From an optimization exercise on the open Yosys and OpenROAD flow, aimed at small area and a short achievable clock period; shortcuts taken in it are not production practice. Function was checked by simulation only, so behaviour that the tests miss may differ from the original. The series may have gaps, and a smaller design here may also do less where the tests do not look.

--- flow/design.v: outline only ---
// module test_dsp: 1234 lines
module test_dsp #(parameter width_in1=26, parameter width_in2=14, parameter width_out=40) (
    input clk_i,
    input signed [width_in1:0] a_i,
    input signed [width_in2:0] b_i,
    input signed [width_out:0] pd_pattern1,
    output signed [width_out:0] c_o,
    output reg ones_o
);
  // ...
==> flow/flow/run.sh <==
#!/bin/bash
# Standard ORFS layout, with one extra step between synthesis and floorplan:
# flow/polarity.py removes the polarity inverters that Yosys's full-adder
# extraction leaves between adder cells (full adders are self-dual), and
# swaps gates for their complement cells where that saves an inverter.
# Registers and ports are untouched.
set -euo pipefail
cd "$(dirname "$0")/.."
W=$(pwd)
R=$W/orfs/results/${FLOW_PLATFORM}/test_dsp/base
LIB=${FLOW_HOME}/platforms/${FLOW_PLATFORM}/lib/sky130_fd_sc_hd__tt_025C_1v80.lib
# port buffers: a real buffer cell (buffer_ports otherwise picks a delay cell)
export BUFFER_PORTS_ARGS="-buffer_cell sky130_fd_sc_hd__buf_2"
bash standard.sh synth > "$W/run_synth.log" 2>&1
cp "$R/1_2_yosys.v" "$W/1_2_yosys.standard.v"
python3 flow/polarity.py "$LIB" "$W/1_2_yosys.standard.v" "$R/1_2_yosys.v" > "$W/run_polarity.log" 2>&1
rm -f "$R/1_synth.odb" "$R/1_synth.sdc"
bash standard.sh finish > "$W/run_layout.log" 2>&1
==> flow/flow/polarity.py <==
#!/usr/bin/env python3
"""Remove polarity inverters from a Yosys gate netlist (sky130hd).

Yosys's extract_fa leaves many inverters between full-adder cells.  A full
adder is self-dual, FA(~a, ~b, ~c) = (~sum, ~carry), so each fa cell may
work on inverted signals; a gate with a complement cell (and2/nand2,
a21o/a21oi, ...) may produce its output inverted.  This pass chooses those
polarities to minimise cell area (the inverters still needed plus the
complement swaps), then rewires the netlist with one shared inverter per
signal whose other polarity is still needed.  Registers, ports and every
other cell keep their function; only combinational cells change.

usage: polarity.py LIB in.v out.v
"""
import random
import re
import sys

lib, fin, fout = sys.argv[1:4]
src = open(fin).read()
libt = open(lib).read()

# --- library: area and pins per cell --------------------------------------
AREA = {}
PINS = {}
for m in re.finditer(r'cell \("sky130_fd_sc_hd__(\w+)"\)\s*\{', libt):
    name = m.group(1)
    nxt = libt.find('cell ("sky130_fd_sc_hd__', m.end())
    body = libt[m.end():nxt if nxt > 0 else len(libt)]
    a = re.search(r'\barea\s*:\s*([\d.]+)', body)
    AREA[name] = float(a.group(1)) if a else 0.0
    ins, outs = set(), set()
    for pm in re.finditer(r'pin \("(\w+)"\)\s*\{(.{0,400})', body, re.S):
        d = re.search(r'direction\s*:\s*"?(\w+)', pm.group(2))
        if d:
            (ins if d.group(1) == 'input' else outs).add(pm.group(1))
    PINS[name] = (ins, outs)

PAIRS = [('and2', 'nand2'), ('and3', 'nand3'), ('and4', 'nand4'), ('or2', 'nor2'),
         ('or3', 'nor3'), ('or4', 'nor4'), ('xor2', 'xnor2'), ('xor3', 'xnor3'),
         ('a21o', 'a21oi'), ('a22o', 'a22oi'), ('a211o', 'a211oi'), ('a31o', 'a31oi'),
         ('a32o', 'a32oi'), ('a221o', 'a221oi'), ('a2111o', 'a2111oi'), ('a311o', 'a311oi'),
         ('a41o', 'a41oi'), ('o21a', 'o21ai'), ('o22a', 'o22ai'), ('o211a', 'o211ai'),
         ('o31a', 'o31ai'), ('o32a', 'o32ai'), ('o221a', 'o221ai'), ('o311a', 'o311ai'),
         ('o2111a', 'o2111ai'), ('o41a', 'o41ai'), ('a21bo', 'a21boi'), ('o21ba', 'o21bai'),
         ('and2b', 'nand2b'), ('or2b', 'nor2b'), ('and3b', 'nand3b'), ('or3b', 'nor3b'),
         ('and4b', 'nand4b'), ('or4b', 'nor4b'), ('and4bb', 'nand4bb'), ('or4bb', 'nor4bb'),
         ('mux2', 'mux2i')]
COMP = {}
for a, b in PAIRS:
    COMP[a] = b
    COMP[b] = a


def complement(short):
    m = re.fullmatch(r'(\w+?)_(\d+)', short)
    if not m or m.group(1) not in COMP:
        return None
    base, drive = COMP[m.group(1)], int(m.group(2))
    drives = sorted(int(re.fullmatch(r'.*_(\d+)', n).group(1)) for n in AREA
                    if re.fullmatch(re.escape(base) + r'_\d+', n))
    cand = [d for d in drives if d >= drive] or drives
    if not cand:
        return None
    c = f'{base}_{cand[0]}'
    if c not in PINS or short not in PINS:
        return None
    if PINS[c][0] != PINS[short][0] or len(PINS[c][1]) != 1 or len(PINS[short][1]) != 1:
        return None
    return c


INV_AREA = AREA['inv_1']

# --- netlist ---------------------------------------------------------------
cell_re = re.compile(r'^  (sky130_fd_sc_hd__(\w+)) (\S+)\s+\((.*?)\n  \);\n', re.S | re.M)
pin_re = re.compile(r'\.(\w+)\(([^()]*)\)')

cells = []
for m in cell_re.finditer(src):
    short = m.group(2)
    pins = pin_re.findall(m.group(4))
    cells.append({'short': short, 'name': m.group(3), 'pins': pins, 'span': m.span()})

hdr = re.search(r'module\s+\w+\s*\((.*?)\);', src, re.S)
ports = set(x.strip() for x in hdr.group(1).split(','))
if re.search(r'^\s*assign\s', src, re.M):
    open(fout, 'w').write(src)
    print('assign statements present; netlist left unchanged')
    sys.exit(0)


def key(n):
    return n.strip()


def is_port_net(k):
    return k.lstrip('\\').split('[')[0].strip() in ports


def outpins(c):
    return PINS.get(c['short'], (set(), {'X', 'Y', 'Q', 'SUM', 'COUT', 'HI', 'LO'}))[1]


driver = {}
for i, c in enumerate(cells):
    for p, n in c['pins']:
        if p in outpins(c):
            driver[key(n)] = i

removable = []
for c in cells:
    ok = False
    if re.fullmatch(r'inv_\d+', c['short']):
        ok = not is_port_net(key(dict(c['pins'])['Y']))
    removable.append(ok)


def root(k):
    par = 0
    while k in driver and removable[driver[k]]:
        k = key(dict(cells[driver[k]]['pins'])['A'])
        par ^= 1
    return k, par


kind = []
comp = []
for i, c in enumerate(cells):
    if removable[i]:
        kind.append(None)
        comp.append(None)
    elif re.fullmatch(r'fa_\d+', c['short']):
        kind.append('fa')
        comp.append(None)
    else:
        cc = complement(c['short'])
        kind.append('comp' if cc else None)
        comp.append(cc)

cons = []
for i, c in enumerate(cells):
    if removable[i]:
        continue
    for j, (p, n) in enumerate(c['pins']):
        if p in outpins(c):
            continue
        r, q = root(key(n))
        cons.append((i, j, r, q))
by_root = {}
for ci, (i, j, r, q) in enumerate(cons):
    by_root.setdefault(r, []).append(ci)
port_roots = {k for k in driver if is_port_net(k)}

flip = [0] * len(cells)


def drv_pol(r):
    d = driver.get(r)
    if d is None or kind[d] is None:
        return 0
    return flip[d]


def need(ci):
    i, j, r, q = cons[ci]
    return q ^ (flip[i] if kind[i] == 'fa' else 0)


def cost_root(r):
    d = drv_pol(r)
    if r in port_roots and d:
        return 1e6
    for ci in by_root.get(r, []):
        if need(ci) != d:
            return INV_AREA
    return 0.0


def cell_cost(i):
    if kind[i] == 'comp' and flip[i]:
        return AREA[comp[i]] - AREA[cells[i]['short']]
    return 0.0


touch = {}
for i, c in enumerate(cells):
    if kind[i] is None:
        continue
    rs = set()
    for p, n in c['pins']:
        k = key(n)
        if p in outpins(c):
            rs.add(k)
        elif kind[i] == 'fa':
            rs.add(root(k)[0])
    touch[i] = rs


def total():
    return sum(cost_root(r) for r in set(by_root) | port_roots) + sum(cell_cost(i) for i in touch)


def delta(i):
    rs = touch[i]
    c0 = sum(cost_root(r) for r in rs) + cell_cost(i)
    flip[i] ^= 1
    c1 = sum(cost_root(r) for r in rs) + cell_cost(i)
    flip[i] ^= 1
    return c1 - c0


before = total()
rng = random.Random(1)
ids = list(touch)
best_flip = list(flip)
cur = best = before
steps = 60 * len(ids) + 1
for step in range(steps):
    T = max(0.05, 4.0 * (1 - step / steps))
    i = ids[rng.randrange(len(ids))]
    d = delta(i)
    if d <= 0 or rng.random() < pow(2.718281828, -d / T):
        flip[i] ^= 1
        cur += d
        if cur < best - 1e-9:
            best = cur
            best_flip = list(flip)
flip[:] = best_flip
changed = True
while changed:
    changed = False
    for i in ids:
        if delta(i) < -1e-9:
            flip[i] ^= 1
            changed = True
after = total()

# --- rewrite ---------------------------------------------------------------
orig_text = {}
for c in cells:
    for p, n in c['pins']:
        orig_text.setdefault(key(n), n)
newinv = {}
extra_wires, extra_cells = [], []


def net_for(r, want):
    if want == drv_pol(r):
        return orig_text.get(r, r)
    if r not in newinv:
        k = len(newinv)
        nn = f'polinv_{k}'
        newinv[r] = nn
        extra_wires.append(f'  wire {nn};\n')
        extra_cells.append(f'  sky130_fd_sc_hd__inv_1 polinv_cell_{k} (\n'
                           f'    .A({orig_text.get(r, r)}),\n    .Y({nn})\n  );\n')
    return newinv[r]


newpins = {}
for ci, (i, j, r, q) in enumerate(cons):
    newpins[(i, j)] = net_for(r, need(ci))

# size each new inverter by its fanout
fan = {}
for nn in newpins.values():
    fan[nn] = fan.get(nn, 0) + 1
for k, r in enumerate(list(newinv)):
    nn = newinv[r]
    f = fan.get(nn, 0)
    size = 1 if f <= 3 else 2 if f <= 6 else 4 if f <= 12 else 8
    extra_cells[k] = extra_cells[k].replace('sky130_fd_sc_hd__inv_1 ', f'sky130_fd_sc_hd__inv_{size} ', 1)

out = []
pos = 0
nswap = 0
for i, c in enumerate(cells):
    s, e = c['span']
    out.append(src[pos:s])
    pos = e
    if removable[i]:
        continue
    short = c['short']
    pins = c['pins']
    if kind[i] == 'comp' and flip[i]:
        nswap += 1
        newshort = comp[i]
        op_old = next(iter(PINS[short][1]))
        op_new = next(iter(PINS[newshort][1]))
        pins = [(op_new if p == op_old else p, n) for p, n in pins]
        short = newshort
    pl = [f'    .{p}({newpins.get((i, j), n)})' for j, (p, n) in enumerate(pins)]
    out.append(f'  sky130_fd_sc_hd__{short} {c["name"]} (\n' + ',\n'.join(pl) + '\n  );\n')
tail = src[pos:]
idx = tail.rfind('endmodule')
out.append(tail[:idx])
out.extend(extra_cells)
out.append(tail[idx:])
text = ''.join(out)
m = re.search(r'\n  wire ', text)
text = text[:m.start() + 1] + ''.join(extra_wires) + text[m.start() + 1:]
open(fout, 'w').write(text)
print(f'inverters removed {sum(removable)}, added {len(newinv)}; complement swaps {nswap}; '
      f'fa flipped {sum(flip[i] for i in ids if kind[i] == "fa")}; '
      f'area cost {before:.1f} -> {after:.1f} (relative)')
==> flow/standard.sh <==
#!/bin/bash
# synth_recipe.tcl (not shown) runs the flow's synth.tcl, then flattens the netlist and writes it again
# the make line also repeats each setting of config.mk as NAME=value (left out here)
make -C /OpenROAD-flow-scripts/flow DESIGN_CONFIG=/design/flow/config.mk WORK_HOME=/design/flow/orfs CLKGATE_MAP_FILE= SYNTH_SCRIPT=/design/flow/synth_recipe.tcl "${@:-finish}"
==> flow/config.mk <==
export PLATFORM = sky130hd
export DESIGN_NAME = test_dsp
export DESIGN_NICKNAME = test_dsp
export VERILOG_FILES = /design/flow/design.v
export SDC_FILE = /design/flow/constraint.sdc
export NUM_CORES = 4
export LEC_CHECK = 0
export ABC_AREA = 1
export CAP_MARGIN = 20
export CORE_MARGIN = 2
export CORE_UTILIZATION = 50
export SETUP_SLACK_MARGIN = 3.4
export SLEW_MARGIN = 20
==> flow/constraint.sdc <==
create_clock -name core_clock -period 6.5 [get_ports {clk_i}]
set_input_delay 1.3000 -clock core_clock [delete_from_list [all_inputs] [get_ports {clk_i}]]
set_output_delay 1.3000 -clock core_clock [all_outputs]
set_load 0.01 [all_outputs]
**Run 1: supply voltage drop heat map**

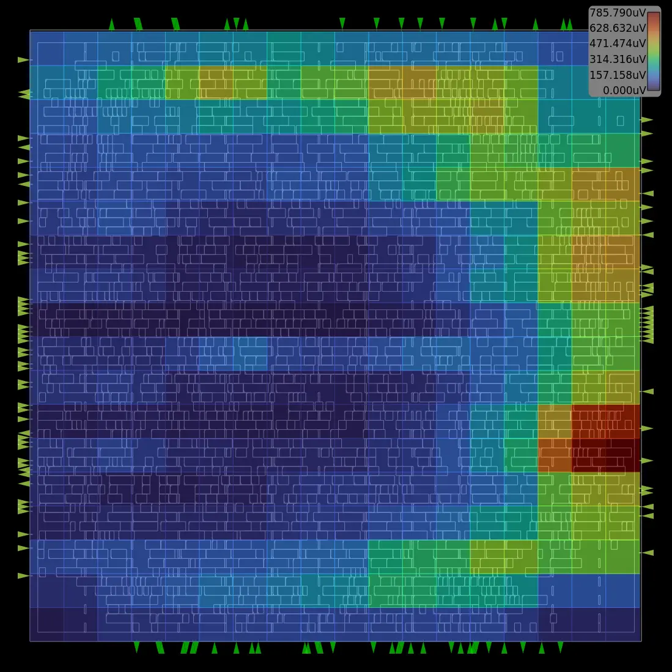

**Run 1: cell classes on the final placement**

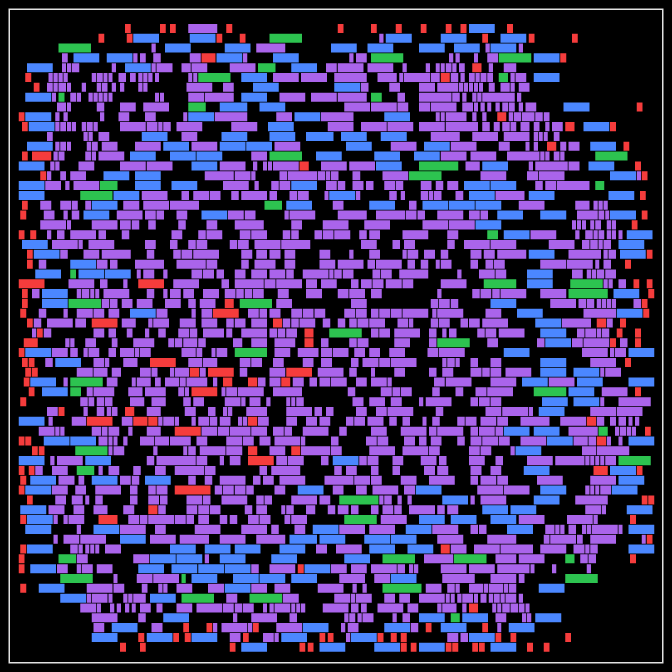
[green] clock drivers and dummy loads | cells: 48 | share of their area: 5.3%
[blue] flops | cells: 219 | share of their area: 24%
[red] other buffers and delay cells | cells: 162 | share of their area: 6.1%
[purple] combinational and other logic | cells: 1,241 | share of their area: 64%
number of rows in the core area: 64
area of all placed cells without fillers: 18,600 um2
Core Area: 30,700 um2
sequential fraction of total cell area: 0.236
final core utilization: 0.607

**Run 1: routed clock nets over the placement**

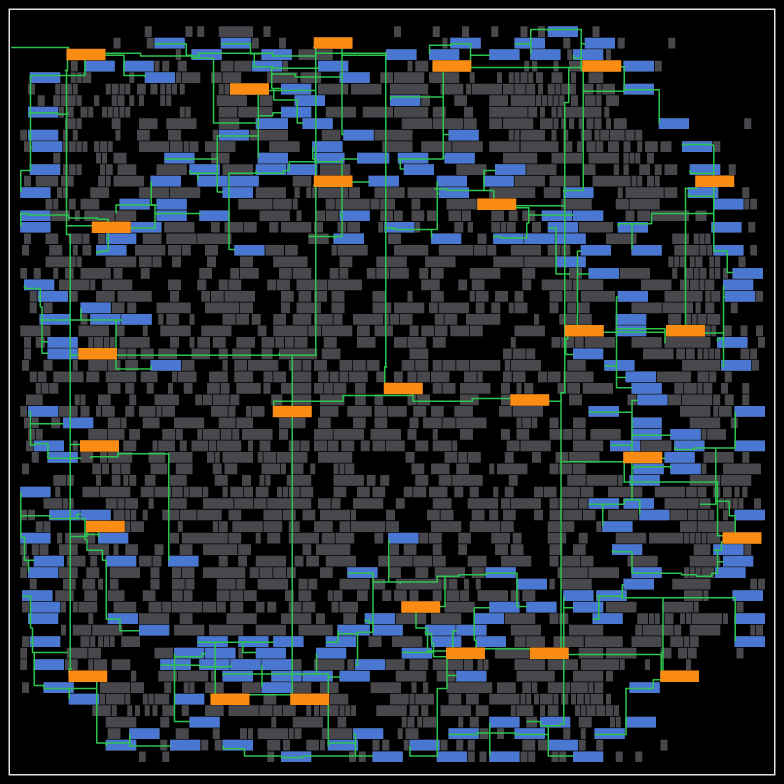
[blue] flip-flops | count: 219
[green] clock wires | length: 3,090 um
[orange] clock drivers | count: 26
routed clock nets: 27
flops lie: all over the die
clock network latency to the later pin of the worst-skew pair: 540 ps

==> results.sh, run 1 <==
export IMPL_clock_root_cell="clkbuf_16"
export IMPL_drc_markers=0
export IMPL_critical_path_startpoint_type="flop"
export IMPL_cts_resized_gates=52
export IMPL_min_path_type="reg -> reg"
export IMPL_n_fill_cell=2615
export IMPL_timing_max_slew_rel_slack=0.409
export IMPL_antenna_violations_before_repair=0
export IMPL_outcome="no timing/DRC/antenna violations"
export IMPL_placedCellCount=1973
export IMPL_critical_path_required_ps=6930
export IMPL_setup_tns_ps=0
export IMPL_drive_gt1_frac=0.268
export IMPL_cts_repair_timing_setup_buffer_count=17
export IMPL_register_area_um2=4390
export IMPL_globalRoute_totalOverflow=0
export IMPL_worstMarginPinSlew_ps=886
export IMPL_area_growth_from_synthesis_to_layout_pct=19.4
export IMPL_timing_clock_skew_ps=10.7
export IMPL_multi_input_comb_area_um2=10800
export IMPL_syn_cell_area_um2=15600
export IMPL_pre_cts_ws_ps=1950
export IMPL_portBuffers=125
export IMPL_largest_class="multi-input combinational cells"
export IMPL_floorplan_tapcells=396
export IMPL_ant_nets=0
export IMPL_cts_inserted_buffers=26
export IMPL_worst_setup_path_end_kind="flop"
export IMPL_drv_max_cap_violation_count=0
export IMPL_wl_met3_um=2770
export IMPL_synth_net_count=1881
export IMPL_nFlopsAndLatches=219
export IMPL_final_min_clock_period_ps=3090
export IMPL_most_common_layout_cells="216 x dfxtp_1, 215 x xor2_1, 164 x fa_1"
export IMPL_clkTransAtPathRegs_ps=60
export IMPL_drt_total_wl_um=40200
**Run 1: I/O nets highlighted**

Scale bar: 50 um.
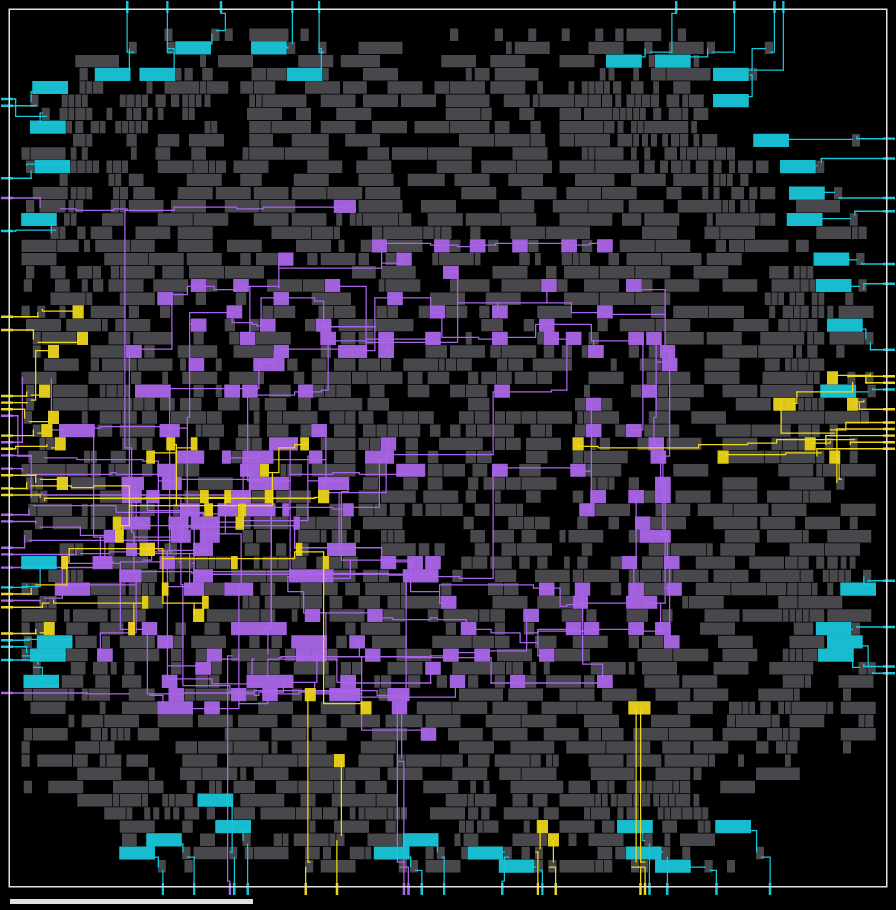

## Run 2: what changed since run 1
--- a/flow/config.mk
+++ b/flow/config.mk
@@ -10,4 +10,4 @@
 export CORE_MARGIN = 2
 export CORE_UTILIZATION = 50
-export SETUP_SLACK_MARGIN = 3.4
+export SETUP_SLACK_MARGIN = 3.3
 export SLEW_MARGIN = 20
**Run 2: I/O nets highlighted**

Scale bar: 50 um.
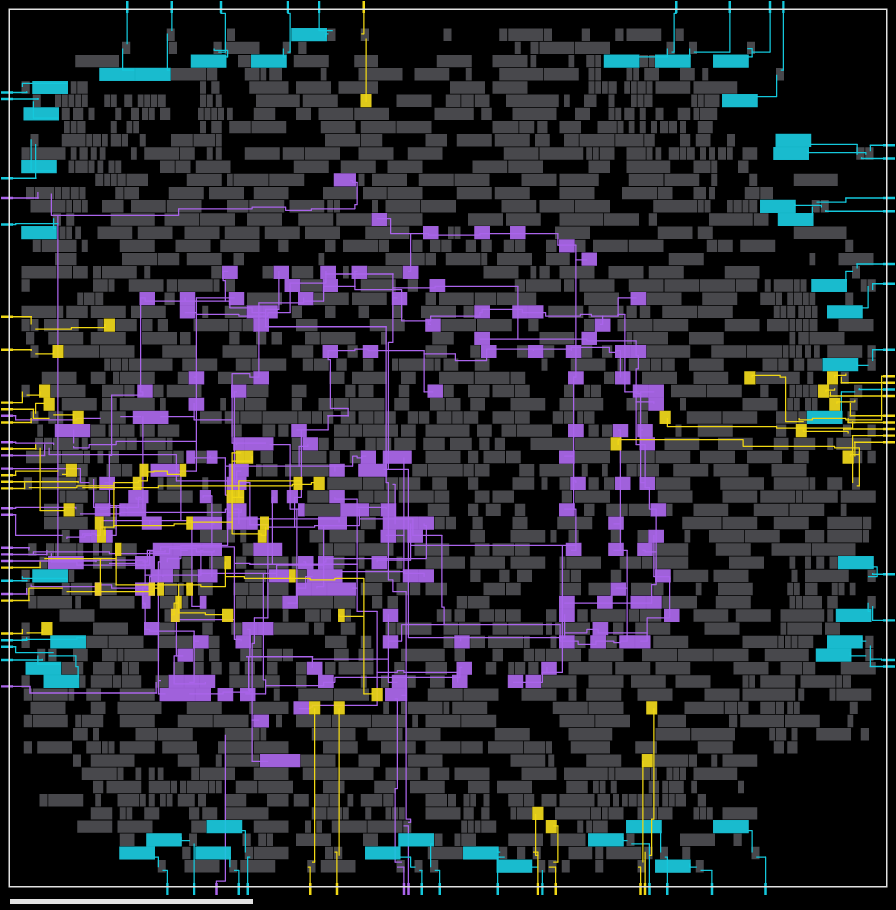
[purple] `b_i` | bits: 15 | direction: input | end cells: 173 | wire: 2,970 um
[yellow] `a_i` | bits: 27 | direction: input | end cells: 49 | wire: 899 um
[cyan] `c_o` | bits: 41 | direction: output | end cells: 41 | wire: 501 um
number of input and output port buffers inserted: 125
num ports: 126

**Run 2: routed clock nets over the placement**

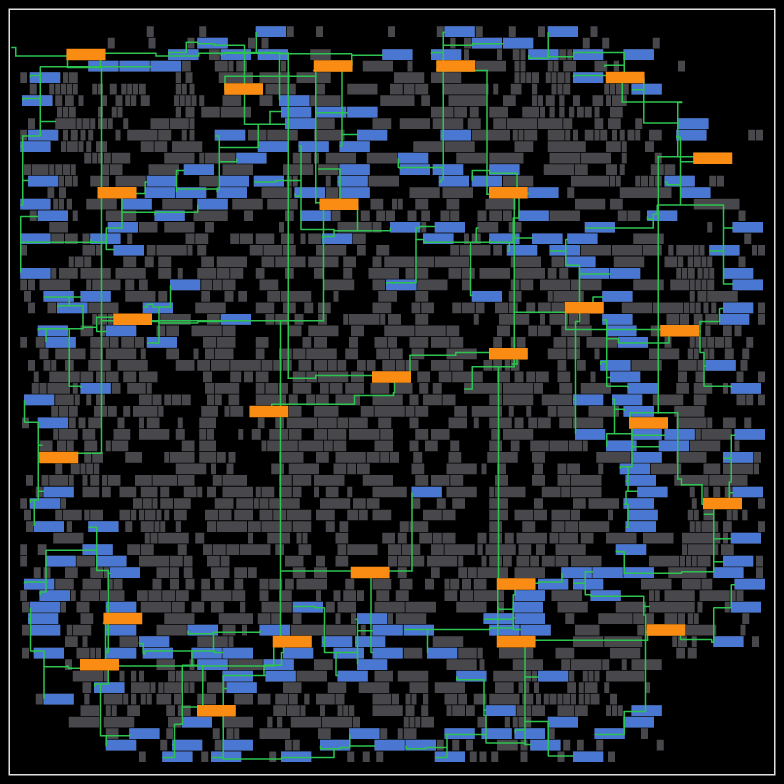
[orange] clock drivers | count: 26
[blue] flip-flops | count: 219
[green] clock wires | length: 3,020 um
flops lie: all over the die

**Run 2: supply voltage drop heat map**

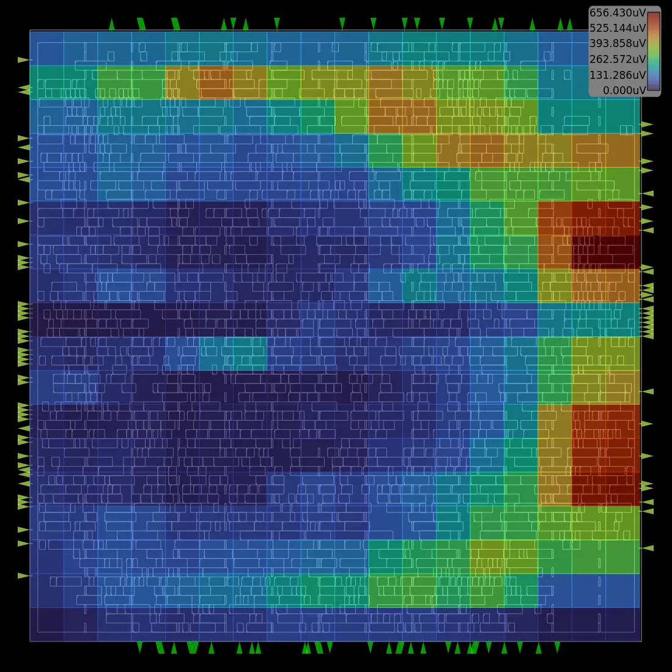

==> run 2 against run 1 <==
- maximum frequency shrank 1.5%
- still clean
- die area is the same
- global-route usage shrank 0.36 points
- via count shrank 1.1%
- hold slack lost 4.5 ps
- register-to-register slack lost 50 ps
- clock skew shrank 2.9 ps
==> results.sh, run 2 <==
export IMPL_outcome="no timing/DRC/antenna violations"
export IMPL_setup_tns_ps=0
export IMPL_most_common_layout_cells="219 x dfxtp_1, 215 x xor2_1, 181 x fa_1"
export IMPL_register_area_um2=4380
export IMPL_syn_cell_area_um2=15600
export IMPL_clkTransAtPathRegs_ps=60
export IMPL_worstMarginPinSlew_ps=544
export IMPL_cts_resized_gates=34
export IMPL_cts_repair_timing_setup_buffer_count=11
export IMPL_synth_net_count=1881
export IMPL_multi_input_comb_area_um2=10500
export IMPL_ant_nets=0
export IMPL_min_path_type="reg -> reg"
export IMPL_critical_path_startpoint_type="flop"
export IMPL_largest_class="multi-input combinational cells"
export IMPL_timing_clock_skew_ps=7.87
export IMPL_drc_markers=0
export IMPL_layout_cell_area_non_filler_um2=18100
export IMPL_clock_root_cell="clkbuf_16"
export IMPL_worst_setup_path_end_kind="flop"
export IMPL_area_share_sequential=0.242
export IMPL_nFlopsAndLatches=219
export IMPL_core_area_um2=30700
export IMPL_drive_gt1_frac=0.231
export IMPL_globalRoute_totalOverflow=0
export IMPL_drt_total_wl_um=39300
export IMPL_floorplan_rows=64
export IMPL_area_growth_from_synthesis_to_layout_pct=16.4
export IMPL_timing_max_slew_rel_slack=0.636
export IMPL_critical_path_required_ps=6910
export IMPL_placedCellCount=1974
export IMPL_final_min_clock_period_ps=3140
**Run 2: cell classes on the final placement**

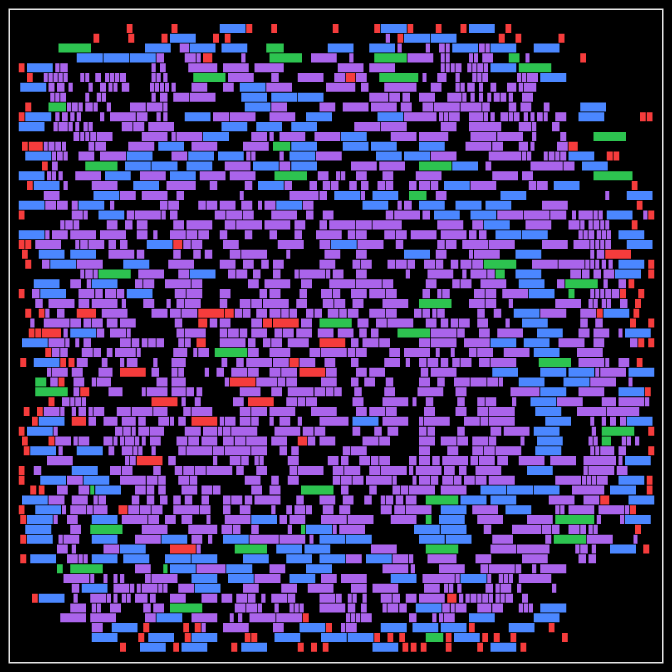

## Run 3: what changed since run 2
--- a/flow/config.mk
+++ b/flow/config.mk
@@ -9,5 +9,5 @@
 export CAP_MARGIN = 20
 export CORE_MARGIN = 2
-export CORE_UTILIZATION = 50
+export CORE_UTILIZATION = 60
 export SETUP_SLACK_MARGIN = 3.3
 export SLEW_MARGIN = 20
**Run 3: cell classes on the final placement**

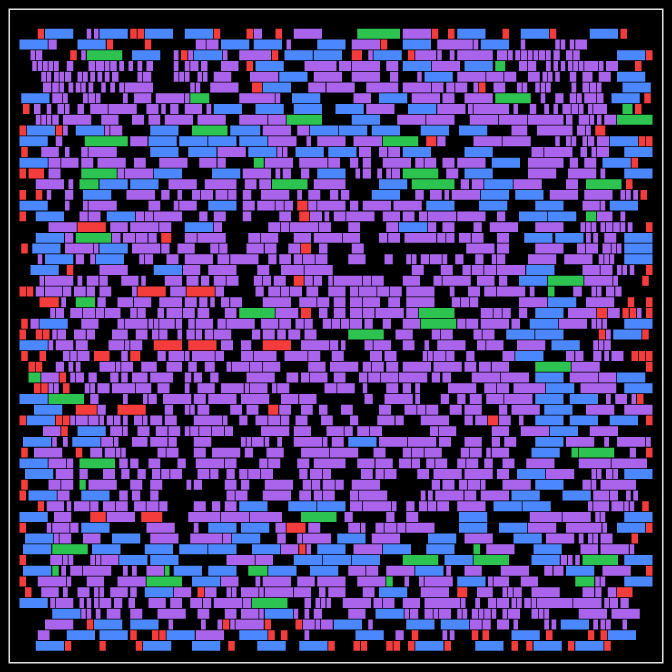
[red] other buffers and delay cells | cells: 149 | share of their area: 5.4%
[green] clock drivers and dummy loads | cells: 47 | share of their area: 5.1%
[purple] combinational and other logic | cells: 1,240 | share of their area: 65%
[blue] flops | cells: 219 | share of their area: 25%
area of all placed cells without fillers: 18,000 um2
Core Area: 25,300 um2

**Run 3: I/O nets highlighted**

Scale bar: 50 um.
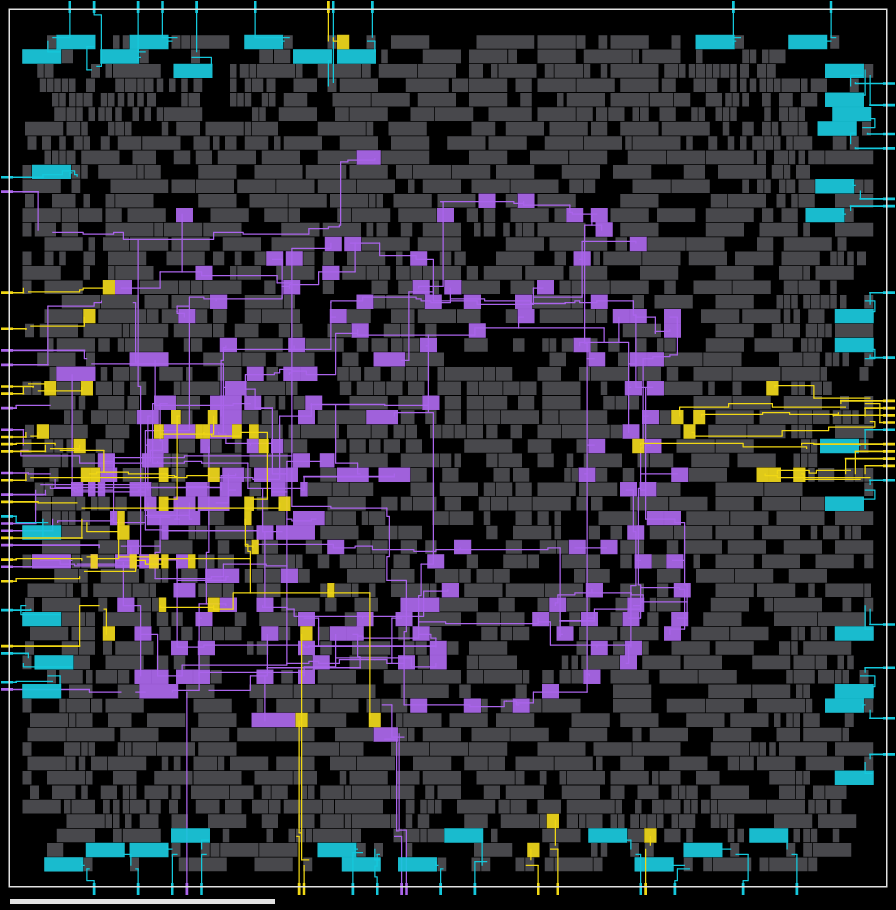
[cyan] `c_o` | bits: 41 | direction: output | end cells: 41 | wire: 413 um
[yellow] `a_i` | bits: 27 | direction: input | end cells: 49 | wire: 870 um
[purple] `b_i` | bits: 15 | direction: input | end cells: 174 | wire: 2,800 um

==> run 3 against run 2 <==
- register-to-register slack is essentially flat
- sequential share of layout area grew 0.15 points
- critical endpoint is now r1_c12_2
- still clean
- largest cell class unchanged
- utilization grew 12 points
- final area down 0.57%
==> results.sh, run 3 <==
export IMPL_outcome="no timing/DRC/antenna violations"
export IMPL_drt_total_wl_um=39300
export IMPL_grt_start_max_net_pins=33
export IMPL_multi_input_comb_area_um2=10500
export IMPL_final_min_clock_period_ps=3200
export IMPL_drc_markers=0
export IMPL_grt_setup_unrepaired="false"
export IMPL_final_clkbuf_count=33
export IMPL_rr_worst_depth=11
export IMPL_globalRoute_totalOverflow=0
export IMPL_clkTransAtPathRegs_ps=60
export IMPL_setup_tns_ps=0
export IMPL_critical_path_required_ps=6980
export IMPL_viasPerCell=5.72
export IMPL_min_path_type="reg -> reg"
export IMPL_syn_cell_area_um2=15600
export IMPL_place_detailed_hpwl_um=26200
export IMPL_clock_tree_buffer_depth=3
export IMPL_pre_cts_ws_ps=1830
export IMPL_worst_setup_path_end_kind="flop"
export IMPL_top_level_ports=126
export IMPL_floorplan_rows=58
export IMPL_portBuffers=125
export IMPL_ant_nets=0
export IMPL_most_common_layout_cells="218 x dfxtp_1, 215 x xor2_1, 183 x fa_1"
export IMPL_nFlopsAndLatches=219
export IMPL_slowest_library_cell_on_the_worst_path="fa_1"
export IMPL_synth_net_count=1881
export IMPL_worstMarginPinSlew_ps=917
export IMPL_non_clock_inverter_count=208
export IMPL_timing_max_slew_rel_slack=0.385
export IMPL_area_growth_from_synthesis_to_layout_pct=15.7
export IMPL_clock_sink_count=219
export IMPL_area_share_sequential=0.243
export IMPL_placedCellCount=1907
export IMPL_cts_resized_gates=34
export IMPL_detail_route_first_pass_iterations=8
export IMPL_register_area_um2=4390
export IMPL_reg2reg_slack_ps=3360
export IMPL_largest_class="multi-input combinational cells"
export IMPL_timing_clock_skew_ps=15.9
export IMPL_cts_repair_timing_setup_buffer_count=13
export IMPL_multi_input_area_share=0.582
export IMPL_drive_gt1_frac=0.233
export IMPL_clock_root_cell="clkbuf_16"
export IMPL_critical_path_startpoint_type="input port"
**Run 3: supply voltage drop heat map**

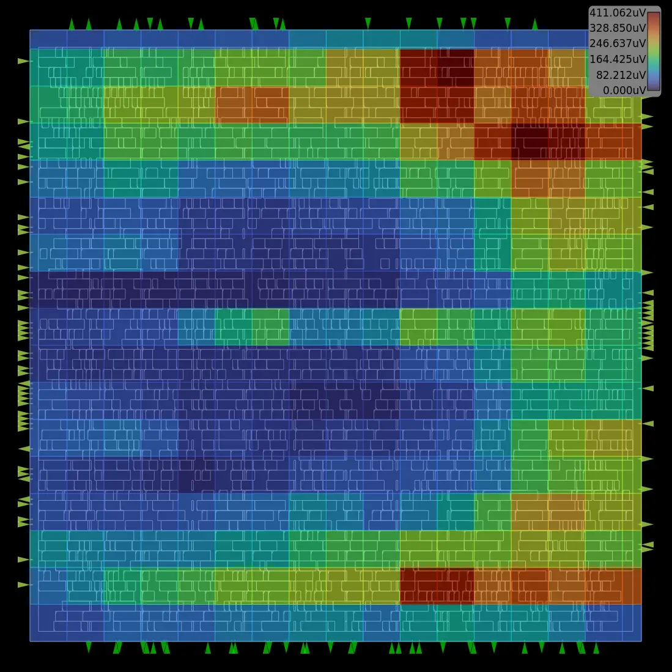

**Run 3: wiring heat map**

33 x 33 tiles, from dark purple (low) to yellow (high), scaled to the fullest tile. Values are wire area over tile area, all layers added.
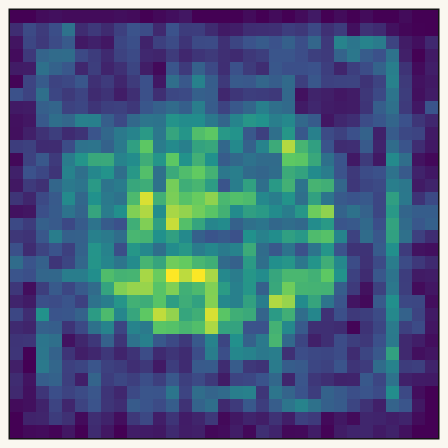

## Run 4: what changed since run 3
--- a/flow/config.mk
+++ b/flow/config.mk
@@ -9,5 +9,5 @@
 export CAP_MARGIN = 20
 export CORE_MARGIN = 2
-export CORE_UTILIZATION = 60
+export CORE_UTILIZATION = 40
 export SETUP_SLACK_MARGIN = 3.3
 export SLEW_MARGIN = 20
**Run 4: wiring heat map**

20 x 20 tiles, from dark purple (low) to yellow (high), scaled to the fullest tile. Values are wire area over tile area, all layers added.
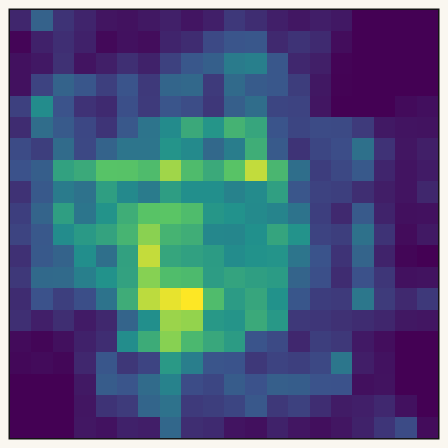
mean over tiles: 0.17
fullest tile: 0.65
tiles over half the peak: 18%
nearly empty tiles: 11%

**Run 4: I/O nets highlighted**

Scale bar: 50 um.
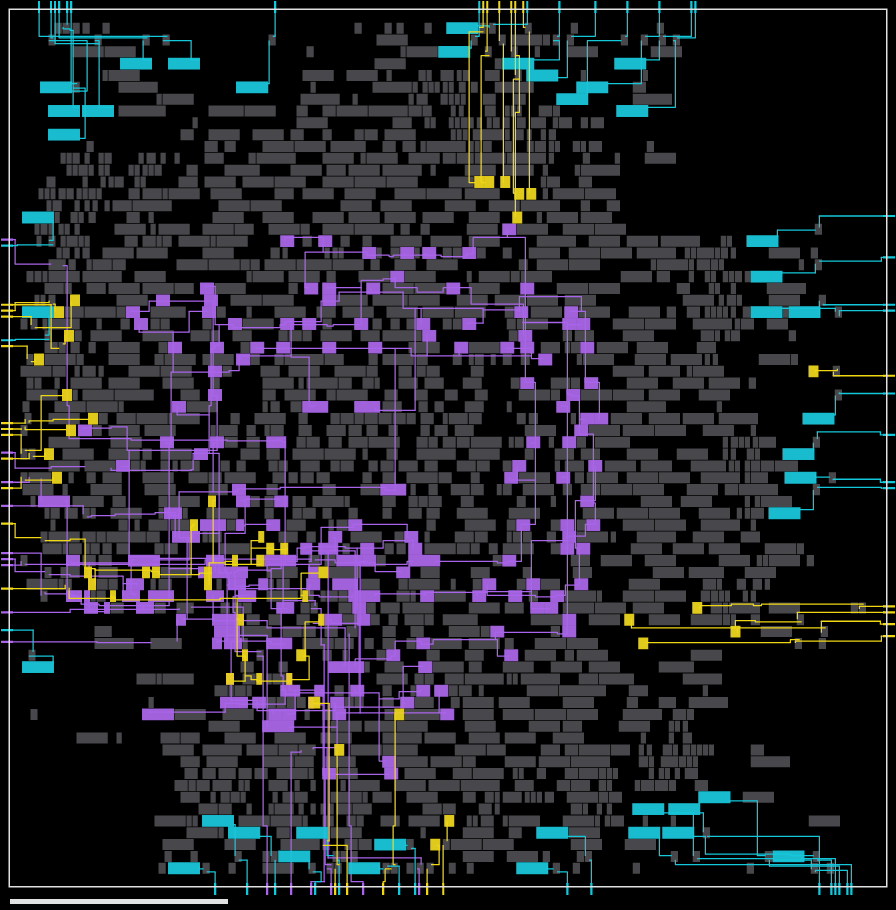
[cyan] `c_o` | bits: 41 | direction: output | end cells: 41 | wire: 951 um
[yellow] `a_i` | bits: 27 | direction: input | end cells: 49 | wire: 1,040 um
[purple] `b_i` | bits: 15 | direction: input | end cells: 174 | wire: 3,110 um

==> run 4 against run 3 <==
- area after synthesis did not move
- flip-flop and latch count did not move
- still clean on timing, DRC and antenna
- non-clock buffer count rose by 2
- global-route usage fell by 8.4 points
- critical path depth did not move
- utilization fell by 24 points
- clock skew rose by 2.6 ps
- register-to-register slack improved by 20 ps
- setup slack improved by 43 ps
==> results.sh, run 4 <==
export IMPL_area_growth_from_synthesis_to_layout_pct=17.8
export IMPL_drc_markers=0
export IMPL_multi_input_comb_area_um2=10500
export IMPL_multi_input_area_share=0.574
export IMPL_core_area_um2=38600
export IMPL_globalRoute_totalOverflow=0
export IMPL_timing_max_slew_rel_slack=0.625
export IMPL_clock_sink_count=219
export IMPL_clkTransAtPathRegs_ps=60
export IMPL_nFlopsAndLatches=219
export IMPL_rr_worst_depth=11
export IMPL_outcome="no timing/DRC/antenna violations"
export IMPL_clock_root_cell="clkbuf_16"
export IMPL_place_detailed_hpwl_um=29100
export IMPL_cts_resized_gates=39
export IMPL_layout_cell_area_non_filler_um2=18400
export IMPL_grt_setup_unrepaired="false"
export IMPL_slowest_library_cell_on_the_worst_path="or2_2"
export IMPL_detail_route_first_pass_iterations=7
export IMPL_synth_net_count=1881
export IMPL_worstMarginPinSlew_ps=562
export IMPL_reg2reg_slack_ps=3380
export IMPL_register_area_um2=4380
export IMPL_non_clock_inverter_count=208
export IMPL_clock_tree_buffer_depth=3
export IMPL_min_path_type="reg -> reg"
export IMPL_grt_start_max_net_pins=33
**Run 4: routed clock nets over the placement**

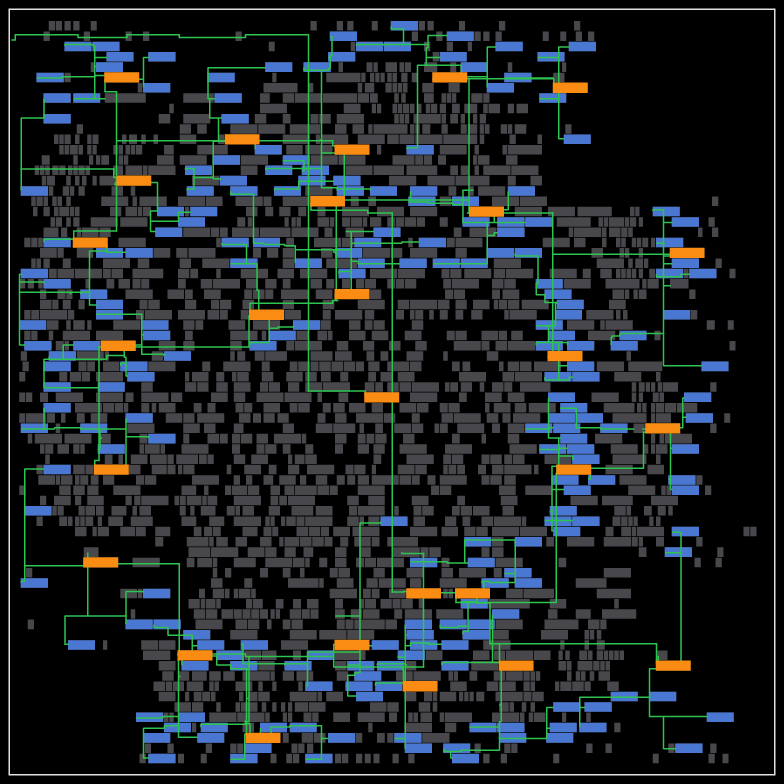
clock network latency to the later pin of the worst-skew pair: 570 ps
final worst clock skew: 18.5 ps

## Run 5: what changed since run 4
--- a/flow/config.mk
+++ b/flow/config.mk
@@ -7,7 +7,7 @@
 export LEC_CHECK = 0
 export ABC_AREA = 1
-export CAP_MARGIN = 20
+export CAP_MARGIN = 5
 export CORE_MARGIN = 2
-export CORE_UTILIZATION = 40
+export CORE_UTILIZATION = 50
 export SETUP_SLACK_MARGIN = 3.3
-export SLEW_MARGIN = 20
+export SLEW_MARGIN = 5
**Run 5: wiring heat map**

36 x 36 tiles, from dark purple (low) to yellow (high), scaled to the fullest tile. Values are wire area over tile area, all layers added.
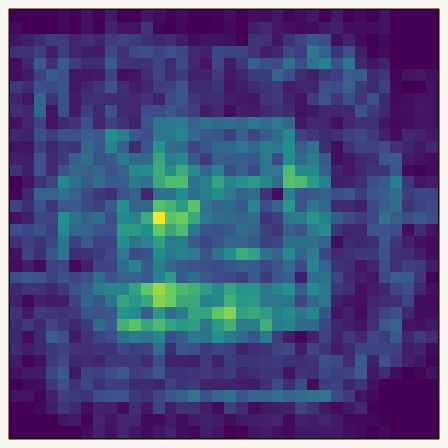
tiles over half the peak: 6.0%
mean over tiles: 0.20
fullest tile: 0.94

==> run 5 against run 4 <==
- count of clock-buffer cells in the layout is 3 higher
- maximum frequency up 0.50%
- final cell count down 6.0%
- hold slack gained 1.1 ps
- critical path depth increased by 3
- flip-flop and latch count stayed put
- area after synthesis is the same
==> results.sh, run 5 <==
export IMPL_clock_sink_count=219
export IMPL_multi_input_area_share=0.579
export IMPL_synth_net_count=1881
export IMPL_top_level_ports=126
export IMPL_clock_tree_buffer_depth=3
export IMPL_critPathTopFamily="adder cells"
export IMPL_nFlopsAndLatches=219
export IMPL_area_share_sequential=0.242
export IMPL_timing_max_slew_rel_slack=0.636
export IMPL_grt_setup_unrepaired="true"
export IMPL_multi_input_comb_area_um2=10500
export IMPL_clkTransAtPathRegs_ps=60
export IMPL_place_detailed_hpwl_um=26900
export IMPL_timing_clock_skew_ps=7.87
export IMPL_reg2reg_slack_ps=3360
export IMPL_multi_input_comb_cells=1032
export IMPL_globalRoute_totalOverflow=0
export IMPL_netlist_instances=1532
export IMPL_cts_resized_gates=34
export IMPL_grt_start_max_net_pins=33
export IMPL_register_area_um2=4380
export IMPL_critical_path_required_ps=6910
export IMPL_core_area_um2=30700
export IMPL_non_clock_inverter_count=207
export IMPL_clock_root_cell="clkbuf_16"
export IMPL_slowest_library_cell_on_the_worst_path="fa_1"
export IMPL_clock_latency_ps=540
export IMPL_outcome="no timing/DRC/antenna violations"
export IMPL_dr_total_vias=11200
export IMPL_drv_max_cap_violation_count=0
export IMPL_worstMarginPinSlew_ps=544
export IMPL_layout_cell_area_non_filler_um2=18100
export IMPL_diodes=0
export IMPL_detail_route_first_pass_iterations=5
export IMPL_final_nets=1984
export IMPL_area_growth_from_synthesis_to_layout_pct=16.4
export IMPL_drc_markers=0
export IMPL_most_common_layout_cells="219 x dfxtp_1, 215 x xor2_1, 181 x fa_1"
export IMPL_viasPerCell=5.47
export IMPL_min_path_type="reg -> reg"
export IMPL_rr_worst_depth=11
## Run 6: what changed since run 5
--- a/flow/flow/polarity.py
+++ b/flow/flow/polarity.py
@@ -83,4 +83,19 @@
     cells.append({'short': short, 'name': m.group(3), 'pins': pins, 'span': m.span()})
 
+# a half adder may be split into xor2/xnor2 + and2/nand2 so that each output
+# can take either polarity; both halves are modelled as complement cells
+newcells = []
+for c in cells:
+    if re.fullmatch(r'ha_\d+', c['short']):
+        d = dict(c['pins'])
+        pid = len(newcells)
+        newcells.append({'short': 'xor2_1', 'name': c['name'], 'pins': [('A', d['A']), ('B', d['B']), ('X', d['SUM'])],
+                         'span': c['span'], 'ha': (pid, 0, c)})
+        newcells.append({'short': 'and2_1', 'name': c['name'], 'pins': [('A', d['A']), ('B', d['B']), ('X', d['COUT'])],
+                         'span': None, 'ha': (pid, 1, c)})
+    else:
+        newcells.append(c)
+cells = newcells
+
 hdr = re.search(r'module\s+\w+\s*\((.*?)\);', src, re.S)
 ports = set(x.strip() for x in hdr.group(1).split(','))
@@ -179,4 +194,14 @@
 
 def cell_cost(i):
+    c = cells[i]
+    if 'ha' in c:
+        pid, half, orig = c['ha']
+        if half == 1:
+            return 0.0
+        fs, fc = flip[pid], flip[pid + 1]
+        if not fs and not fc:
+            return 0.0
+        a = AREA['xnor2_1' if fs else 'xor2_1'] + AREA['nand2_1' if fc else 'and2_1']
+        return a - AREA[orig['short']]
     if kind[i] == 'comp' and flip[i]:
         return AREA[comp[i]] - AREA[cells[i]['short']]
@@ -202,9 +227,15 @@
 
 
+def owner(i):
+    c = cells[i]
+    return c['ha'][0] if 'ha' in c else i
+
+
 def delta(i):
     rs = touch[i]
-    c0 = sum(cost_root(r) for r in rs) + cell_cost(i)
+    o = owner(i)
+    c0 = sum(cost_root(r) for r in rs) + cell_cost(o)
     flip[i] ^= 1
-    c1 = sum(cost_root(r) for r in rs) + cell_cost(i)
+    c1 = sum(cost_root(r) for r in rs) + cell_cost(o)
     flip[i] ^= 1
     return c1 - c0
@@ -276,10 +307,36 @@
 pos = 0
 nswap = 0
+def hname(name, suf):
+    if name.startswith('\\'):
+        return name.rstrip() + suf + ' '
+    return name + suf
+
+
 for i, c in enumerate(cells):
-    s, e = c['span']
-    out.append(src[pos:s])
-    pos = e
+    if c['span'] is not None:
+        s, e = c['span']
+        out.append(src[pos:s])
+        pos = e
     if removable[i]:
         continue
+    if 'ha' in c:
+        pid, half, orig = c['ha']
+        if half == 1:
+            continue
+        fs, fc = flip[pid], flip[pid + 1]
+        ins = [newpins.get((pid, 0), cells[pid]['pins'][0][1]), newpins.get((pid, 1), cells[pid]['pins'][1][1])]
+        ins2 = [newpins.get((pid + 1, 0), cells[pid + 1]['pins'][0][1]), newpins.get((pid + 1, 1), cells[pid + 1]['pins'][1][1])]
+        assert ins == ins2
+        so, co = cells[pid]['pins'][2][1], cells[pid + 1]['pins'][2][1]
+        if not fs and not fc:
+            out.append(f'  sky130_fd_sc_hd__{orig["short"]} {c["name"]} (\n    .A({ins[0]}),\n    .B({ins[1]}),\n'
+                       f'    .COUT({co}),\n    .SUM({so})\n  );\n')
+        else:
+            nswap += 1
+            st, sp = ('xnor2_1', 'Y') if fs else ('xor2_1', 'X')
+            ct, cp = ('nand2_1', 'Y') if fc else ('and2_1', 'X')
+            out.append(f'  sky130_fd_sc_hd__{st} {hname(c["name"], "_s")} (\n    .A({ins[0]}),\n    .B({ins[1]}),\n    .{sp}({so})\n  );\n')
+            out.append(f'  sky130_fd_sc_hd__{ct} {hname(c["name"], "_c")} (\n    .A({ins[0]}),\n    .B({ins[1]}),\n    .{cp}({co})\n  );\n')
+        continue
     short = c['short']
     pins = c['pins']
--- a/flow/config.mk
+++ b/flow/config.mk
@@ -7,7 +7,7 @@
 export LEC_CHECK = 0
 export ABC_AREA = 1
-export CAP_MARGIN = 5
+export CAP_MARGIN = 20
 export CORE_MARGIN = 2
 export CORE_UTILIZATION = 50
 export SETUP_SLACK_MARGIN = 3.3
-export SLEW_MARGIN = 5
+export SLEW_MARGIN = 20
**Run 6: supply voltage drop heat map**

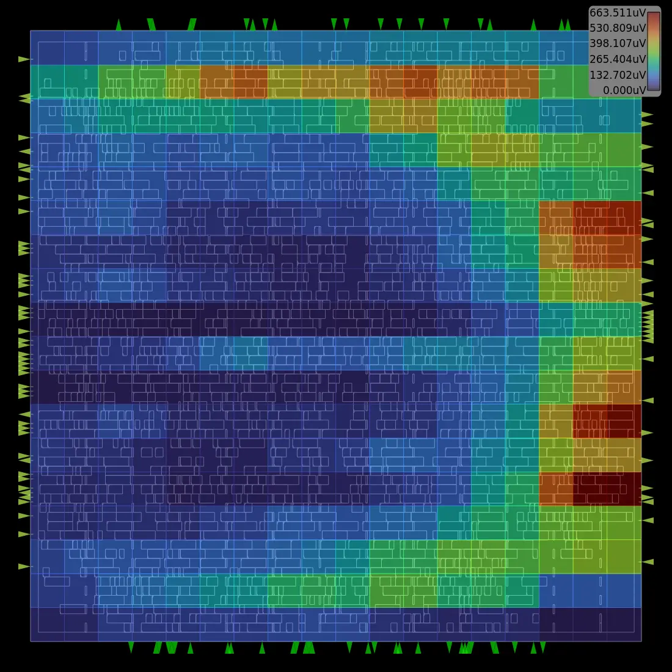

**Run 6: cell classes on the final placement**

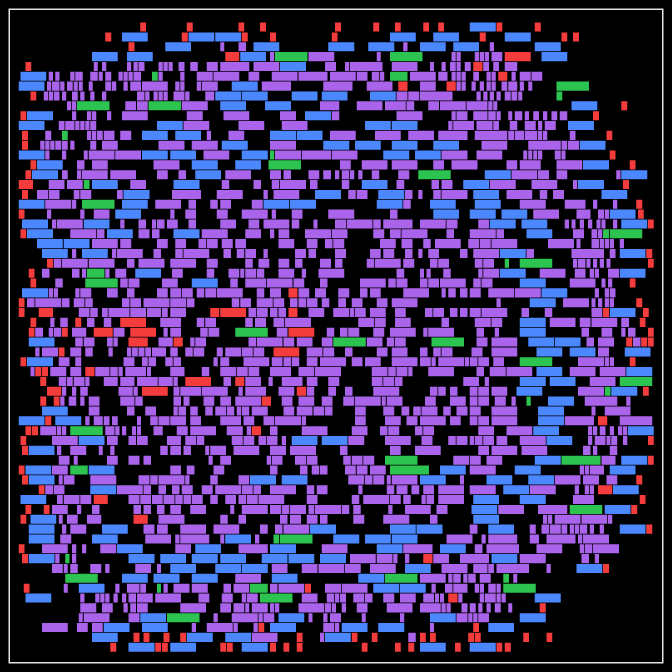
Core Area: 30,600 um2
final core utilization: 0.588

==> run 6 against run 5 <==
- still clean on timing, DRC and antenna
- hold slack better by 2.5 ps
- first-iteration DRC count is 12% higher
- maximum frequency is 0.58% lower
- non-clock buffer count is 4 higher
- register-to-register slack better by 40 ps
- final area is 0.76% lower
- synthesized cell count hardly changed
- critical endpoint is now r1_c14_2
==> results.sh, run 6 <==
export IMPL_outcome="no timing/DRC/antenna violations"
export IMPL_globalRoute_totalOverflow=0
export IMPL_area_growth_from_synthesis_to_layout_pct=16.0
export IMPL_timing_max_slew_rel_slack=0.613
export IMPL_final_nets=1972
export IMPL_drv_max_cap_violation_count=0
export IMPL_viasPerCell=5.46
export IMPL_clock_tree_buffer_depth=3
export IMPL_most_common_layout_cells="228 x xor2_1, 219 x dfxtp_1, 180 x fa_1"
export IMPL_diodes=0
export IMPL_place_detailed_hpwl_um=27000
export IMPL_detail_route_first_pass_iterations=5
export IMPL_nFlopsAndLatches=219
export IMPL_clock_latency_ps=530
export IMPL_multi_input_comb_area_um2=10500
export IMPL_worstMarginPinSlew_ps=579
export IMPL_grt_start_max_net_pins=31
export IMPL_area_share_sequential=0.244
export IMPL_route_met2_wl_um=18500
export IMPL_multi_input_area_share=0.584
export IMPL_timing_clock_skew_ps=6.91
export IMPL_grt_setup_unrepaired="false"
export IMPL_slowest_library_cell_on_the_worst_path="fa_1"
export IMPL_non_clock_inverter_count=192
export IMPL_top_level_ports=126
export IMPL_critical_path_required_ps=6900
export IMPL_synth_net_count=1864
export IMPL_clock_sink_count=219
export IMPL_layout_cell_area_non_filler_um2=18000
export IMPL_clkTransAtPathRegs_ps=60
export IMPL_min_path_type="reg -> reg"
export IMPL_cts_resized_gates=34
export IMPL_routabilityCongestion=0.824
export IMPL_clock_root_cell="clkbuf_16"
**Run 6: wiring heat map**

36 x 36 tiles, from dark purple (low) to yellow (high), scaled to the fullest tile. Values are wire area over tile area, all layers added.
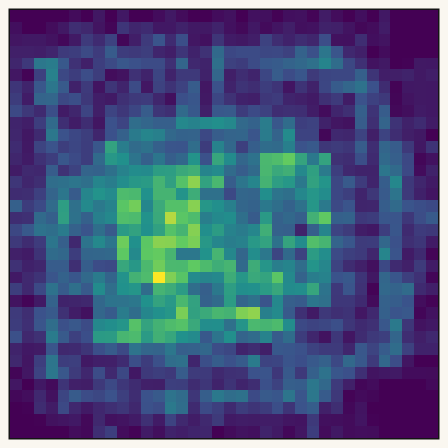
Routed WL: 40,300 um
all-layer global routing usage: 0.243
vias post-DR: 11,200
wire length per cell after detailed routing: 19.6 um

## Run 7: what changed since run 6
--- a/flow/config.mk
+++ b/flow/config.mk
@@ -7,4 +7,5 @@
 export LEC_CHECK = 0
 export ABC_AREA = 1
+export ABC_CLOCK_PERIOD_IN_PS = 2000
 export CAP_MARGIN = 20
 export CORE_MARGIN = 2
**Run 7: routed clock nets over the placement**

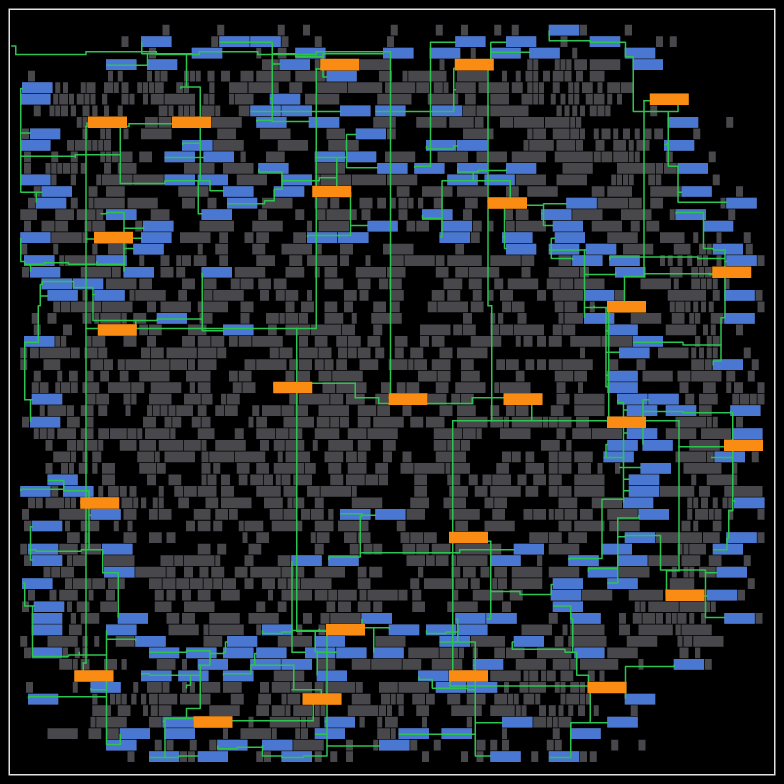
[blue] flip-flops | count: 219
[green] clock wires | length: 3,090 um
[orange] clock drivers | count: 25
routed clock nets: 26
clock network latency to the later pin of the worst-skew pair: 530 ps
final worst clock skew: 6.91 ps

==> run 7 against run 6 <==
- sequential share of layout area did not move
- area after synthesis unchanged
- non-clock buffer count unchanged
- still clean on timing, DRC and antenna
- clock skew is the same
- maximum frequency is the same
==> results.sh, run 7 <==
export IMPL_outcome="no timing/DRC/antenna violations"
export IMPL_all_layer_global_routing_usage=0.243
export IMPL_clock_tree_buffer_depth=3
export IMPL_area_share_sequential=0.244
export IMPL_grt_start_max_net_pins=31
export IMPL_routabilityCongestion=0.824
export IMPL_place_detailed_hpwl_um=27000
export IMPL_critical_path_required_ps=6900
export IMPL_globalRoute_totalOverflow=0
export IMPL_most_common_layout_cells="228 x xor2_1, 219 x dfxtp_1, 180 x fa_1"
export IMPL_timing_max_slew_rel_slack=0.613
export IMPL_detail_route_wl_per_cell_um=19.6
export IMPL_grt_setup_unrepaired="false"
export IMPL_fin_util=0.588
export IMPL_cts_resized_gates=34
export IMPL_clkTransAtPathRegs_ps=60
export IMPL_multi_input_area_share=0.584
export IMPL_core_area_um2=30600
export IMPL_drv_max_cap_violation_count=0
export IMPL_drt_total_wl_um=40300
export IMPL_clock_sink_count=219
export IMPL_synth_net_count=1864
export IMPL_nFlopsAndLatches=219
export IMPL_diodes=0
export IMPL_worstMarginPinSlew_ps=579
export IMPL_min_path_type="reg -> reg"
**Run 7: I/O nets highlighted**

Scale bar: 50 um.
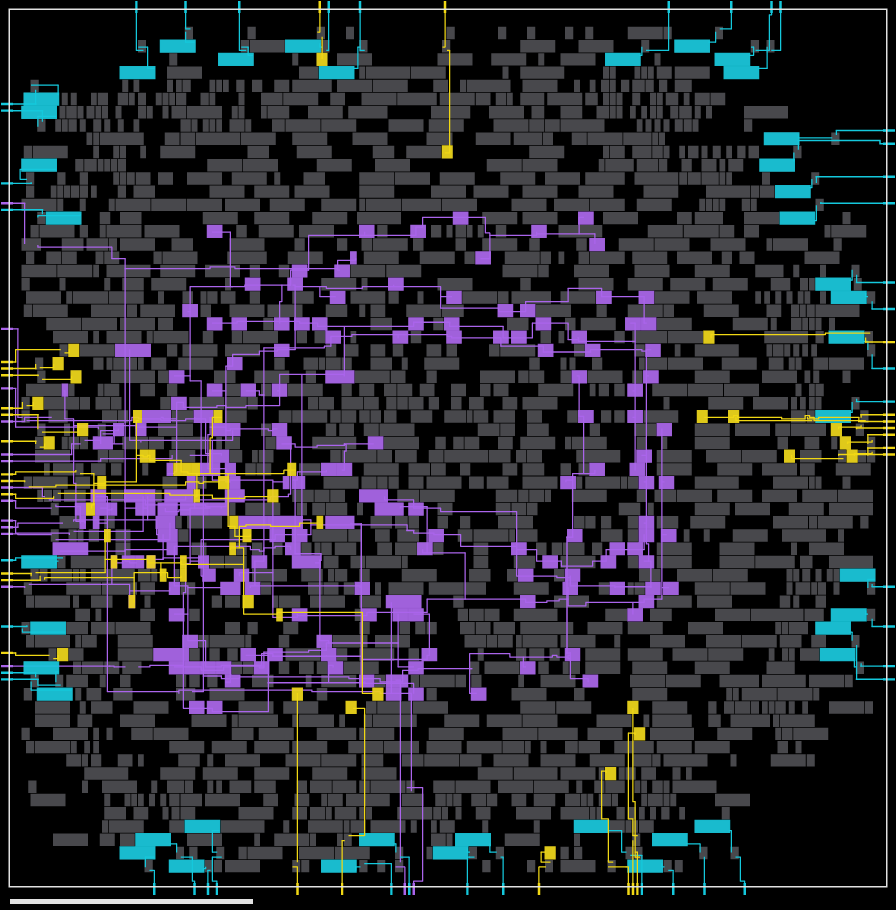
[cyan] `c_o` | bits: 41 | direction: output | end cells: 41 | wire: 493 um
[yellow] `a_i` | bits: 27 | direction: input | end cells: 49 | wire: 875 um
[purple] `b_i` | bits: 15 | direction: input | end cells: 174 | wire: 2,880 um

## Run 8: what changed since run 7
--- a/flow/config.mk
+++ b/flow/config.mk
@@ -7,8 +7,10 @@
 export LEC_CHECK = 0
 export ABC_AREA = 1
-export ABC_CLOCK_PERIOD_IN_PS = 2000
 export CAP_MARGIN = 20
 export CORE_MARGIN = 2
 export CORE_UTILIZATION = 50
+export CTS_BUF_LIST = sky130_fd_sc_hd__clkbuf_8
+export CTS_CLUSTER_DIAMETER = 71
+export CTS_CLUSTER_SIZE = 12
 export SETUP_SLACK_MARGIN = 3.3
 export SLEW_MARGIN = 20
**Run 8: I/O nets highlighted**

Scale bar: 50 um.
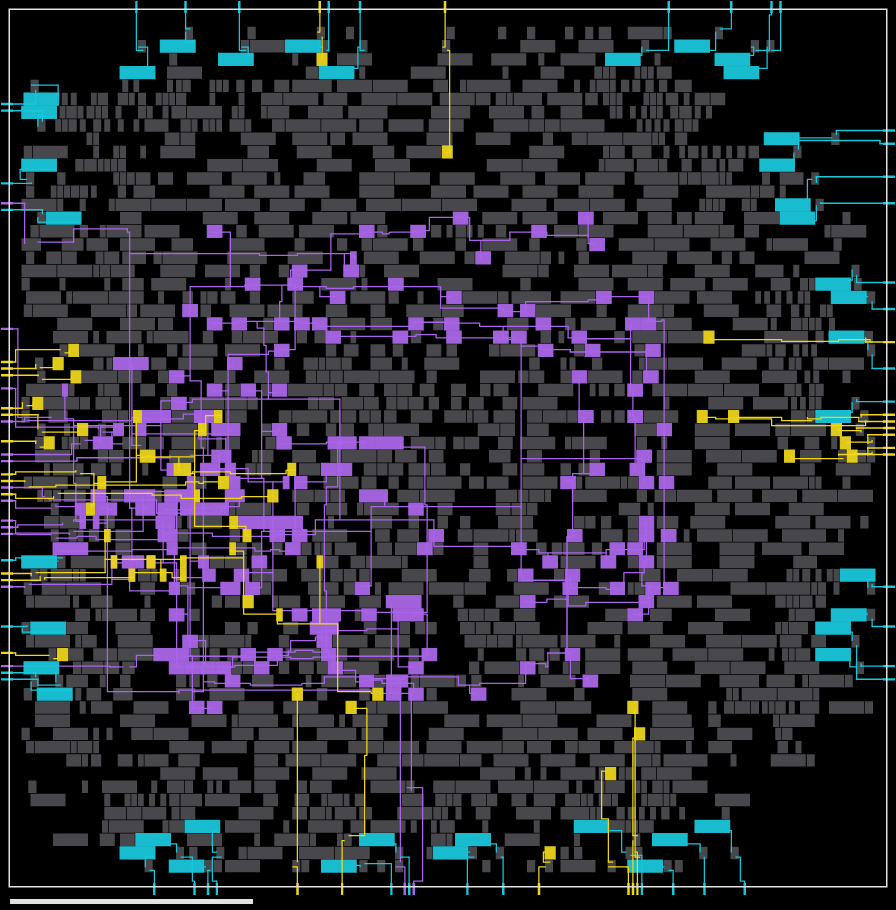
[purple] `b_i` | bits: 15 | direction: input | end cells: 174 | wire: 2,870 um
[cyan] `c_o` | bits: 41 | direction: output | end cells: 41 | wire: 499 um
[yellow] `a_i` | bits: 27 | direction: input | end cells: 49 | wire: 866 um

**Run 8: wiring heat map**

36 x 36 tiles, from dark purple (low) to yellow (high), scaled to the fullest tile. Values are wire area over tile area, all layers added.
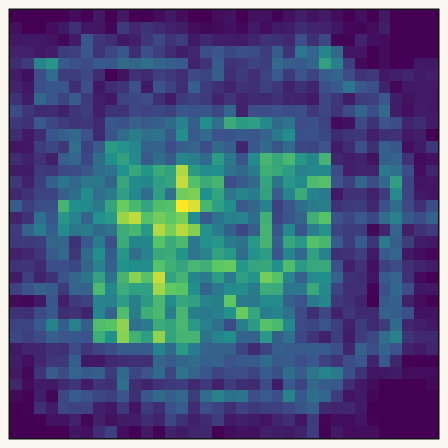
tiles over half the peak: 13%
fullest tile: 0.77
densest ninth of the die: centre
mean over tiles: 0.20
nearly empty tiles: 7.4%

==> run 8 against run 7 <==
- via count shrank 0.21%
- area after synthesis is the same
- count of clock-buffer cells in the layout shrank 8
- final cell count shrank 0.54%
- flip-flop and latch count is the same
- global-route usage shrank 0.15 points
- wire length shrank 0.97%
- critical path type unchanged
- critical path depth grew 1
- synthesized cell count is the same
- largest cell class unchanged
- final area shrank 2.2%
- still clean
==> results.sh, run 8 <==
export IMPL_timing_max_slew_rel_slack=0.629
export IMPL_nFlopsAndLatches=219
export IMPL_grt_setup_unrepaired="false"
export IMPL_synth_net_count=1864
export IMPL_outcome="no timing/DRC/antenna violations"
export IMPL_fin_util=0.575
export IMPL_drive_gt1_frac=0.230
export IMPL_maxUsedRoutingLayer="met4"
export IMPL_place_detailed_hpwl_um=27000
export IMPL_detail_route_wl_per_cell_um=19.5
export IMPL_all_layer_global_routing_usage=0.242
export IMPL_rr_worst_depth=11
export IMPL_final_hold_violation_count=0
export IMPL_worstMarginPinSlew_ps=555
export IMPL_viasPerCell=5.48
export IMPL_most_common_layout_cells="228 x xor2_1, 219 x dfxtp_1, 182 x fa_1"
export IMPL_min_path_type="reg -> reg"
export IMPL_multi_input_area_share=0.597
export IMPL_cts_resized_gates=35
export IMPL_globalRoute_totalOverflow=0
export IMPL_clock_latency_ps=550
export IMPL_area_share_sequential=0.249
export IMPL_cpPeakStageDelay_ps=490
export IMPL_critical_path_required_ps=6910
export IMPL_routabilityCongestion=0.824
export IMPL_timing_clock_skew_ps=23.2
export IMPL_worst_setup_path_end_kind="flop"
export IMPL_clock_sink_count=219
export IMPL_core_area_um2=30600
export IMPL_grt_start_max_net_pins=31
export IMPL_timing_fmax_mhz=316
export IMPL_clock_tree_buffer_depth=3
export IMPL_diodes=0
export IMPL_clkTransAtPathRegs_ps=80
**Run 8: cell classes on the final placement**

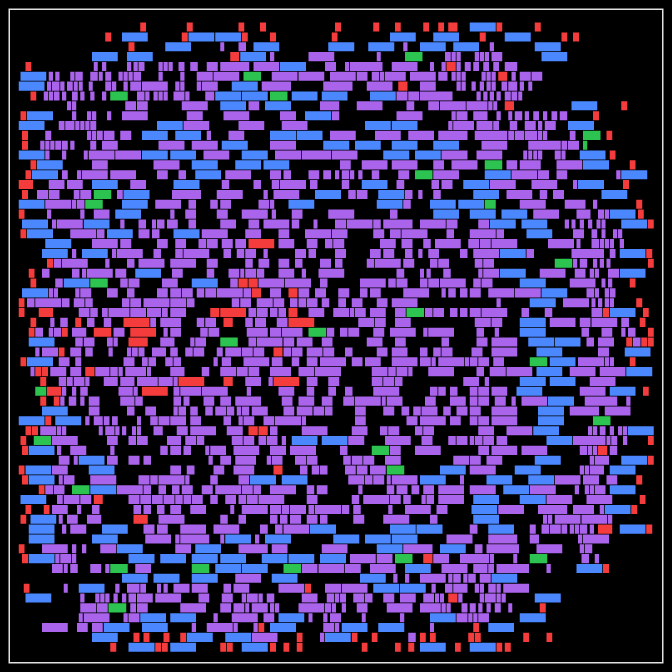
[red] other buffers and delay cells | cells: 158 | share of their area: 6.0%
[blue] flops | cells: 219 | share of their area: 26%
[green] clock drivers and dummy loads | cells: 29 | share of their area: 2.2%
[purple] combinational and other logic | cells: 1,241 | share of their area: 66%

**Run 8: routed clock nets over the placement**

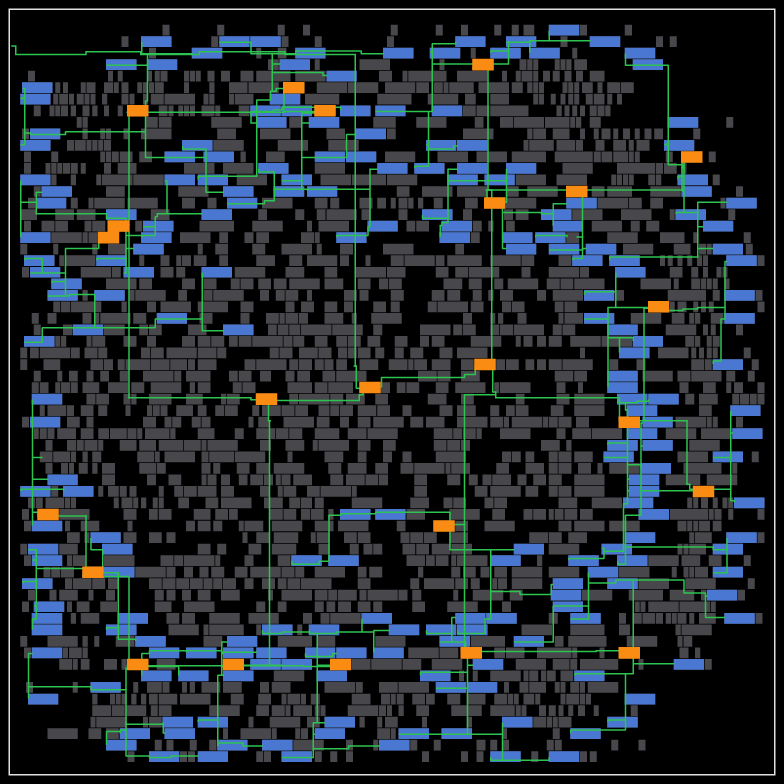

## Run 9: what changed since run 8
--- a/flow/config.mk
+++ b/flow/config.mk
@@ -13,4 +13,4 @@
 export CTS_CLUSTER_DIAMETER = 71
 export CTS_CLUSTER_SIZE = 12
-export SETUP_SLACK_MARGIN = 3.3
+export SETUP_SLACK_MARGIN = 3.4
 export SLEW_MARGIN = 20
**Run 9: routed clock nets over the placement**

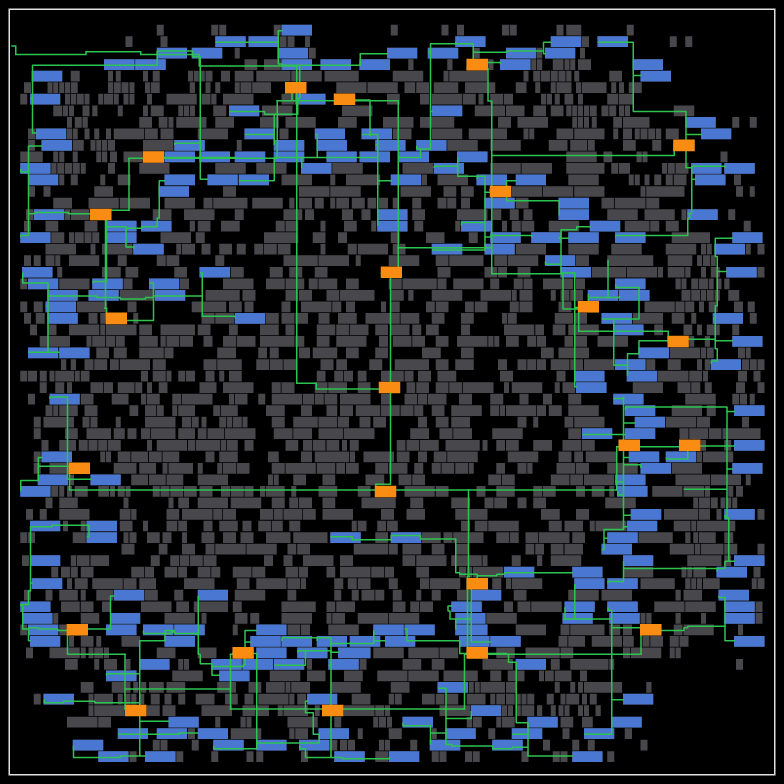
[blue] flip-flops | count: 219
[orange] clock drivers | count: 23
[green] clock wires | length: 2,960 um
routed clock nets: 24
flops lie: all over the die

**Run 9: wiring heat map**

36 x 36 tiles, from dark purple (low) to yellow (high), scaled to the fullest tile. Values are wire area over tile area, all layers added.
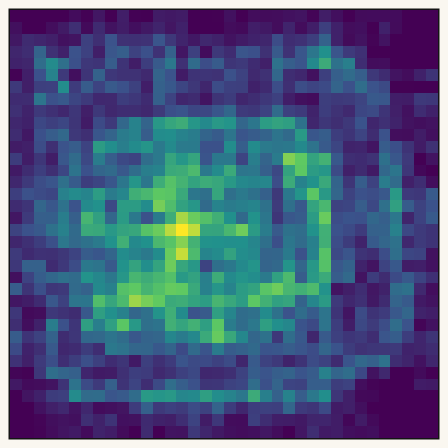
nearly empty tiles: 7.2%
mean over tiles: 0.20
densest ninth of the die: centre
tiles over half the peak: 14%

**Run 9: supply voltage drop heat map**

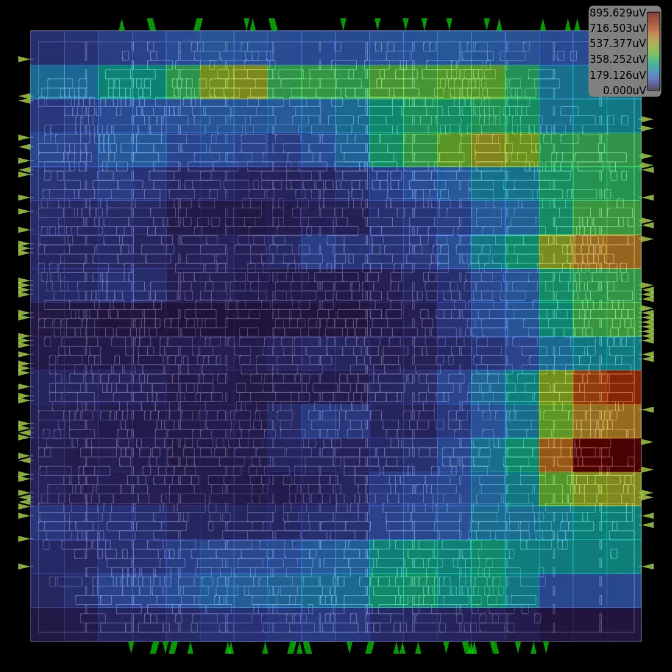

==> run 9 against run 8 <==
- critical path type is now reg -> reg
- hold slack better by 8.2 ps
- flip-flop and latch count stayed put
- setup slack better by 65 ps
- global-route usage is 0.53 points higher
- wire length is 0.61% higher
- highest routed layer unchanged
- critical endpoint is now prod_r[32]
- maximum frequency is 2.1% higher
- largest cell class unchanged
- first-iteration DRC count is 13% higher
- sequential share of layout area is 0.37 points lower
- utilization is 0.91 points higher
- final cell count is 0.24% higher
==> results.sh, run 9 <==
export IMPL_detail_route_wl_per_cell_um=19.6
export IMPL_globalRoute_totalOverflow=0
export IMPL_final_hold_violation_count=0
export IMPL_cts_repair_timing_setup_buffer_count=30
export IMPL_placedCellCount=1973
export IMPL_nFlopsAndLatches=219
export IMPL_critPathKind="reg -> reg"
export IMPL_critical_path_cell_count=11
export IMPL_min_path_type="reg -> reg"
export IMPL_cts_resized_gates=48
export IMPL_worst_setup_path_end_kind="flop"
export IMPL_area_share_sequential=0.245
export IMPL_critical_path_required_ps=6930
export IMPL_routabilityCongestion=0.861
export IMPL_multi_input_area_share=0.598
export IMPL_clock_sink_count=219
export IMPL_grt_start_max_net_pins=33
export IMPL_synth_net_count=1864
export IMPL_worstMarginPinSlew_ps=1050
export IMPL_top_level_ports=126
export IMPL_timing_clock_skew_ps=31.1
export IMPL_outcome="no timing/DRC/antenna violations"
export IMPL_viasPerCell=5.46
export IMPL_drive_gt1_frac=0.261
export IMPL_cpPeakStageDelay_ps=580
export IMPL_core_area_um2=30600
export IMPL_timing_fmax_mhz=322
export IMPL_fin_util=0.584
export IMPL_diodes=0
export IMPL_multi_input_comb_cells=1050
export IMPL_timing_max_slew_rel_slack=0.300
export IMPL_most_common_layout_cells="227 x xor2_1, 217 x dfxtp_1, 163 x fa_1"
export IMPL_layout_cells_non_filler=2048
export IMPL_path_buf_inv=1
export IMPL_clock_latency_ps=570
export IMPL_clock_tree_buffer_depth=3
export IMPL_clkTransAtPathRegs_ps=80
export IMPL_initial_utilization=0.507
export IMPL_all_layer_global_routing_usage=0.247
export IMPL_grt_setup_unrepaired="true"
export IMPL_maxUsedRoutingLayer="met4"
export IMPL_rr_worst_depth=11
export IMPL_nonClkBufAreaFrac=0.0615
export IMPL_place_detailed_hpwl_um=26900
export IMPL_drt_total_wl_um=40100
export IMPL_finalSetupViolCount=0
**Run 9: I/O nets highlighted**

Scale bar: 50 um.
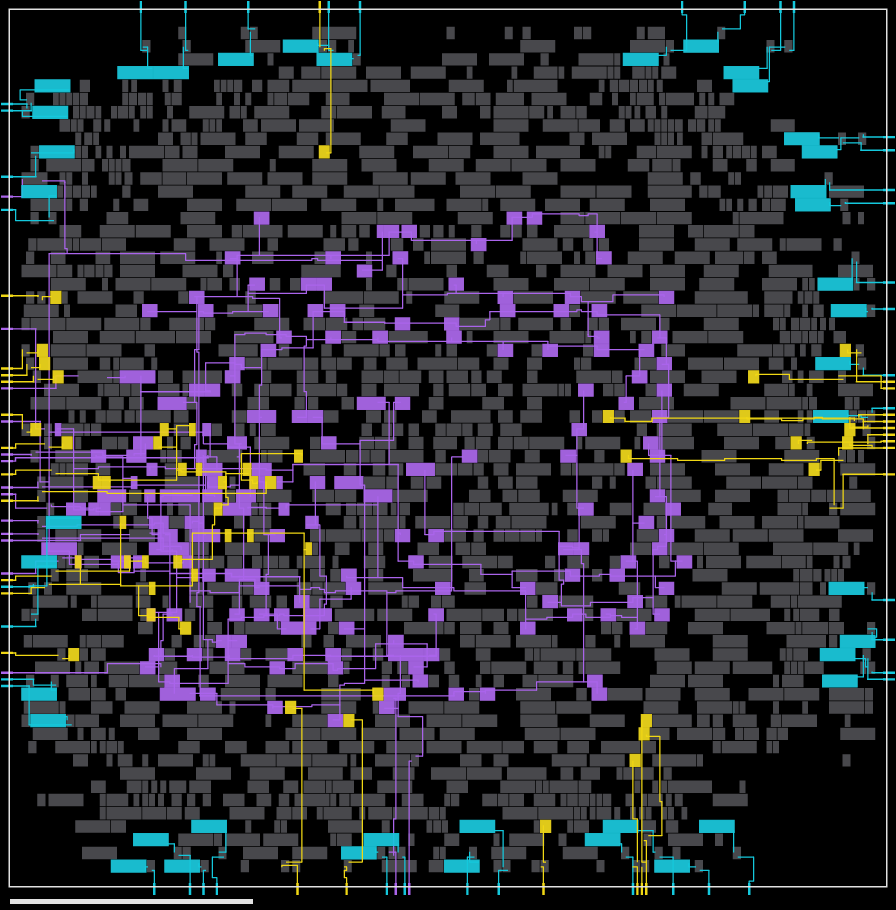

## Run 10: what changed since run 9
--- a/flow/flow/run.sh
+++ b/flow/flow/run.sh
@@ -11,5 +11,5 @@
 LIB=${FLOW_HOME}/platforms/${FLOW_PLATFORM}/lib/sky130_fd_sc_hd__tt_025C_1v80.lib
 # port buffers: a real buffer cell (buffer_ports otherwise picks a delay cell)
-export BUFFER_PORTS_ARGS="-buffer_cell sky130_fd_sc_hd__buf_2"
+export BUFFER_PORTS_ARGS="-buffer_cell sky130_fd_sc_hd__buf_1"
 bash standard.sh synth > "$W/run_synth.log" 2>&1
 cp "$R/1_2_yosys.v" "$W/1_2_yosys.standard.v"
**Run 10: I/O nets highlighted**

Scale bar: 50 um.
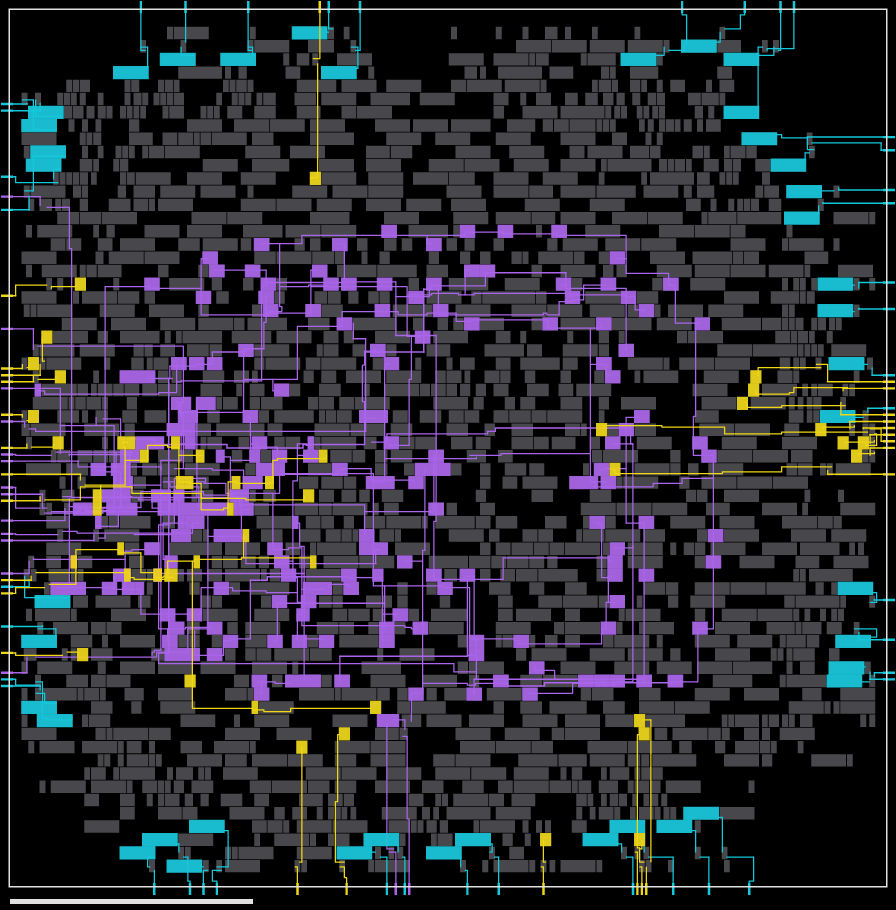
[cyan] `c_o` | bits: 41 | direction: output | end cells: 41 | wire: 519 um
[yellow] `a_i` | bits: 27 | direction: input | end cells: 49 | wire: 883 um
[purple] `b_i` | bits: 15 | direction: input | end cells: 174 | wire: 3,550 um

**Run 10: routed clock nets over the placement**

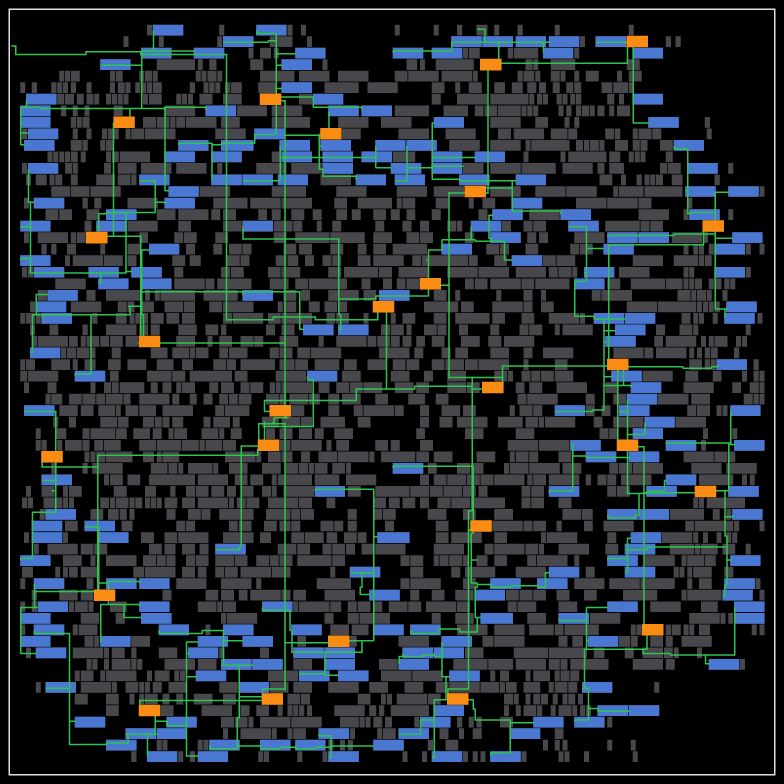
[blue] flip-flops | count: 219
[green] clock wires | length: 3,200 um
[orange] clock drivers | count: 25
routed clock nets: 26
flops lie: all over the die

**Run 10: wiring heat map**

36 x 36 tiles, from dark purple (low) to yellow (high), scaled to the fullest tile. Values are wire area over tile area, all layers added.
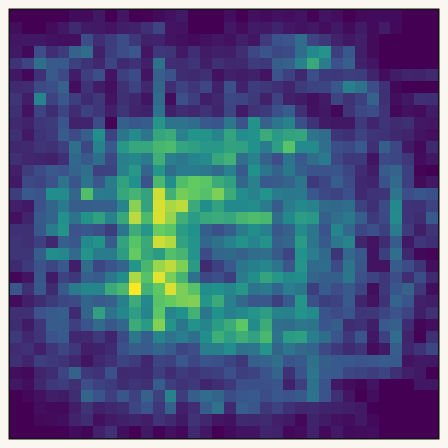
nearly empty tiles: 7.0%
fullest tile: 0.84
emptiest ninth of the die: upper right
densest ninth of the die: centre
vias post-DR: 11,400
all-layer global routing usage: 0.252

==> run 10 against run 9 <==
- still clean
- die area stayed put
- maximum frequency is 1.1% higher
- critical endpoint is now r1_c36_1
- highest routed layer unchanged
==> results.sh, run 10 <==
export IMPL_globalRoute_totalOverflow=0
export IMPL_initial_utilization=0.507
export IMPL_grt_setup_unrepaired="true"
export IMPL_cpPeakStageDelay_ps=510
export IMPL_routabilityCongestion=0.849
export IMPL_timing_fmax_mhz=326
export IMPL_multi_input_area_share=0.595
export IMPL_path_buf_inv=4
export IMPL_first_global_vias=11600
export IMPL_top_level_ports=126
export IMPL_diodes=0
export IMPL_clkTransAtPathRegs_ps=80
export IMPL_nonClkBufAreaFrac=0.0608
export IMPL_finalSetupViolCount=0
export IMPL_drt_total_wl_um=41500
export IMPL_outcome="no timing/DRC/antenna violations"
export IMPL_cts_repair_timing_setup_buffer_count=31
export IMPL_nFlopsAndLatches=219
export IMPL_min_path_type="reg -> reg"
export IMPL_critPathKind="in -> reg"
export IMPL_detail_route_wl_per_cell_um=20.0
export IMPL_worst_setup_path_end_kind="flop"
export IMPL_layout_cells_non_filler=2073
export IMPL_fin_util=0.588
export IMPL_clock_tree_buffer_depth=3
export IMPL_worstMarginPinSlew_ps=619
export IMPL_critical_path_cell_count=10
export IMPL_viasPerCell=5.52
export IMPL_grt_start_max_net_pins=31
export IMPL_placedCellCount=1981
export IMPL_place_detailed_hpwl_um=27200
export IMPL_timing_clock_skew_ps=44.6
export IMPL_area_share_sequential=0.244
export IMPL_critical_path_required_ps=7030
export IMPL_most_common_layout_cells="228 x xor2_1, 216 x dfxtp_1, 160 x fa_1"
export IMPL_cts_resized_gates=45
export IMPL_final_hold_violation_count=0
export IMPL_multi_input_comb_cells=1050
**Run 10: cell classes on the final placement**

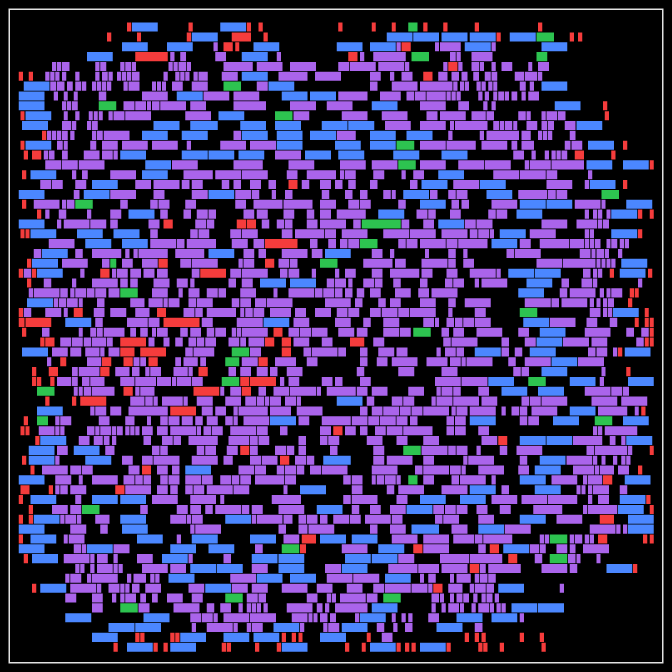

## Run 11: what changed since run 10
==> flow/flow/run.sh (replaced) <==
#!/bin/bash
# Standard ORFS layout, with one extra step between synthesis and floorplan:
# flow/polarity.py removes the polarity inverters that Yosys's full-adder
# extraction leaves between adder cells (full adders are self-dual), and
# swaps gates for their complement cells where that saves an inverter.
# Before that, flow/cpafix.py splits the full adders Yosys made of the final
# adder's last step (sum and carry of s_i, c_i and the prefix carry) into
# xor2 + a21o, so the late prefix carry passes one gate.
# Registers and ports are untouched.
set -euo pipefail
cd "$(dirname "$0")/.."
W=$(pwd)
R=$W/orfs/results/${FLOW_PLATFORM}/test_dsp/base
LIB=${FLOW_HOME}/platforms/${FLOW_PLATFORM}/lib/sky130_fd_sc_hd__tt_025C_1v80.lib
# port buffers: a real buffer cell (buffer_ports otherwise picks a delay cell)
export BUFFER_PORTS_ARGS="-buffer_cell sky130_fd_sc_hd__buf_2"
bash standard.sh synth > "$W/run_synth.log" 2>&1
cp "$R/1_2_yosys.v" "$W/1_2_yosys.standard.v"
python3 flow/cpafix.py "$W/1_2_yosys.standard.v" "$W/1_2_yosys.cpafix.v" > "$W/run_cpafix.log" 2>&1
python3 flow/polarity.py "$LIB" "$W/1_2_yosys.cpafix.v" "$R/1_2_yosys.v" > "$W/run_polarity.log" 2>&1
rm -f "$R/1_synth.odb" "$R/1_synth.sdc"
bash standard.sh finish > "$W/run_layout.log" 2>&1
==> flow/flow/cpafix.py (new file) <==
#!/usr/bin/env python3
"""Split full adders that share two inputs with a half adder.

Yosys's full-adder extraction turns the last step of the final adder,
sum_i = (s_i ^ c_i) ^ G and carry = s_i & c_i | (s_i ^ c_i) & G, into a
full-adder cell on (s_i, c_i, G), although s_i ^ c_i and s_i & c_i already
exist as a half adder and G, the prefix carry, arrives last.  Such a full
adder is replaced by xor2(HA.SUM, G) and a21o(HA.SUM, G, HA.COUT): the same
function, less area, and G passes one gate instead of a full adder.

usage: cpafix.py in.v out.v
"""
import re
import sys

src = open(sys.argv[1]).read()
cell_re = re.compile(r'^  sky130_fd_sc_hd__(\w+) (\S+)\s+\((.*?)\n  \);\n', re.S | re.M)
pin_re = re.compile(r'\.(\w+)\(([^()]*)\)')

cells = []
for m in cell_re.finditer(src):
    pins = dict((p, n) for p, n in pin_re.findall(m.group(3)))
    cells.append((m.group(1), m.group(2), pins, m.span()))
has = {}
for short, name, pins, span in cells:
    if re.fullmatch(r'ha_\d+', short):
        has[frozenset((pins['A'].strip(), pins['B'].strip()))] = pins


def sub(name, suf):
    return name.rstrip() + suf + ' ' if name.startswith('\\') else name + suf


out = []
pos = 0
n = 0
for short, name, pins, span in cells:
    s, e = span
    out.append(src[pos:s])
    pos = e
    text = src[s:e]
    if re.fullmatch(r'fa_\d+', short) and 'SUM' in pins and 'COUT' in pins:
        ins = [pins['A'], pins['B'], pins['CIN']]
        for a, b, z in ((0, 1, 2), (0, 2, 1), (1, 2, 0)):
            h = has.get(frozenset((ins[a].strip(), ins[b].strip())))
            if h is not None and ins[a].strip() != ins[b].strip():
                g = ins[z]
                text = (f'  sky130_fd_sc_hd__xor2_1 {sub(name, "_s")} (\n    .A({h["SUM"]}),\n    .B({g}),\n'
                        f'    .X({pins["SUM"]})\n  );\n'
                        f'  sky130_fd_sc_hd__a21o_1 {sub(name, "_c")} (\n    .A1({h["SUM"]}),\n    .A2({g}),\n'
                        f'    .B1({h["COUT"]}),\n    .X({pins["COUT"]})\n  );\n')
                n += 1
                break
    out.append(text)
out.append(src[pos:])
open(sys.argv[2], 'w').write(''.join(out))
print(f'{n} full adders split into xor2 + a21o')
**Run 11: cell classes on the final placement**

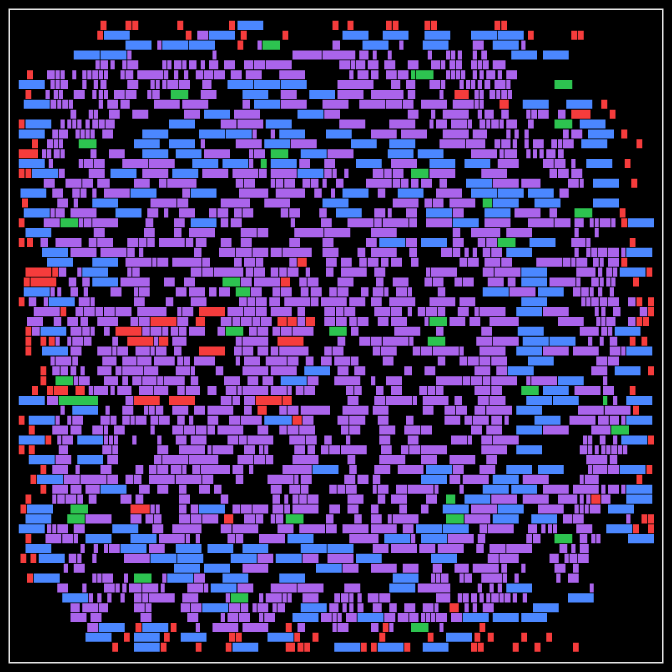
[purple] combinational and other logic | cells: 1,276 | share of their area: 66%
[blue] flops | cells: 219 | share of their area: 26%
[red] other buffers and delay cells | cells: 150 | share of their area: 5.8%
[green] clock drivers and dummy loads | cells: 34 | share of their area: 2.6%

**Run 11: routed clock nets over the placement**

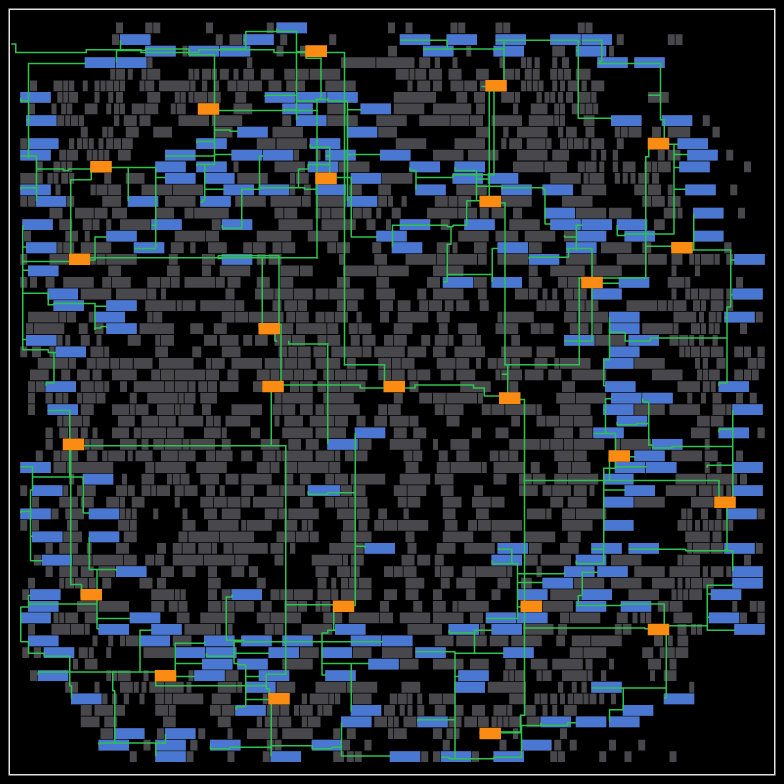
[green] clock wires | length: 3,150 um
[orange] clock drivers | count: 24
[blue] flip-flops | count: 219
routed clock nets: 25
flops lie: all over the die

==> run 11 against run 10 <==
- critical path depth down 1
- synthesized cell count grew 2.2%
- critical endpoint unchanged
- via count is 0.98% lower
- global-route usage decreased by 0.19 points
- flip-flop and latch count unchanged
- register-to-register slack improved by 40 ps
- area after synthesis down 0.56%
- count of clock-buffer cells in the layout is the same
==> results.sh, run 11 <==
export IMPL_outcome="no timing/DRC/antenna violations"
export IMPL_diodes=1
export IMPL_routabilityCongestion=0.813
export IMPL_place_detailed_hpwl_um=26900
export IMPL_min_path_type="reg -> reg"
export IMPL_critPathTopFamily="adder cells"
export IMPL_fin_util=0.577
export IMPL_n_fill_cell=2711
export IMPL_antenna_violations_before_repair=2
export IMPL_mostFrequentLayoutCell="xor2_1"
export IMPL_grt_start_max_net_pins=33
export IMPL_finalSetupViolCount=0
export IMPL_finalHoldWorstSlack_ps=488
export IMPL_critical_path_required_ps=7020
export IMPL_viasPerCell=5.45
export IMPL_multi_input_comb_cells=1077
export IMPL_worst_setup_path_end_kind="flop"
export IMPL_pre_cts_ws_ps=1840
export IMPL_cpPeakStageDelay_ps=520
export IMPL_met1Wirelength_um=17900
export IMPL_top_level_ports=126
export IMPL_yosys_warnings=1
export IMPL_cts_repair_timing_setup_buffer_count=21
export IMPL_worstMarginPinSlew_ps=558
export IMPL_most_common_layout_cells="257 x xor2_1, 218 x dfxtp_1, 156 x inv_1"
export IMPL_gr_usage_met1=0.349
export IMPL_maxUsedRoutingLayer="met4"
export IMPL_first_global_vias=11800
export IMPL_timing_fmax_mhz=329
export IMPL_syn_cell_area_um2=15400
export IMPL_clkTransAtPathRegs_ps=80
export IMPL_cts_resized_gates=40
export IMPL_layout_cells_non_filler=2076
export IMPL_nonClkBufAreaFrac=0.0567
export IMPL_globalRoute_totalOverflow=0
export IMPL_grt_setup_unrepaired="true"
export IMPL_multi_input_area_share=0.593
export IMPL_critical_path_cell_count=9
export IMPL_path_buf_inv=3
export IMPL_nFlopsAndLatches=219
export IMPL_clock_tree_buffer_depth=3
export IMPL_grt_pass1_wl_um=64600
export IMPL_final_hold_violation_count=0
export IMPL_placedCellCount=2008
export IMPL_initial_utilization=0.506
export IMPL_area_share_sequential=0.249
export IMPL_critPathKind="in -> reg"
export IMPL_timing_clock_skew_ps=33.8
**Run 11: wiring heat map**

36 x 36 tiles, from dark purple (low) to yellow (high), scaled to the fullest tile. Values are wire area over tile area, all layers added.
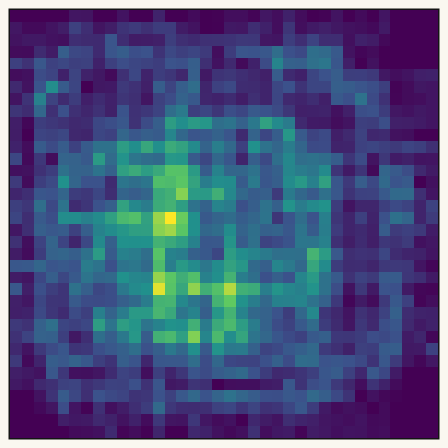
fullest tile: 0.87
tiles over half the peak: 8.6%
mean over tiles: 0.20
Routed WL: 39,900 um
wire length per cell after detailed routing: 19.2 um
vias post-DR: 11,300
all-layer global routing usage: 0.250

**Run 11: I/O nets highlighted**

Scale bar: 50 um.
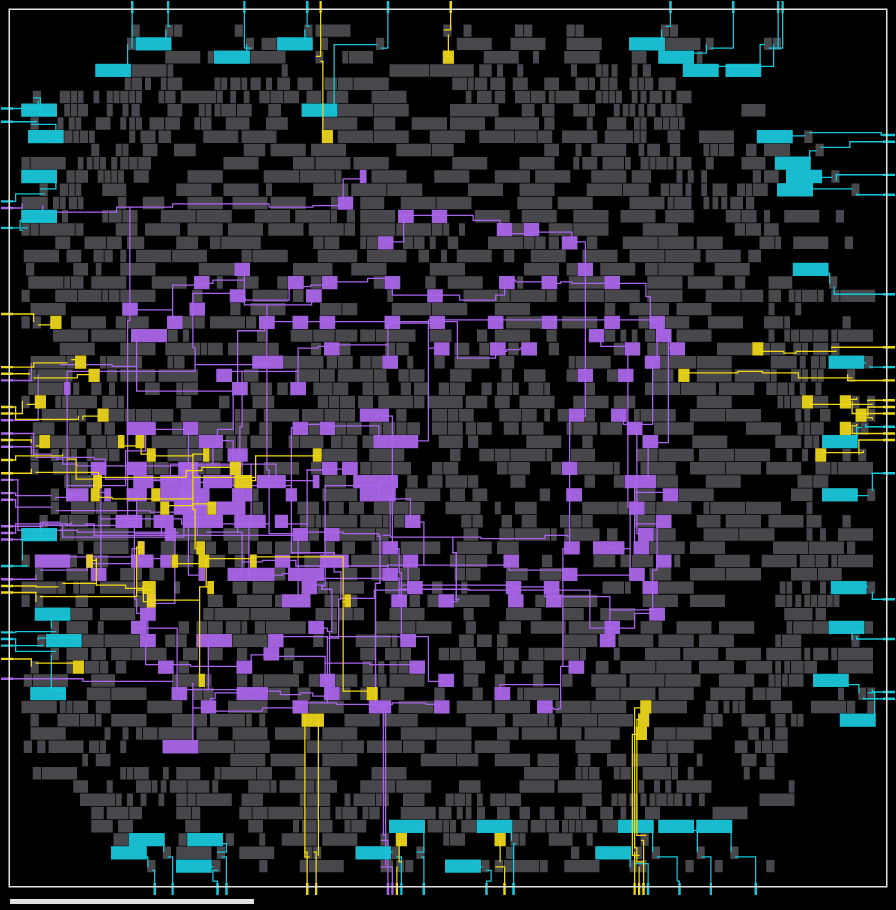

## Run 12: what changed since run 11
--- a/flow/flow/run.sh
+++ b/flow/flow/run.sh
@@ -7,4 +7,6 @@
 # adder's last step (sum and carry of s_i, c_i and the prefix carry) into
 # xor2 + a21o, so the late prefix carry passes one gate.
+# After it, flow/fanout.py gives the high-fanout Booth digit signals an
+# inverter-pair driver.
 # Registers and ports are untouched.
 set -euo pipefail
@@ -18,5 +20,6 @@
 cp "$R/1_2_yosys.v" "$W/1_2_yosys.standard.v"
 python3 flow/cpafix.py "$W/1_2_yosys.standard.v" "$W/1_2_yosys.cpafix.v" > "$W/run_cpafix.log" 2>&1
-python3 flow/polarity.py "$LIB" "$W/1_2_yosys.cpafix.v" "$R/1_2_yosys.v" > "$W/run_polarity.log" 2>&1
+python3 flow/polarity.py "$LIB" "$W/1_2_yosys.cpafix.v" "$W/1_2_yosys.polarity.v" > "$W/run_polarity.log" 2>&1
+python3 flow/fanout.py 10 "$W/1_2_yosys.polarity.v" "$R/1_2_yosys.v" > "$W/run_fanout.log" 2>&1
 rm -f "$R/1_synth.odb" "$R/1_synth.sdc"
 bash standard.sh finish > "$W/run_layout.log" 2>&1
==> flow/flow/fanout.py (new file) <==
#!/usr/bin/env python3
"""Give high-fanout nets driven by small logic gates a strong driver.

In the Booth partial-product selection each encoded digit signal drives a
whole row of selectors; synthesis leaves it on a weak gate.  For every such
net this pass lets the gate drive a small inverter, which drives a large
inverter that drives the original net (an inverter pair: the function is
unchanged; placement's remove_buffers keeps inverters).

usage: fanout.py MIN_FANOUT in.v out.v
"""
import re
import sys

minfo = int(sys.argv[1])
src = open(sys.argv[2]).read()
cell_re = re.compile(r'^  (sky130_fd_sc_hd__(\w+)) (\S+)\s+\((.*?)\n  \);\n', re.S | re.M)
pin_re = re.compile(r'\.(\w+)\(([^()]*)\)')
OUT = {'X', 'Y', 'Q', 'Q_N', 'SUM', 'COUT', 'HI', 'LO'}
SKIP = re.compile(r'(buf|inv|clkbuf|clkinv|bufinv|dlygate|clkdlybuf|dfxtp|fa|ha|conb)')

cells = []
for m in cell_re.finditer(src):
    cells.append((m.group(2), m.group(3), pin_re.findall(m.group(4)), m.span()))
fan = {}
for short, name, pins, span in cells:
    for p, n in pins:
        if p not in OUT:
            fan[n.strip()] = fan.get(n.strip(), 0) + 1

# logical fanout: count sinks through buffer cells
drv = {}
for short, name, pins, span in cells:
    for p, n in pins:
        if p in OUT:
            drv[n.strip()] = short
loads = {}
for short, name, pins, span in cells:
    for p, n in pins:
        if p not in OUT:
            loads.setdefault(n.strip(), []).append((short, pins))
BUF = re.compile(r'(buf|clkbuf)_\d+$')


def logical_fanout(net, depth=0):
    tot = 0
    for short, pins in loads.get(net, []):
        if BUF.match(short) and depth < 20:
            o = [n for p, n in pins if p in OUT][0].strip()
            tot += logical_fanout(o, depth + 1)
        else:
            tot += 1
    return tot


fan = {n: logical_fanout(n) for n in loads}

hdr = re.search(r'module\s+\w+\s*\((.*?)\);', src, re.S)
ports = set(x.strip() for x in hdr.group(1).split(','))

out = []
pos = 0
wires = []
k = 0
for short, name, pins, span in cells:
    s, e = span
    out.append(src[pos:s])
    pos = e
    text = src[s:e]
    if not SKIP.match(short):
        for p, n in pins:
            key = n.strip()
            if p in OUT and fan.get(key, 0) >= minfo and key.lstrip('\\').split('[')[0].strip() not in ports:
                f = fan[key]
                size = 4 if f <= 16 else 6 if f <= 24 else 8
                a, b = f'fo_{k}_a', f'fo_{k}_b'
                wires += [a, b]
                text = text.replace(f'.{p}({n})', f'.{p}({a})')
                text += (f'  sky130_fd_sc_hd__inv_2 fo_cell_{k}a (\n    .A({a}),\n    .Y({b})\n  );\n'
                         f'  sky130_fd_sc_hd__inv_{size} fo_cell_{k}b (\n    .A({b}),\n    .Y({n})\n  );\n')
                k += 1
    out.append(text)
out.append(src[pos:])
text = ''.join(out)
m = re.search(r'\n  wire ', text)
text = text[:m.start() + 1] + ''.join(f'  wire {w};\n' for w in wires) + text[m.start() + 1:]
open(sys.argv[3], 'w').write(text)
print(f'{k} high-fanout nets given an inverter-pair driver (fanout >= {minfo})')
**Run 12: I/O nets highlighted**

Scale bar: 50 um.
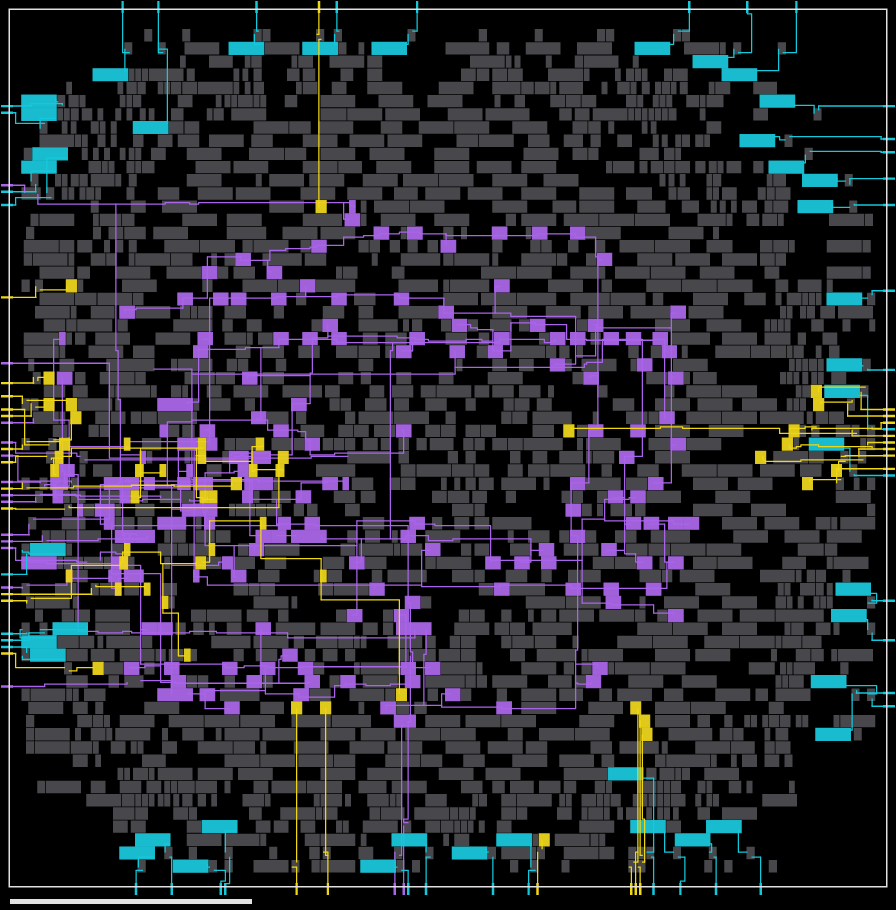
[purple] `b_i` | bits: 15 | direction: input | end cells: 169 | wire: 2,980 um
[yellow] `a_i` | bits: 27 | direction: input | end cells: 49 | wire: 932 um
[cyan] `c_o` | bits: 41 | direction: output | end cells: 41 | wire: 516 um

**Run 12: supply voltage drop heat map**

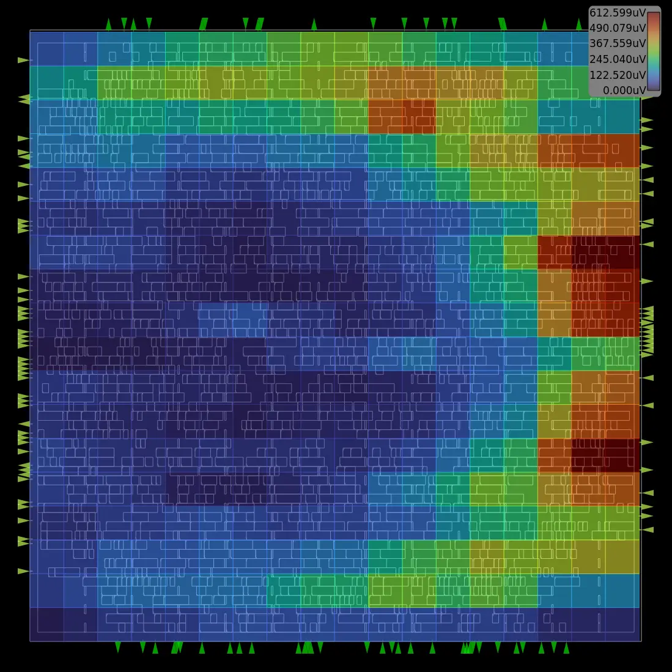

**Run 12: routed clock nets over the placement**

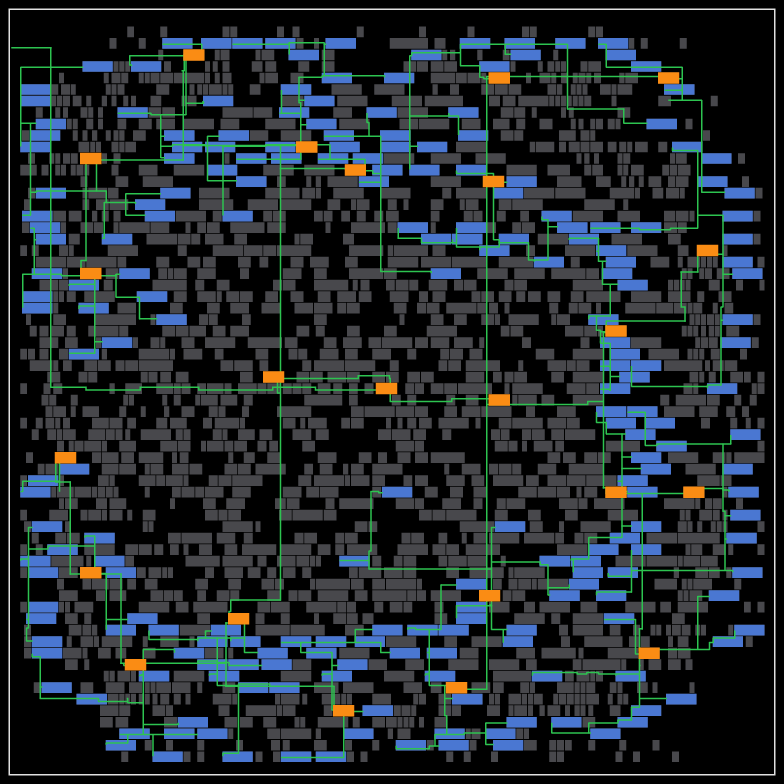
[orange] clock drivers | count: 23
[green] clock wires | length: 3,040 um
[blue] flip-flops | count: 219
routed clock nets: 24
clock network latency to the later pin of the worst-skew pair: 560 ps
final worst clock skew: 19.2 ps

==> run 12 against run 11 <==
- global-route usage fell by 1.6 points
- flip-flop and latch count did not move
- wire length fell by 4.8%
- critical path type unchanged
==> results.sh, run 12 <==
export IMPL_outcome="no timing/DRC/antenna violations"
export IMPL_fin_util=0.569
export IMPL_nFlopsAndLatches=219
export IMPL_met1Wirelength_um=17600
export IMPL_cts_repair_timing_setup_buffer_count=4
export IMPL_largest_class="multi-input combinational cells"
export IMPL_antenna_violations_before_repair=0
export IMPL_place_detailed_hpwl_um=27000
export IMPL_critPathKind="in -> reg"
export IMPL_viasPerCell=5.34
export IMPL_maxUsedRoutingLayer="met4"
export IMPL_path_buf_inv=3
export IMPL_gr_usage_met1=0.338
export IMPL_nonClkBufAreaFrac=0.0454
export IMPL_timing_fmax_mhz=329
export IMPL_grt_start_max_net_pins=32
export IMPL_min_path_type="reg -> reg"
export IMPL_finalHoldWorstSlack_ps=426
export IMPL_routabilityCongestion=0.858
export IMPL_initial_utilization=0.509
export IMPL_mostFrequentLayoutCell="xor2_1"
export IMPL_finalWorstSetupSlack_ps=3460
export IMPL_all_layer_global_routing_usage=0.234
export IMPL_area_share_sequential=0.251
export IMPL_grt_setup_unrepaired="true"
export IMPL_most_common_layout_cells="256 x xor2_1, 219 x dfxtp_1, 149 x inv_1"
export IMPL_cts_tree="built"
export IMPL_n_fill_cell=2763
export IMPL_critPathTopFamily="adder cells"
export IMPL_drt_total_wl_um=38000
export IMPL_yosys_warnings=1
export IMPL_cts_resized_gates=24
export IMPL_finalSetupViolCount=0
export IMPL_layout_cells_non_filler=2071
export IMPL_worstMarginPinSlew_ps=540
export IMPL_top_level_ports=126
export IMPL_globalRoute_totalOverflow=0
export IMPL_worst_setup_path_end_kind="flop"
export IMPL_critical_path_cell_count=9
export IMPL_pre_cts_ws_ps=2200
export IMPL_diodes=0
export IMPL_placedCellCount=2032
**Run 12: cell classes on the final placement**

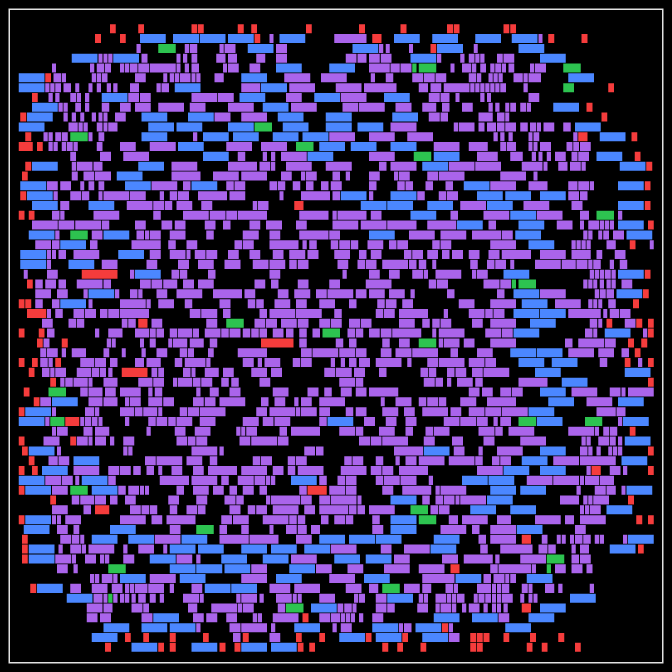

## Run 13: what changed since run 12
--- a/flow/config.mk
+++ b/flow/config.mk
@@ -13,4 +13,4 @@
 export CTS_CLUSTER_DIAMETER = 71
 export CTS_CLUSTER_SIZE = 12
-export SETUP_SLACK_MARGIN = 3.4
+export SETUP_SLACK_MARGIN = 3.5
 export SLEW_MARGIN = 20
**Run 13: cell classes on the final placement**

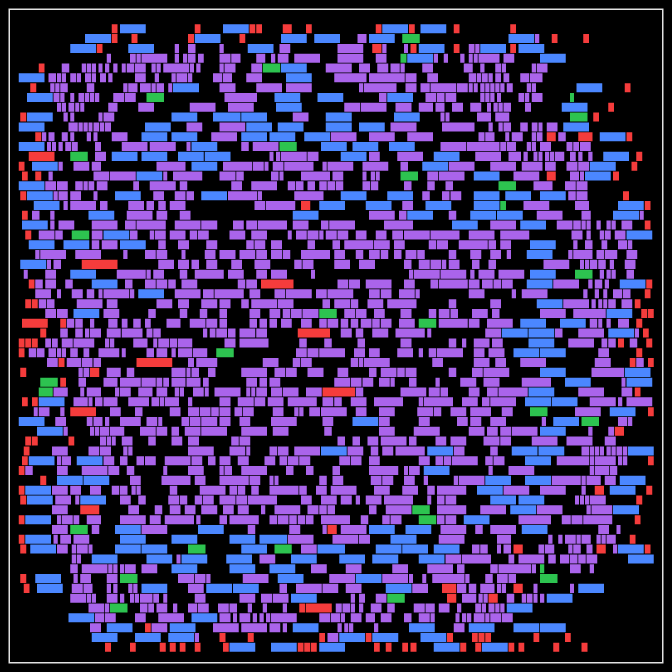
[red] other buffers and delay cells | cells: 145 | share of their area: 5.5%
[purple] combinational and other logic | cells: 1,295 | share of their area: 67%
[green] clock drivers and dummy loads | cells: 30 | share of their area: 2.1%
[blue] flops | cells: 219 | share of their area: 25%
Core Area: 30,700 um2
sequential fraction of total cell area: 0.246
final core utilization: 0.582
area of all placed cells without fillers: 17,900 um2

**Run 13: routed clock nets over the placement**

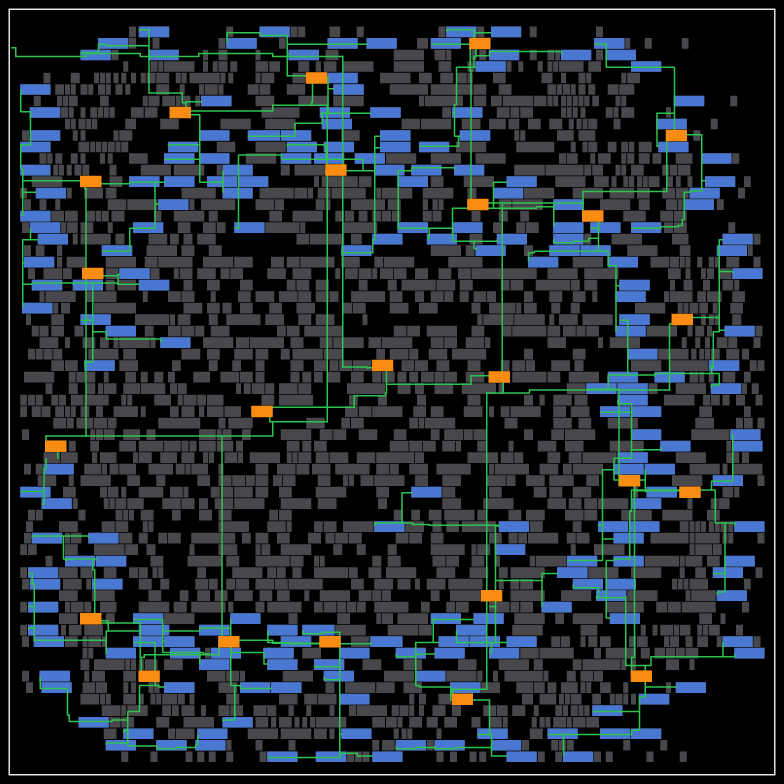
[orange] clock drivers | count: 23
[blue] flip-flops | count: 219
[green] clock wires | length: 2,930 um
flops lie: all over the die
final worst clock skew: 17.8 ps

==> run 13 against run 12 <==
- non-clock buffer count up 10
- first-iteration DRC count down 11%
- synthesized cell count unchanged
- area after synthesis unchanged
- largest cell class unchanged
==> results.sh, run 13 <==
export IMPL_outcome="no timing/DRC/antenna violations"
export IMPL_critPathTopFamily="adder cells"
export IMPL_pre_cts_ws_ps=2230
export IMPL_path_buf_inv=2
export IMPL_cts_resized_gates=61
export IMPL_largest_class="multi-input combinational cells"
export IMPL_layout_cells_non_filler=2085
export IMPL_mostFrequentLayoutCell="xor2_1"
export IMPL_antenna_violations_before_repair=0
export IMPL_placedCellCount=2034
export IMPL_nonClkBufAreaFrac=0.0531
export IMPL_worst_setup_path_end_kind="flop"
export IMPL_globalRoute_totalOverflow=0
export IMPL_most_common_layout_cells="256 x xor2_1, 216 x dfxtp_1, 142 x inv_1"
export IMPL_finalWorstSetupSlack_ps=3490
export IMPL_critical_path_cell_count=14
export IMPL_n_fill_cell=2738
export IMPL_critPathKind="reg -> reg"
export IMPL_yosys_warnings=1
export IMPL_initial_utilization=0.509
export IMPL_timing_fmax_mhz=332
export IMPL_cts_repair_timing_setup_buffer_count=8
export IMPL_clock_latency_ps=560
export IMPL_worstMarginPinSlew_ps=493
export IMPL_min_path_type="reg -> reg"
export IMPL_top_level_ports=126
export IMPL_met1Wirelength_um=17700
export IMPL_routabilityCongestion=0.839
export IMPL_maxUsedRoutingLayer="met4"
export IMPL_nFlopsAndLatches=219
**Run 13: supply voltage drop heat map**

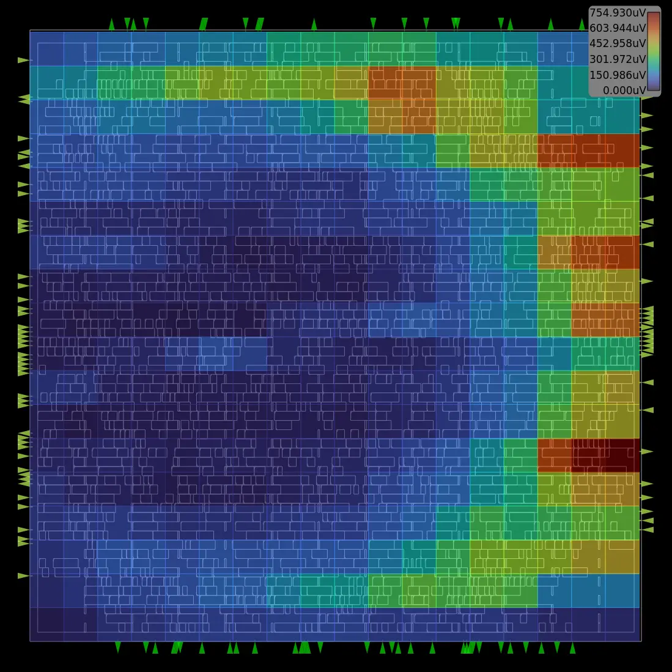

-- separate check: timing with driven ports --
Ports are ideal in the flow. The routed layouts listed here were re-timed in OpenROAD. Step 1 sets driving cells, clkbuf_16 on the clock port and buf_2 on the other inputs (assumed; they add their load-dependent delay and slew). Step 2 moves the port delays by t, midway between the first and last clock arrival at a register: inputs arrive t later, outputs are due t later. That takes back most of the time a late clock gives input paths. Slacks: ideal / step 1 / step 2; pairs: ideal / step 1.
run	shift t [ns]	setup slack, ns	worst slew at a driven data input, ns
run 1	0.587	3.411 / 3.411 / 2.839	0.11
run 2	0.585	3.363 / 3.361 / 2.775	0.07
run 3	0.572	3.305 / 3.284 / 2.712	0.08
run 4	0.614	3.347 / 3.352 / 2.738	0.09
run 5	0.585	3.363 / 3.361 / 2.775	0.07
run 6	0.579	3.345 / 3.321 / 2.742	0.07
run 7	0.579	3.345 / 3.321 / 2.742	0.07
run 8	0.583	3.332 / 3.333 / 2.750	0.07
run 9	0.599	3.397 / 3.397 / 2.837	0.09
run 10	0.621	3.431 / 3.438 / 2.835	0.06
run 11	0.607	3.461 / 3.455 / 2.848	0.09
run 12	0.599	3.460 / 3.388 / 2.788	0.18
run 13	0.595	3.486 / 3.463 / 2.868	0.18
After both steps every run listed still meets setup and hold. The setup slack of run 12, which loses most, moves by -0.072 ns with the drivers and by -0.672 ns with both steps.
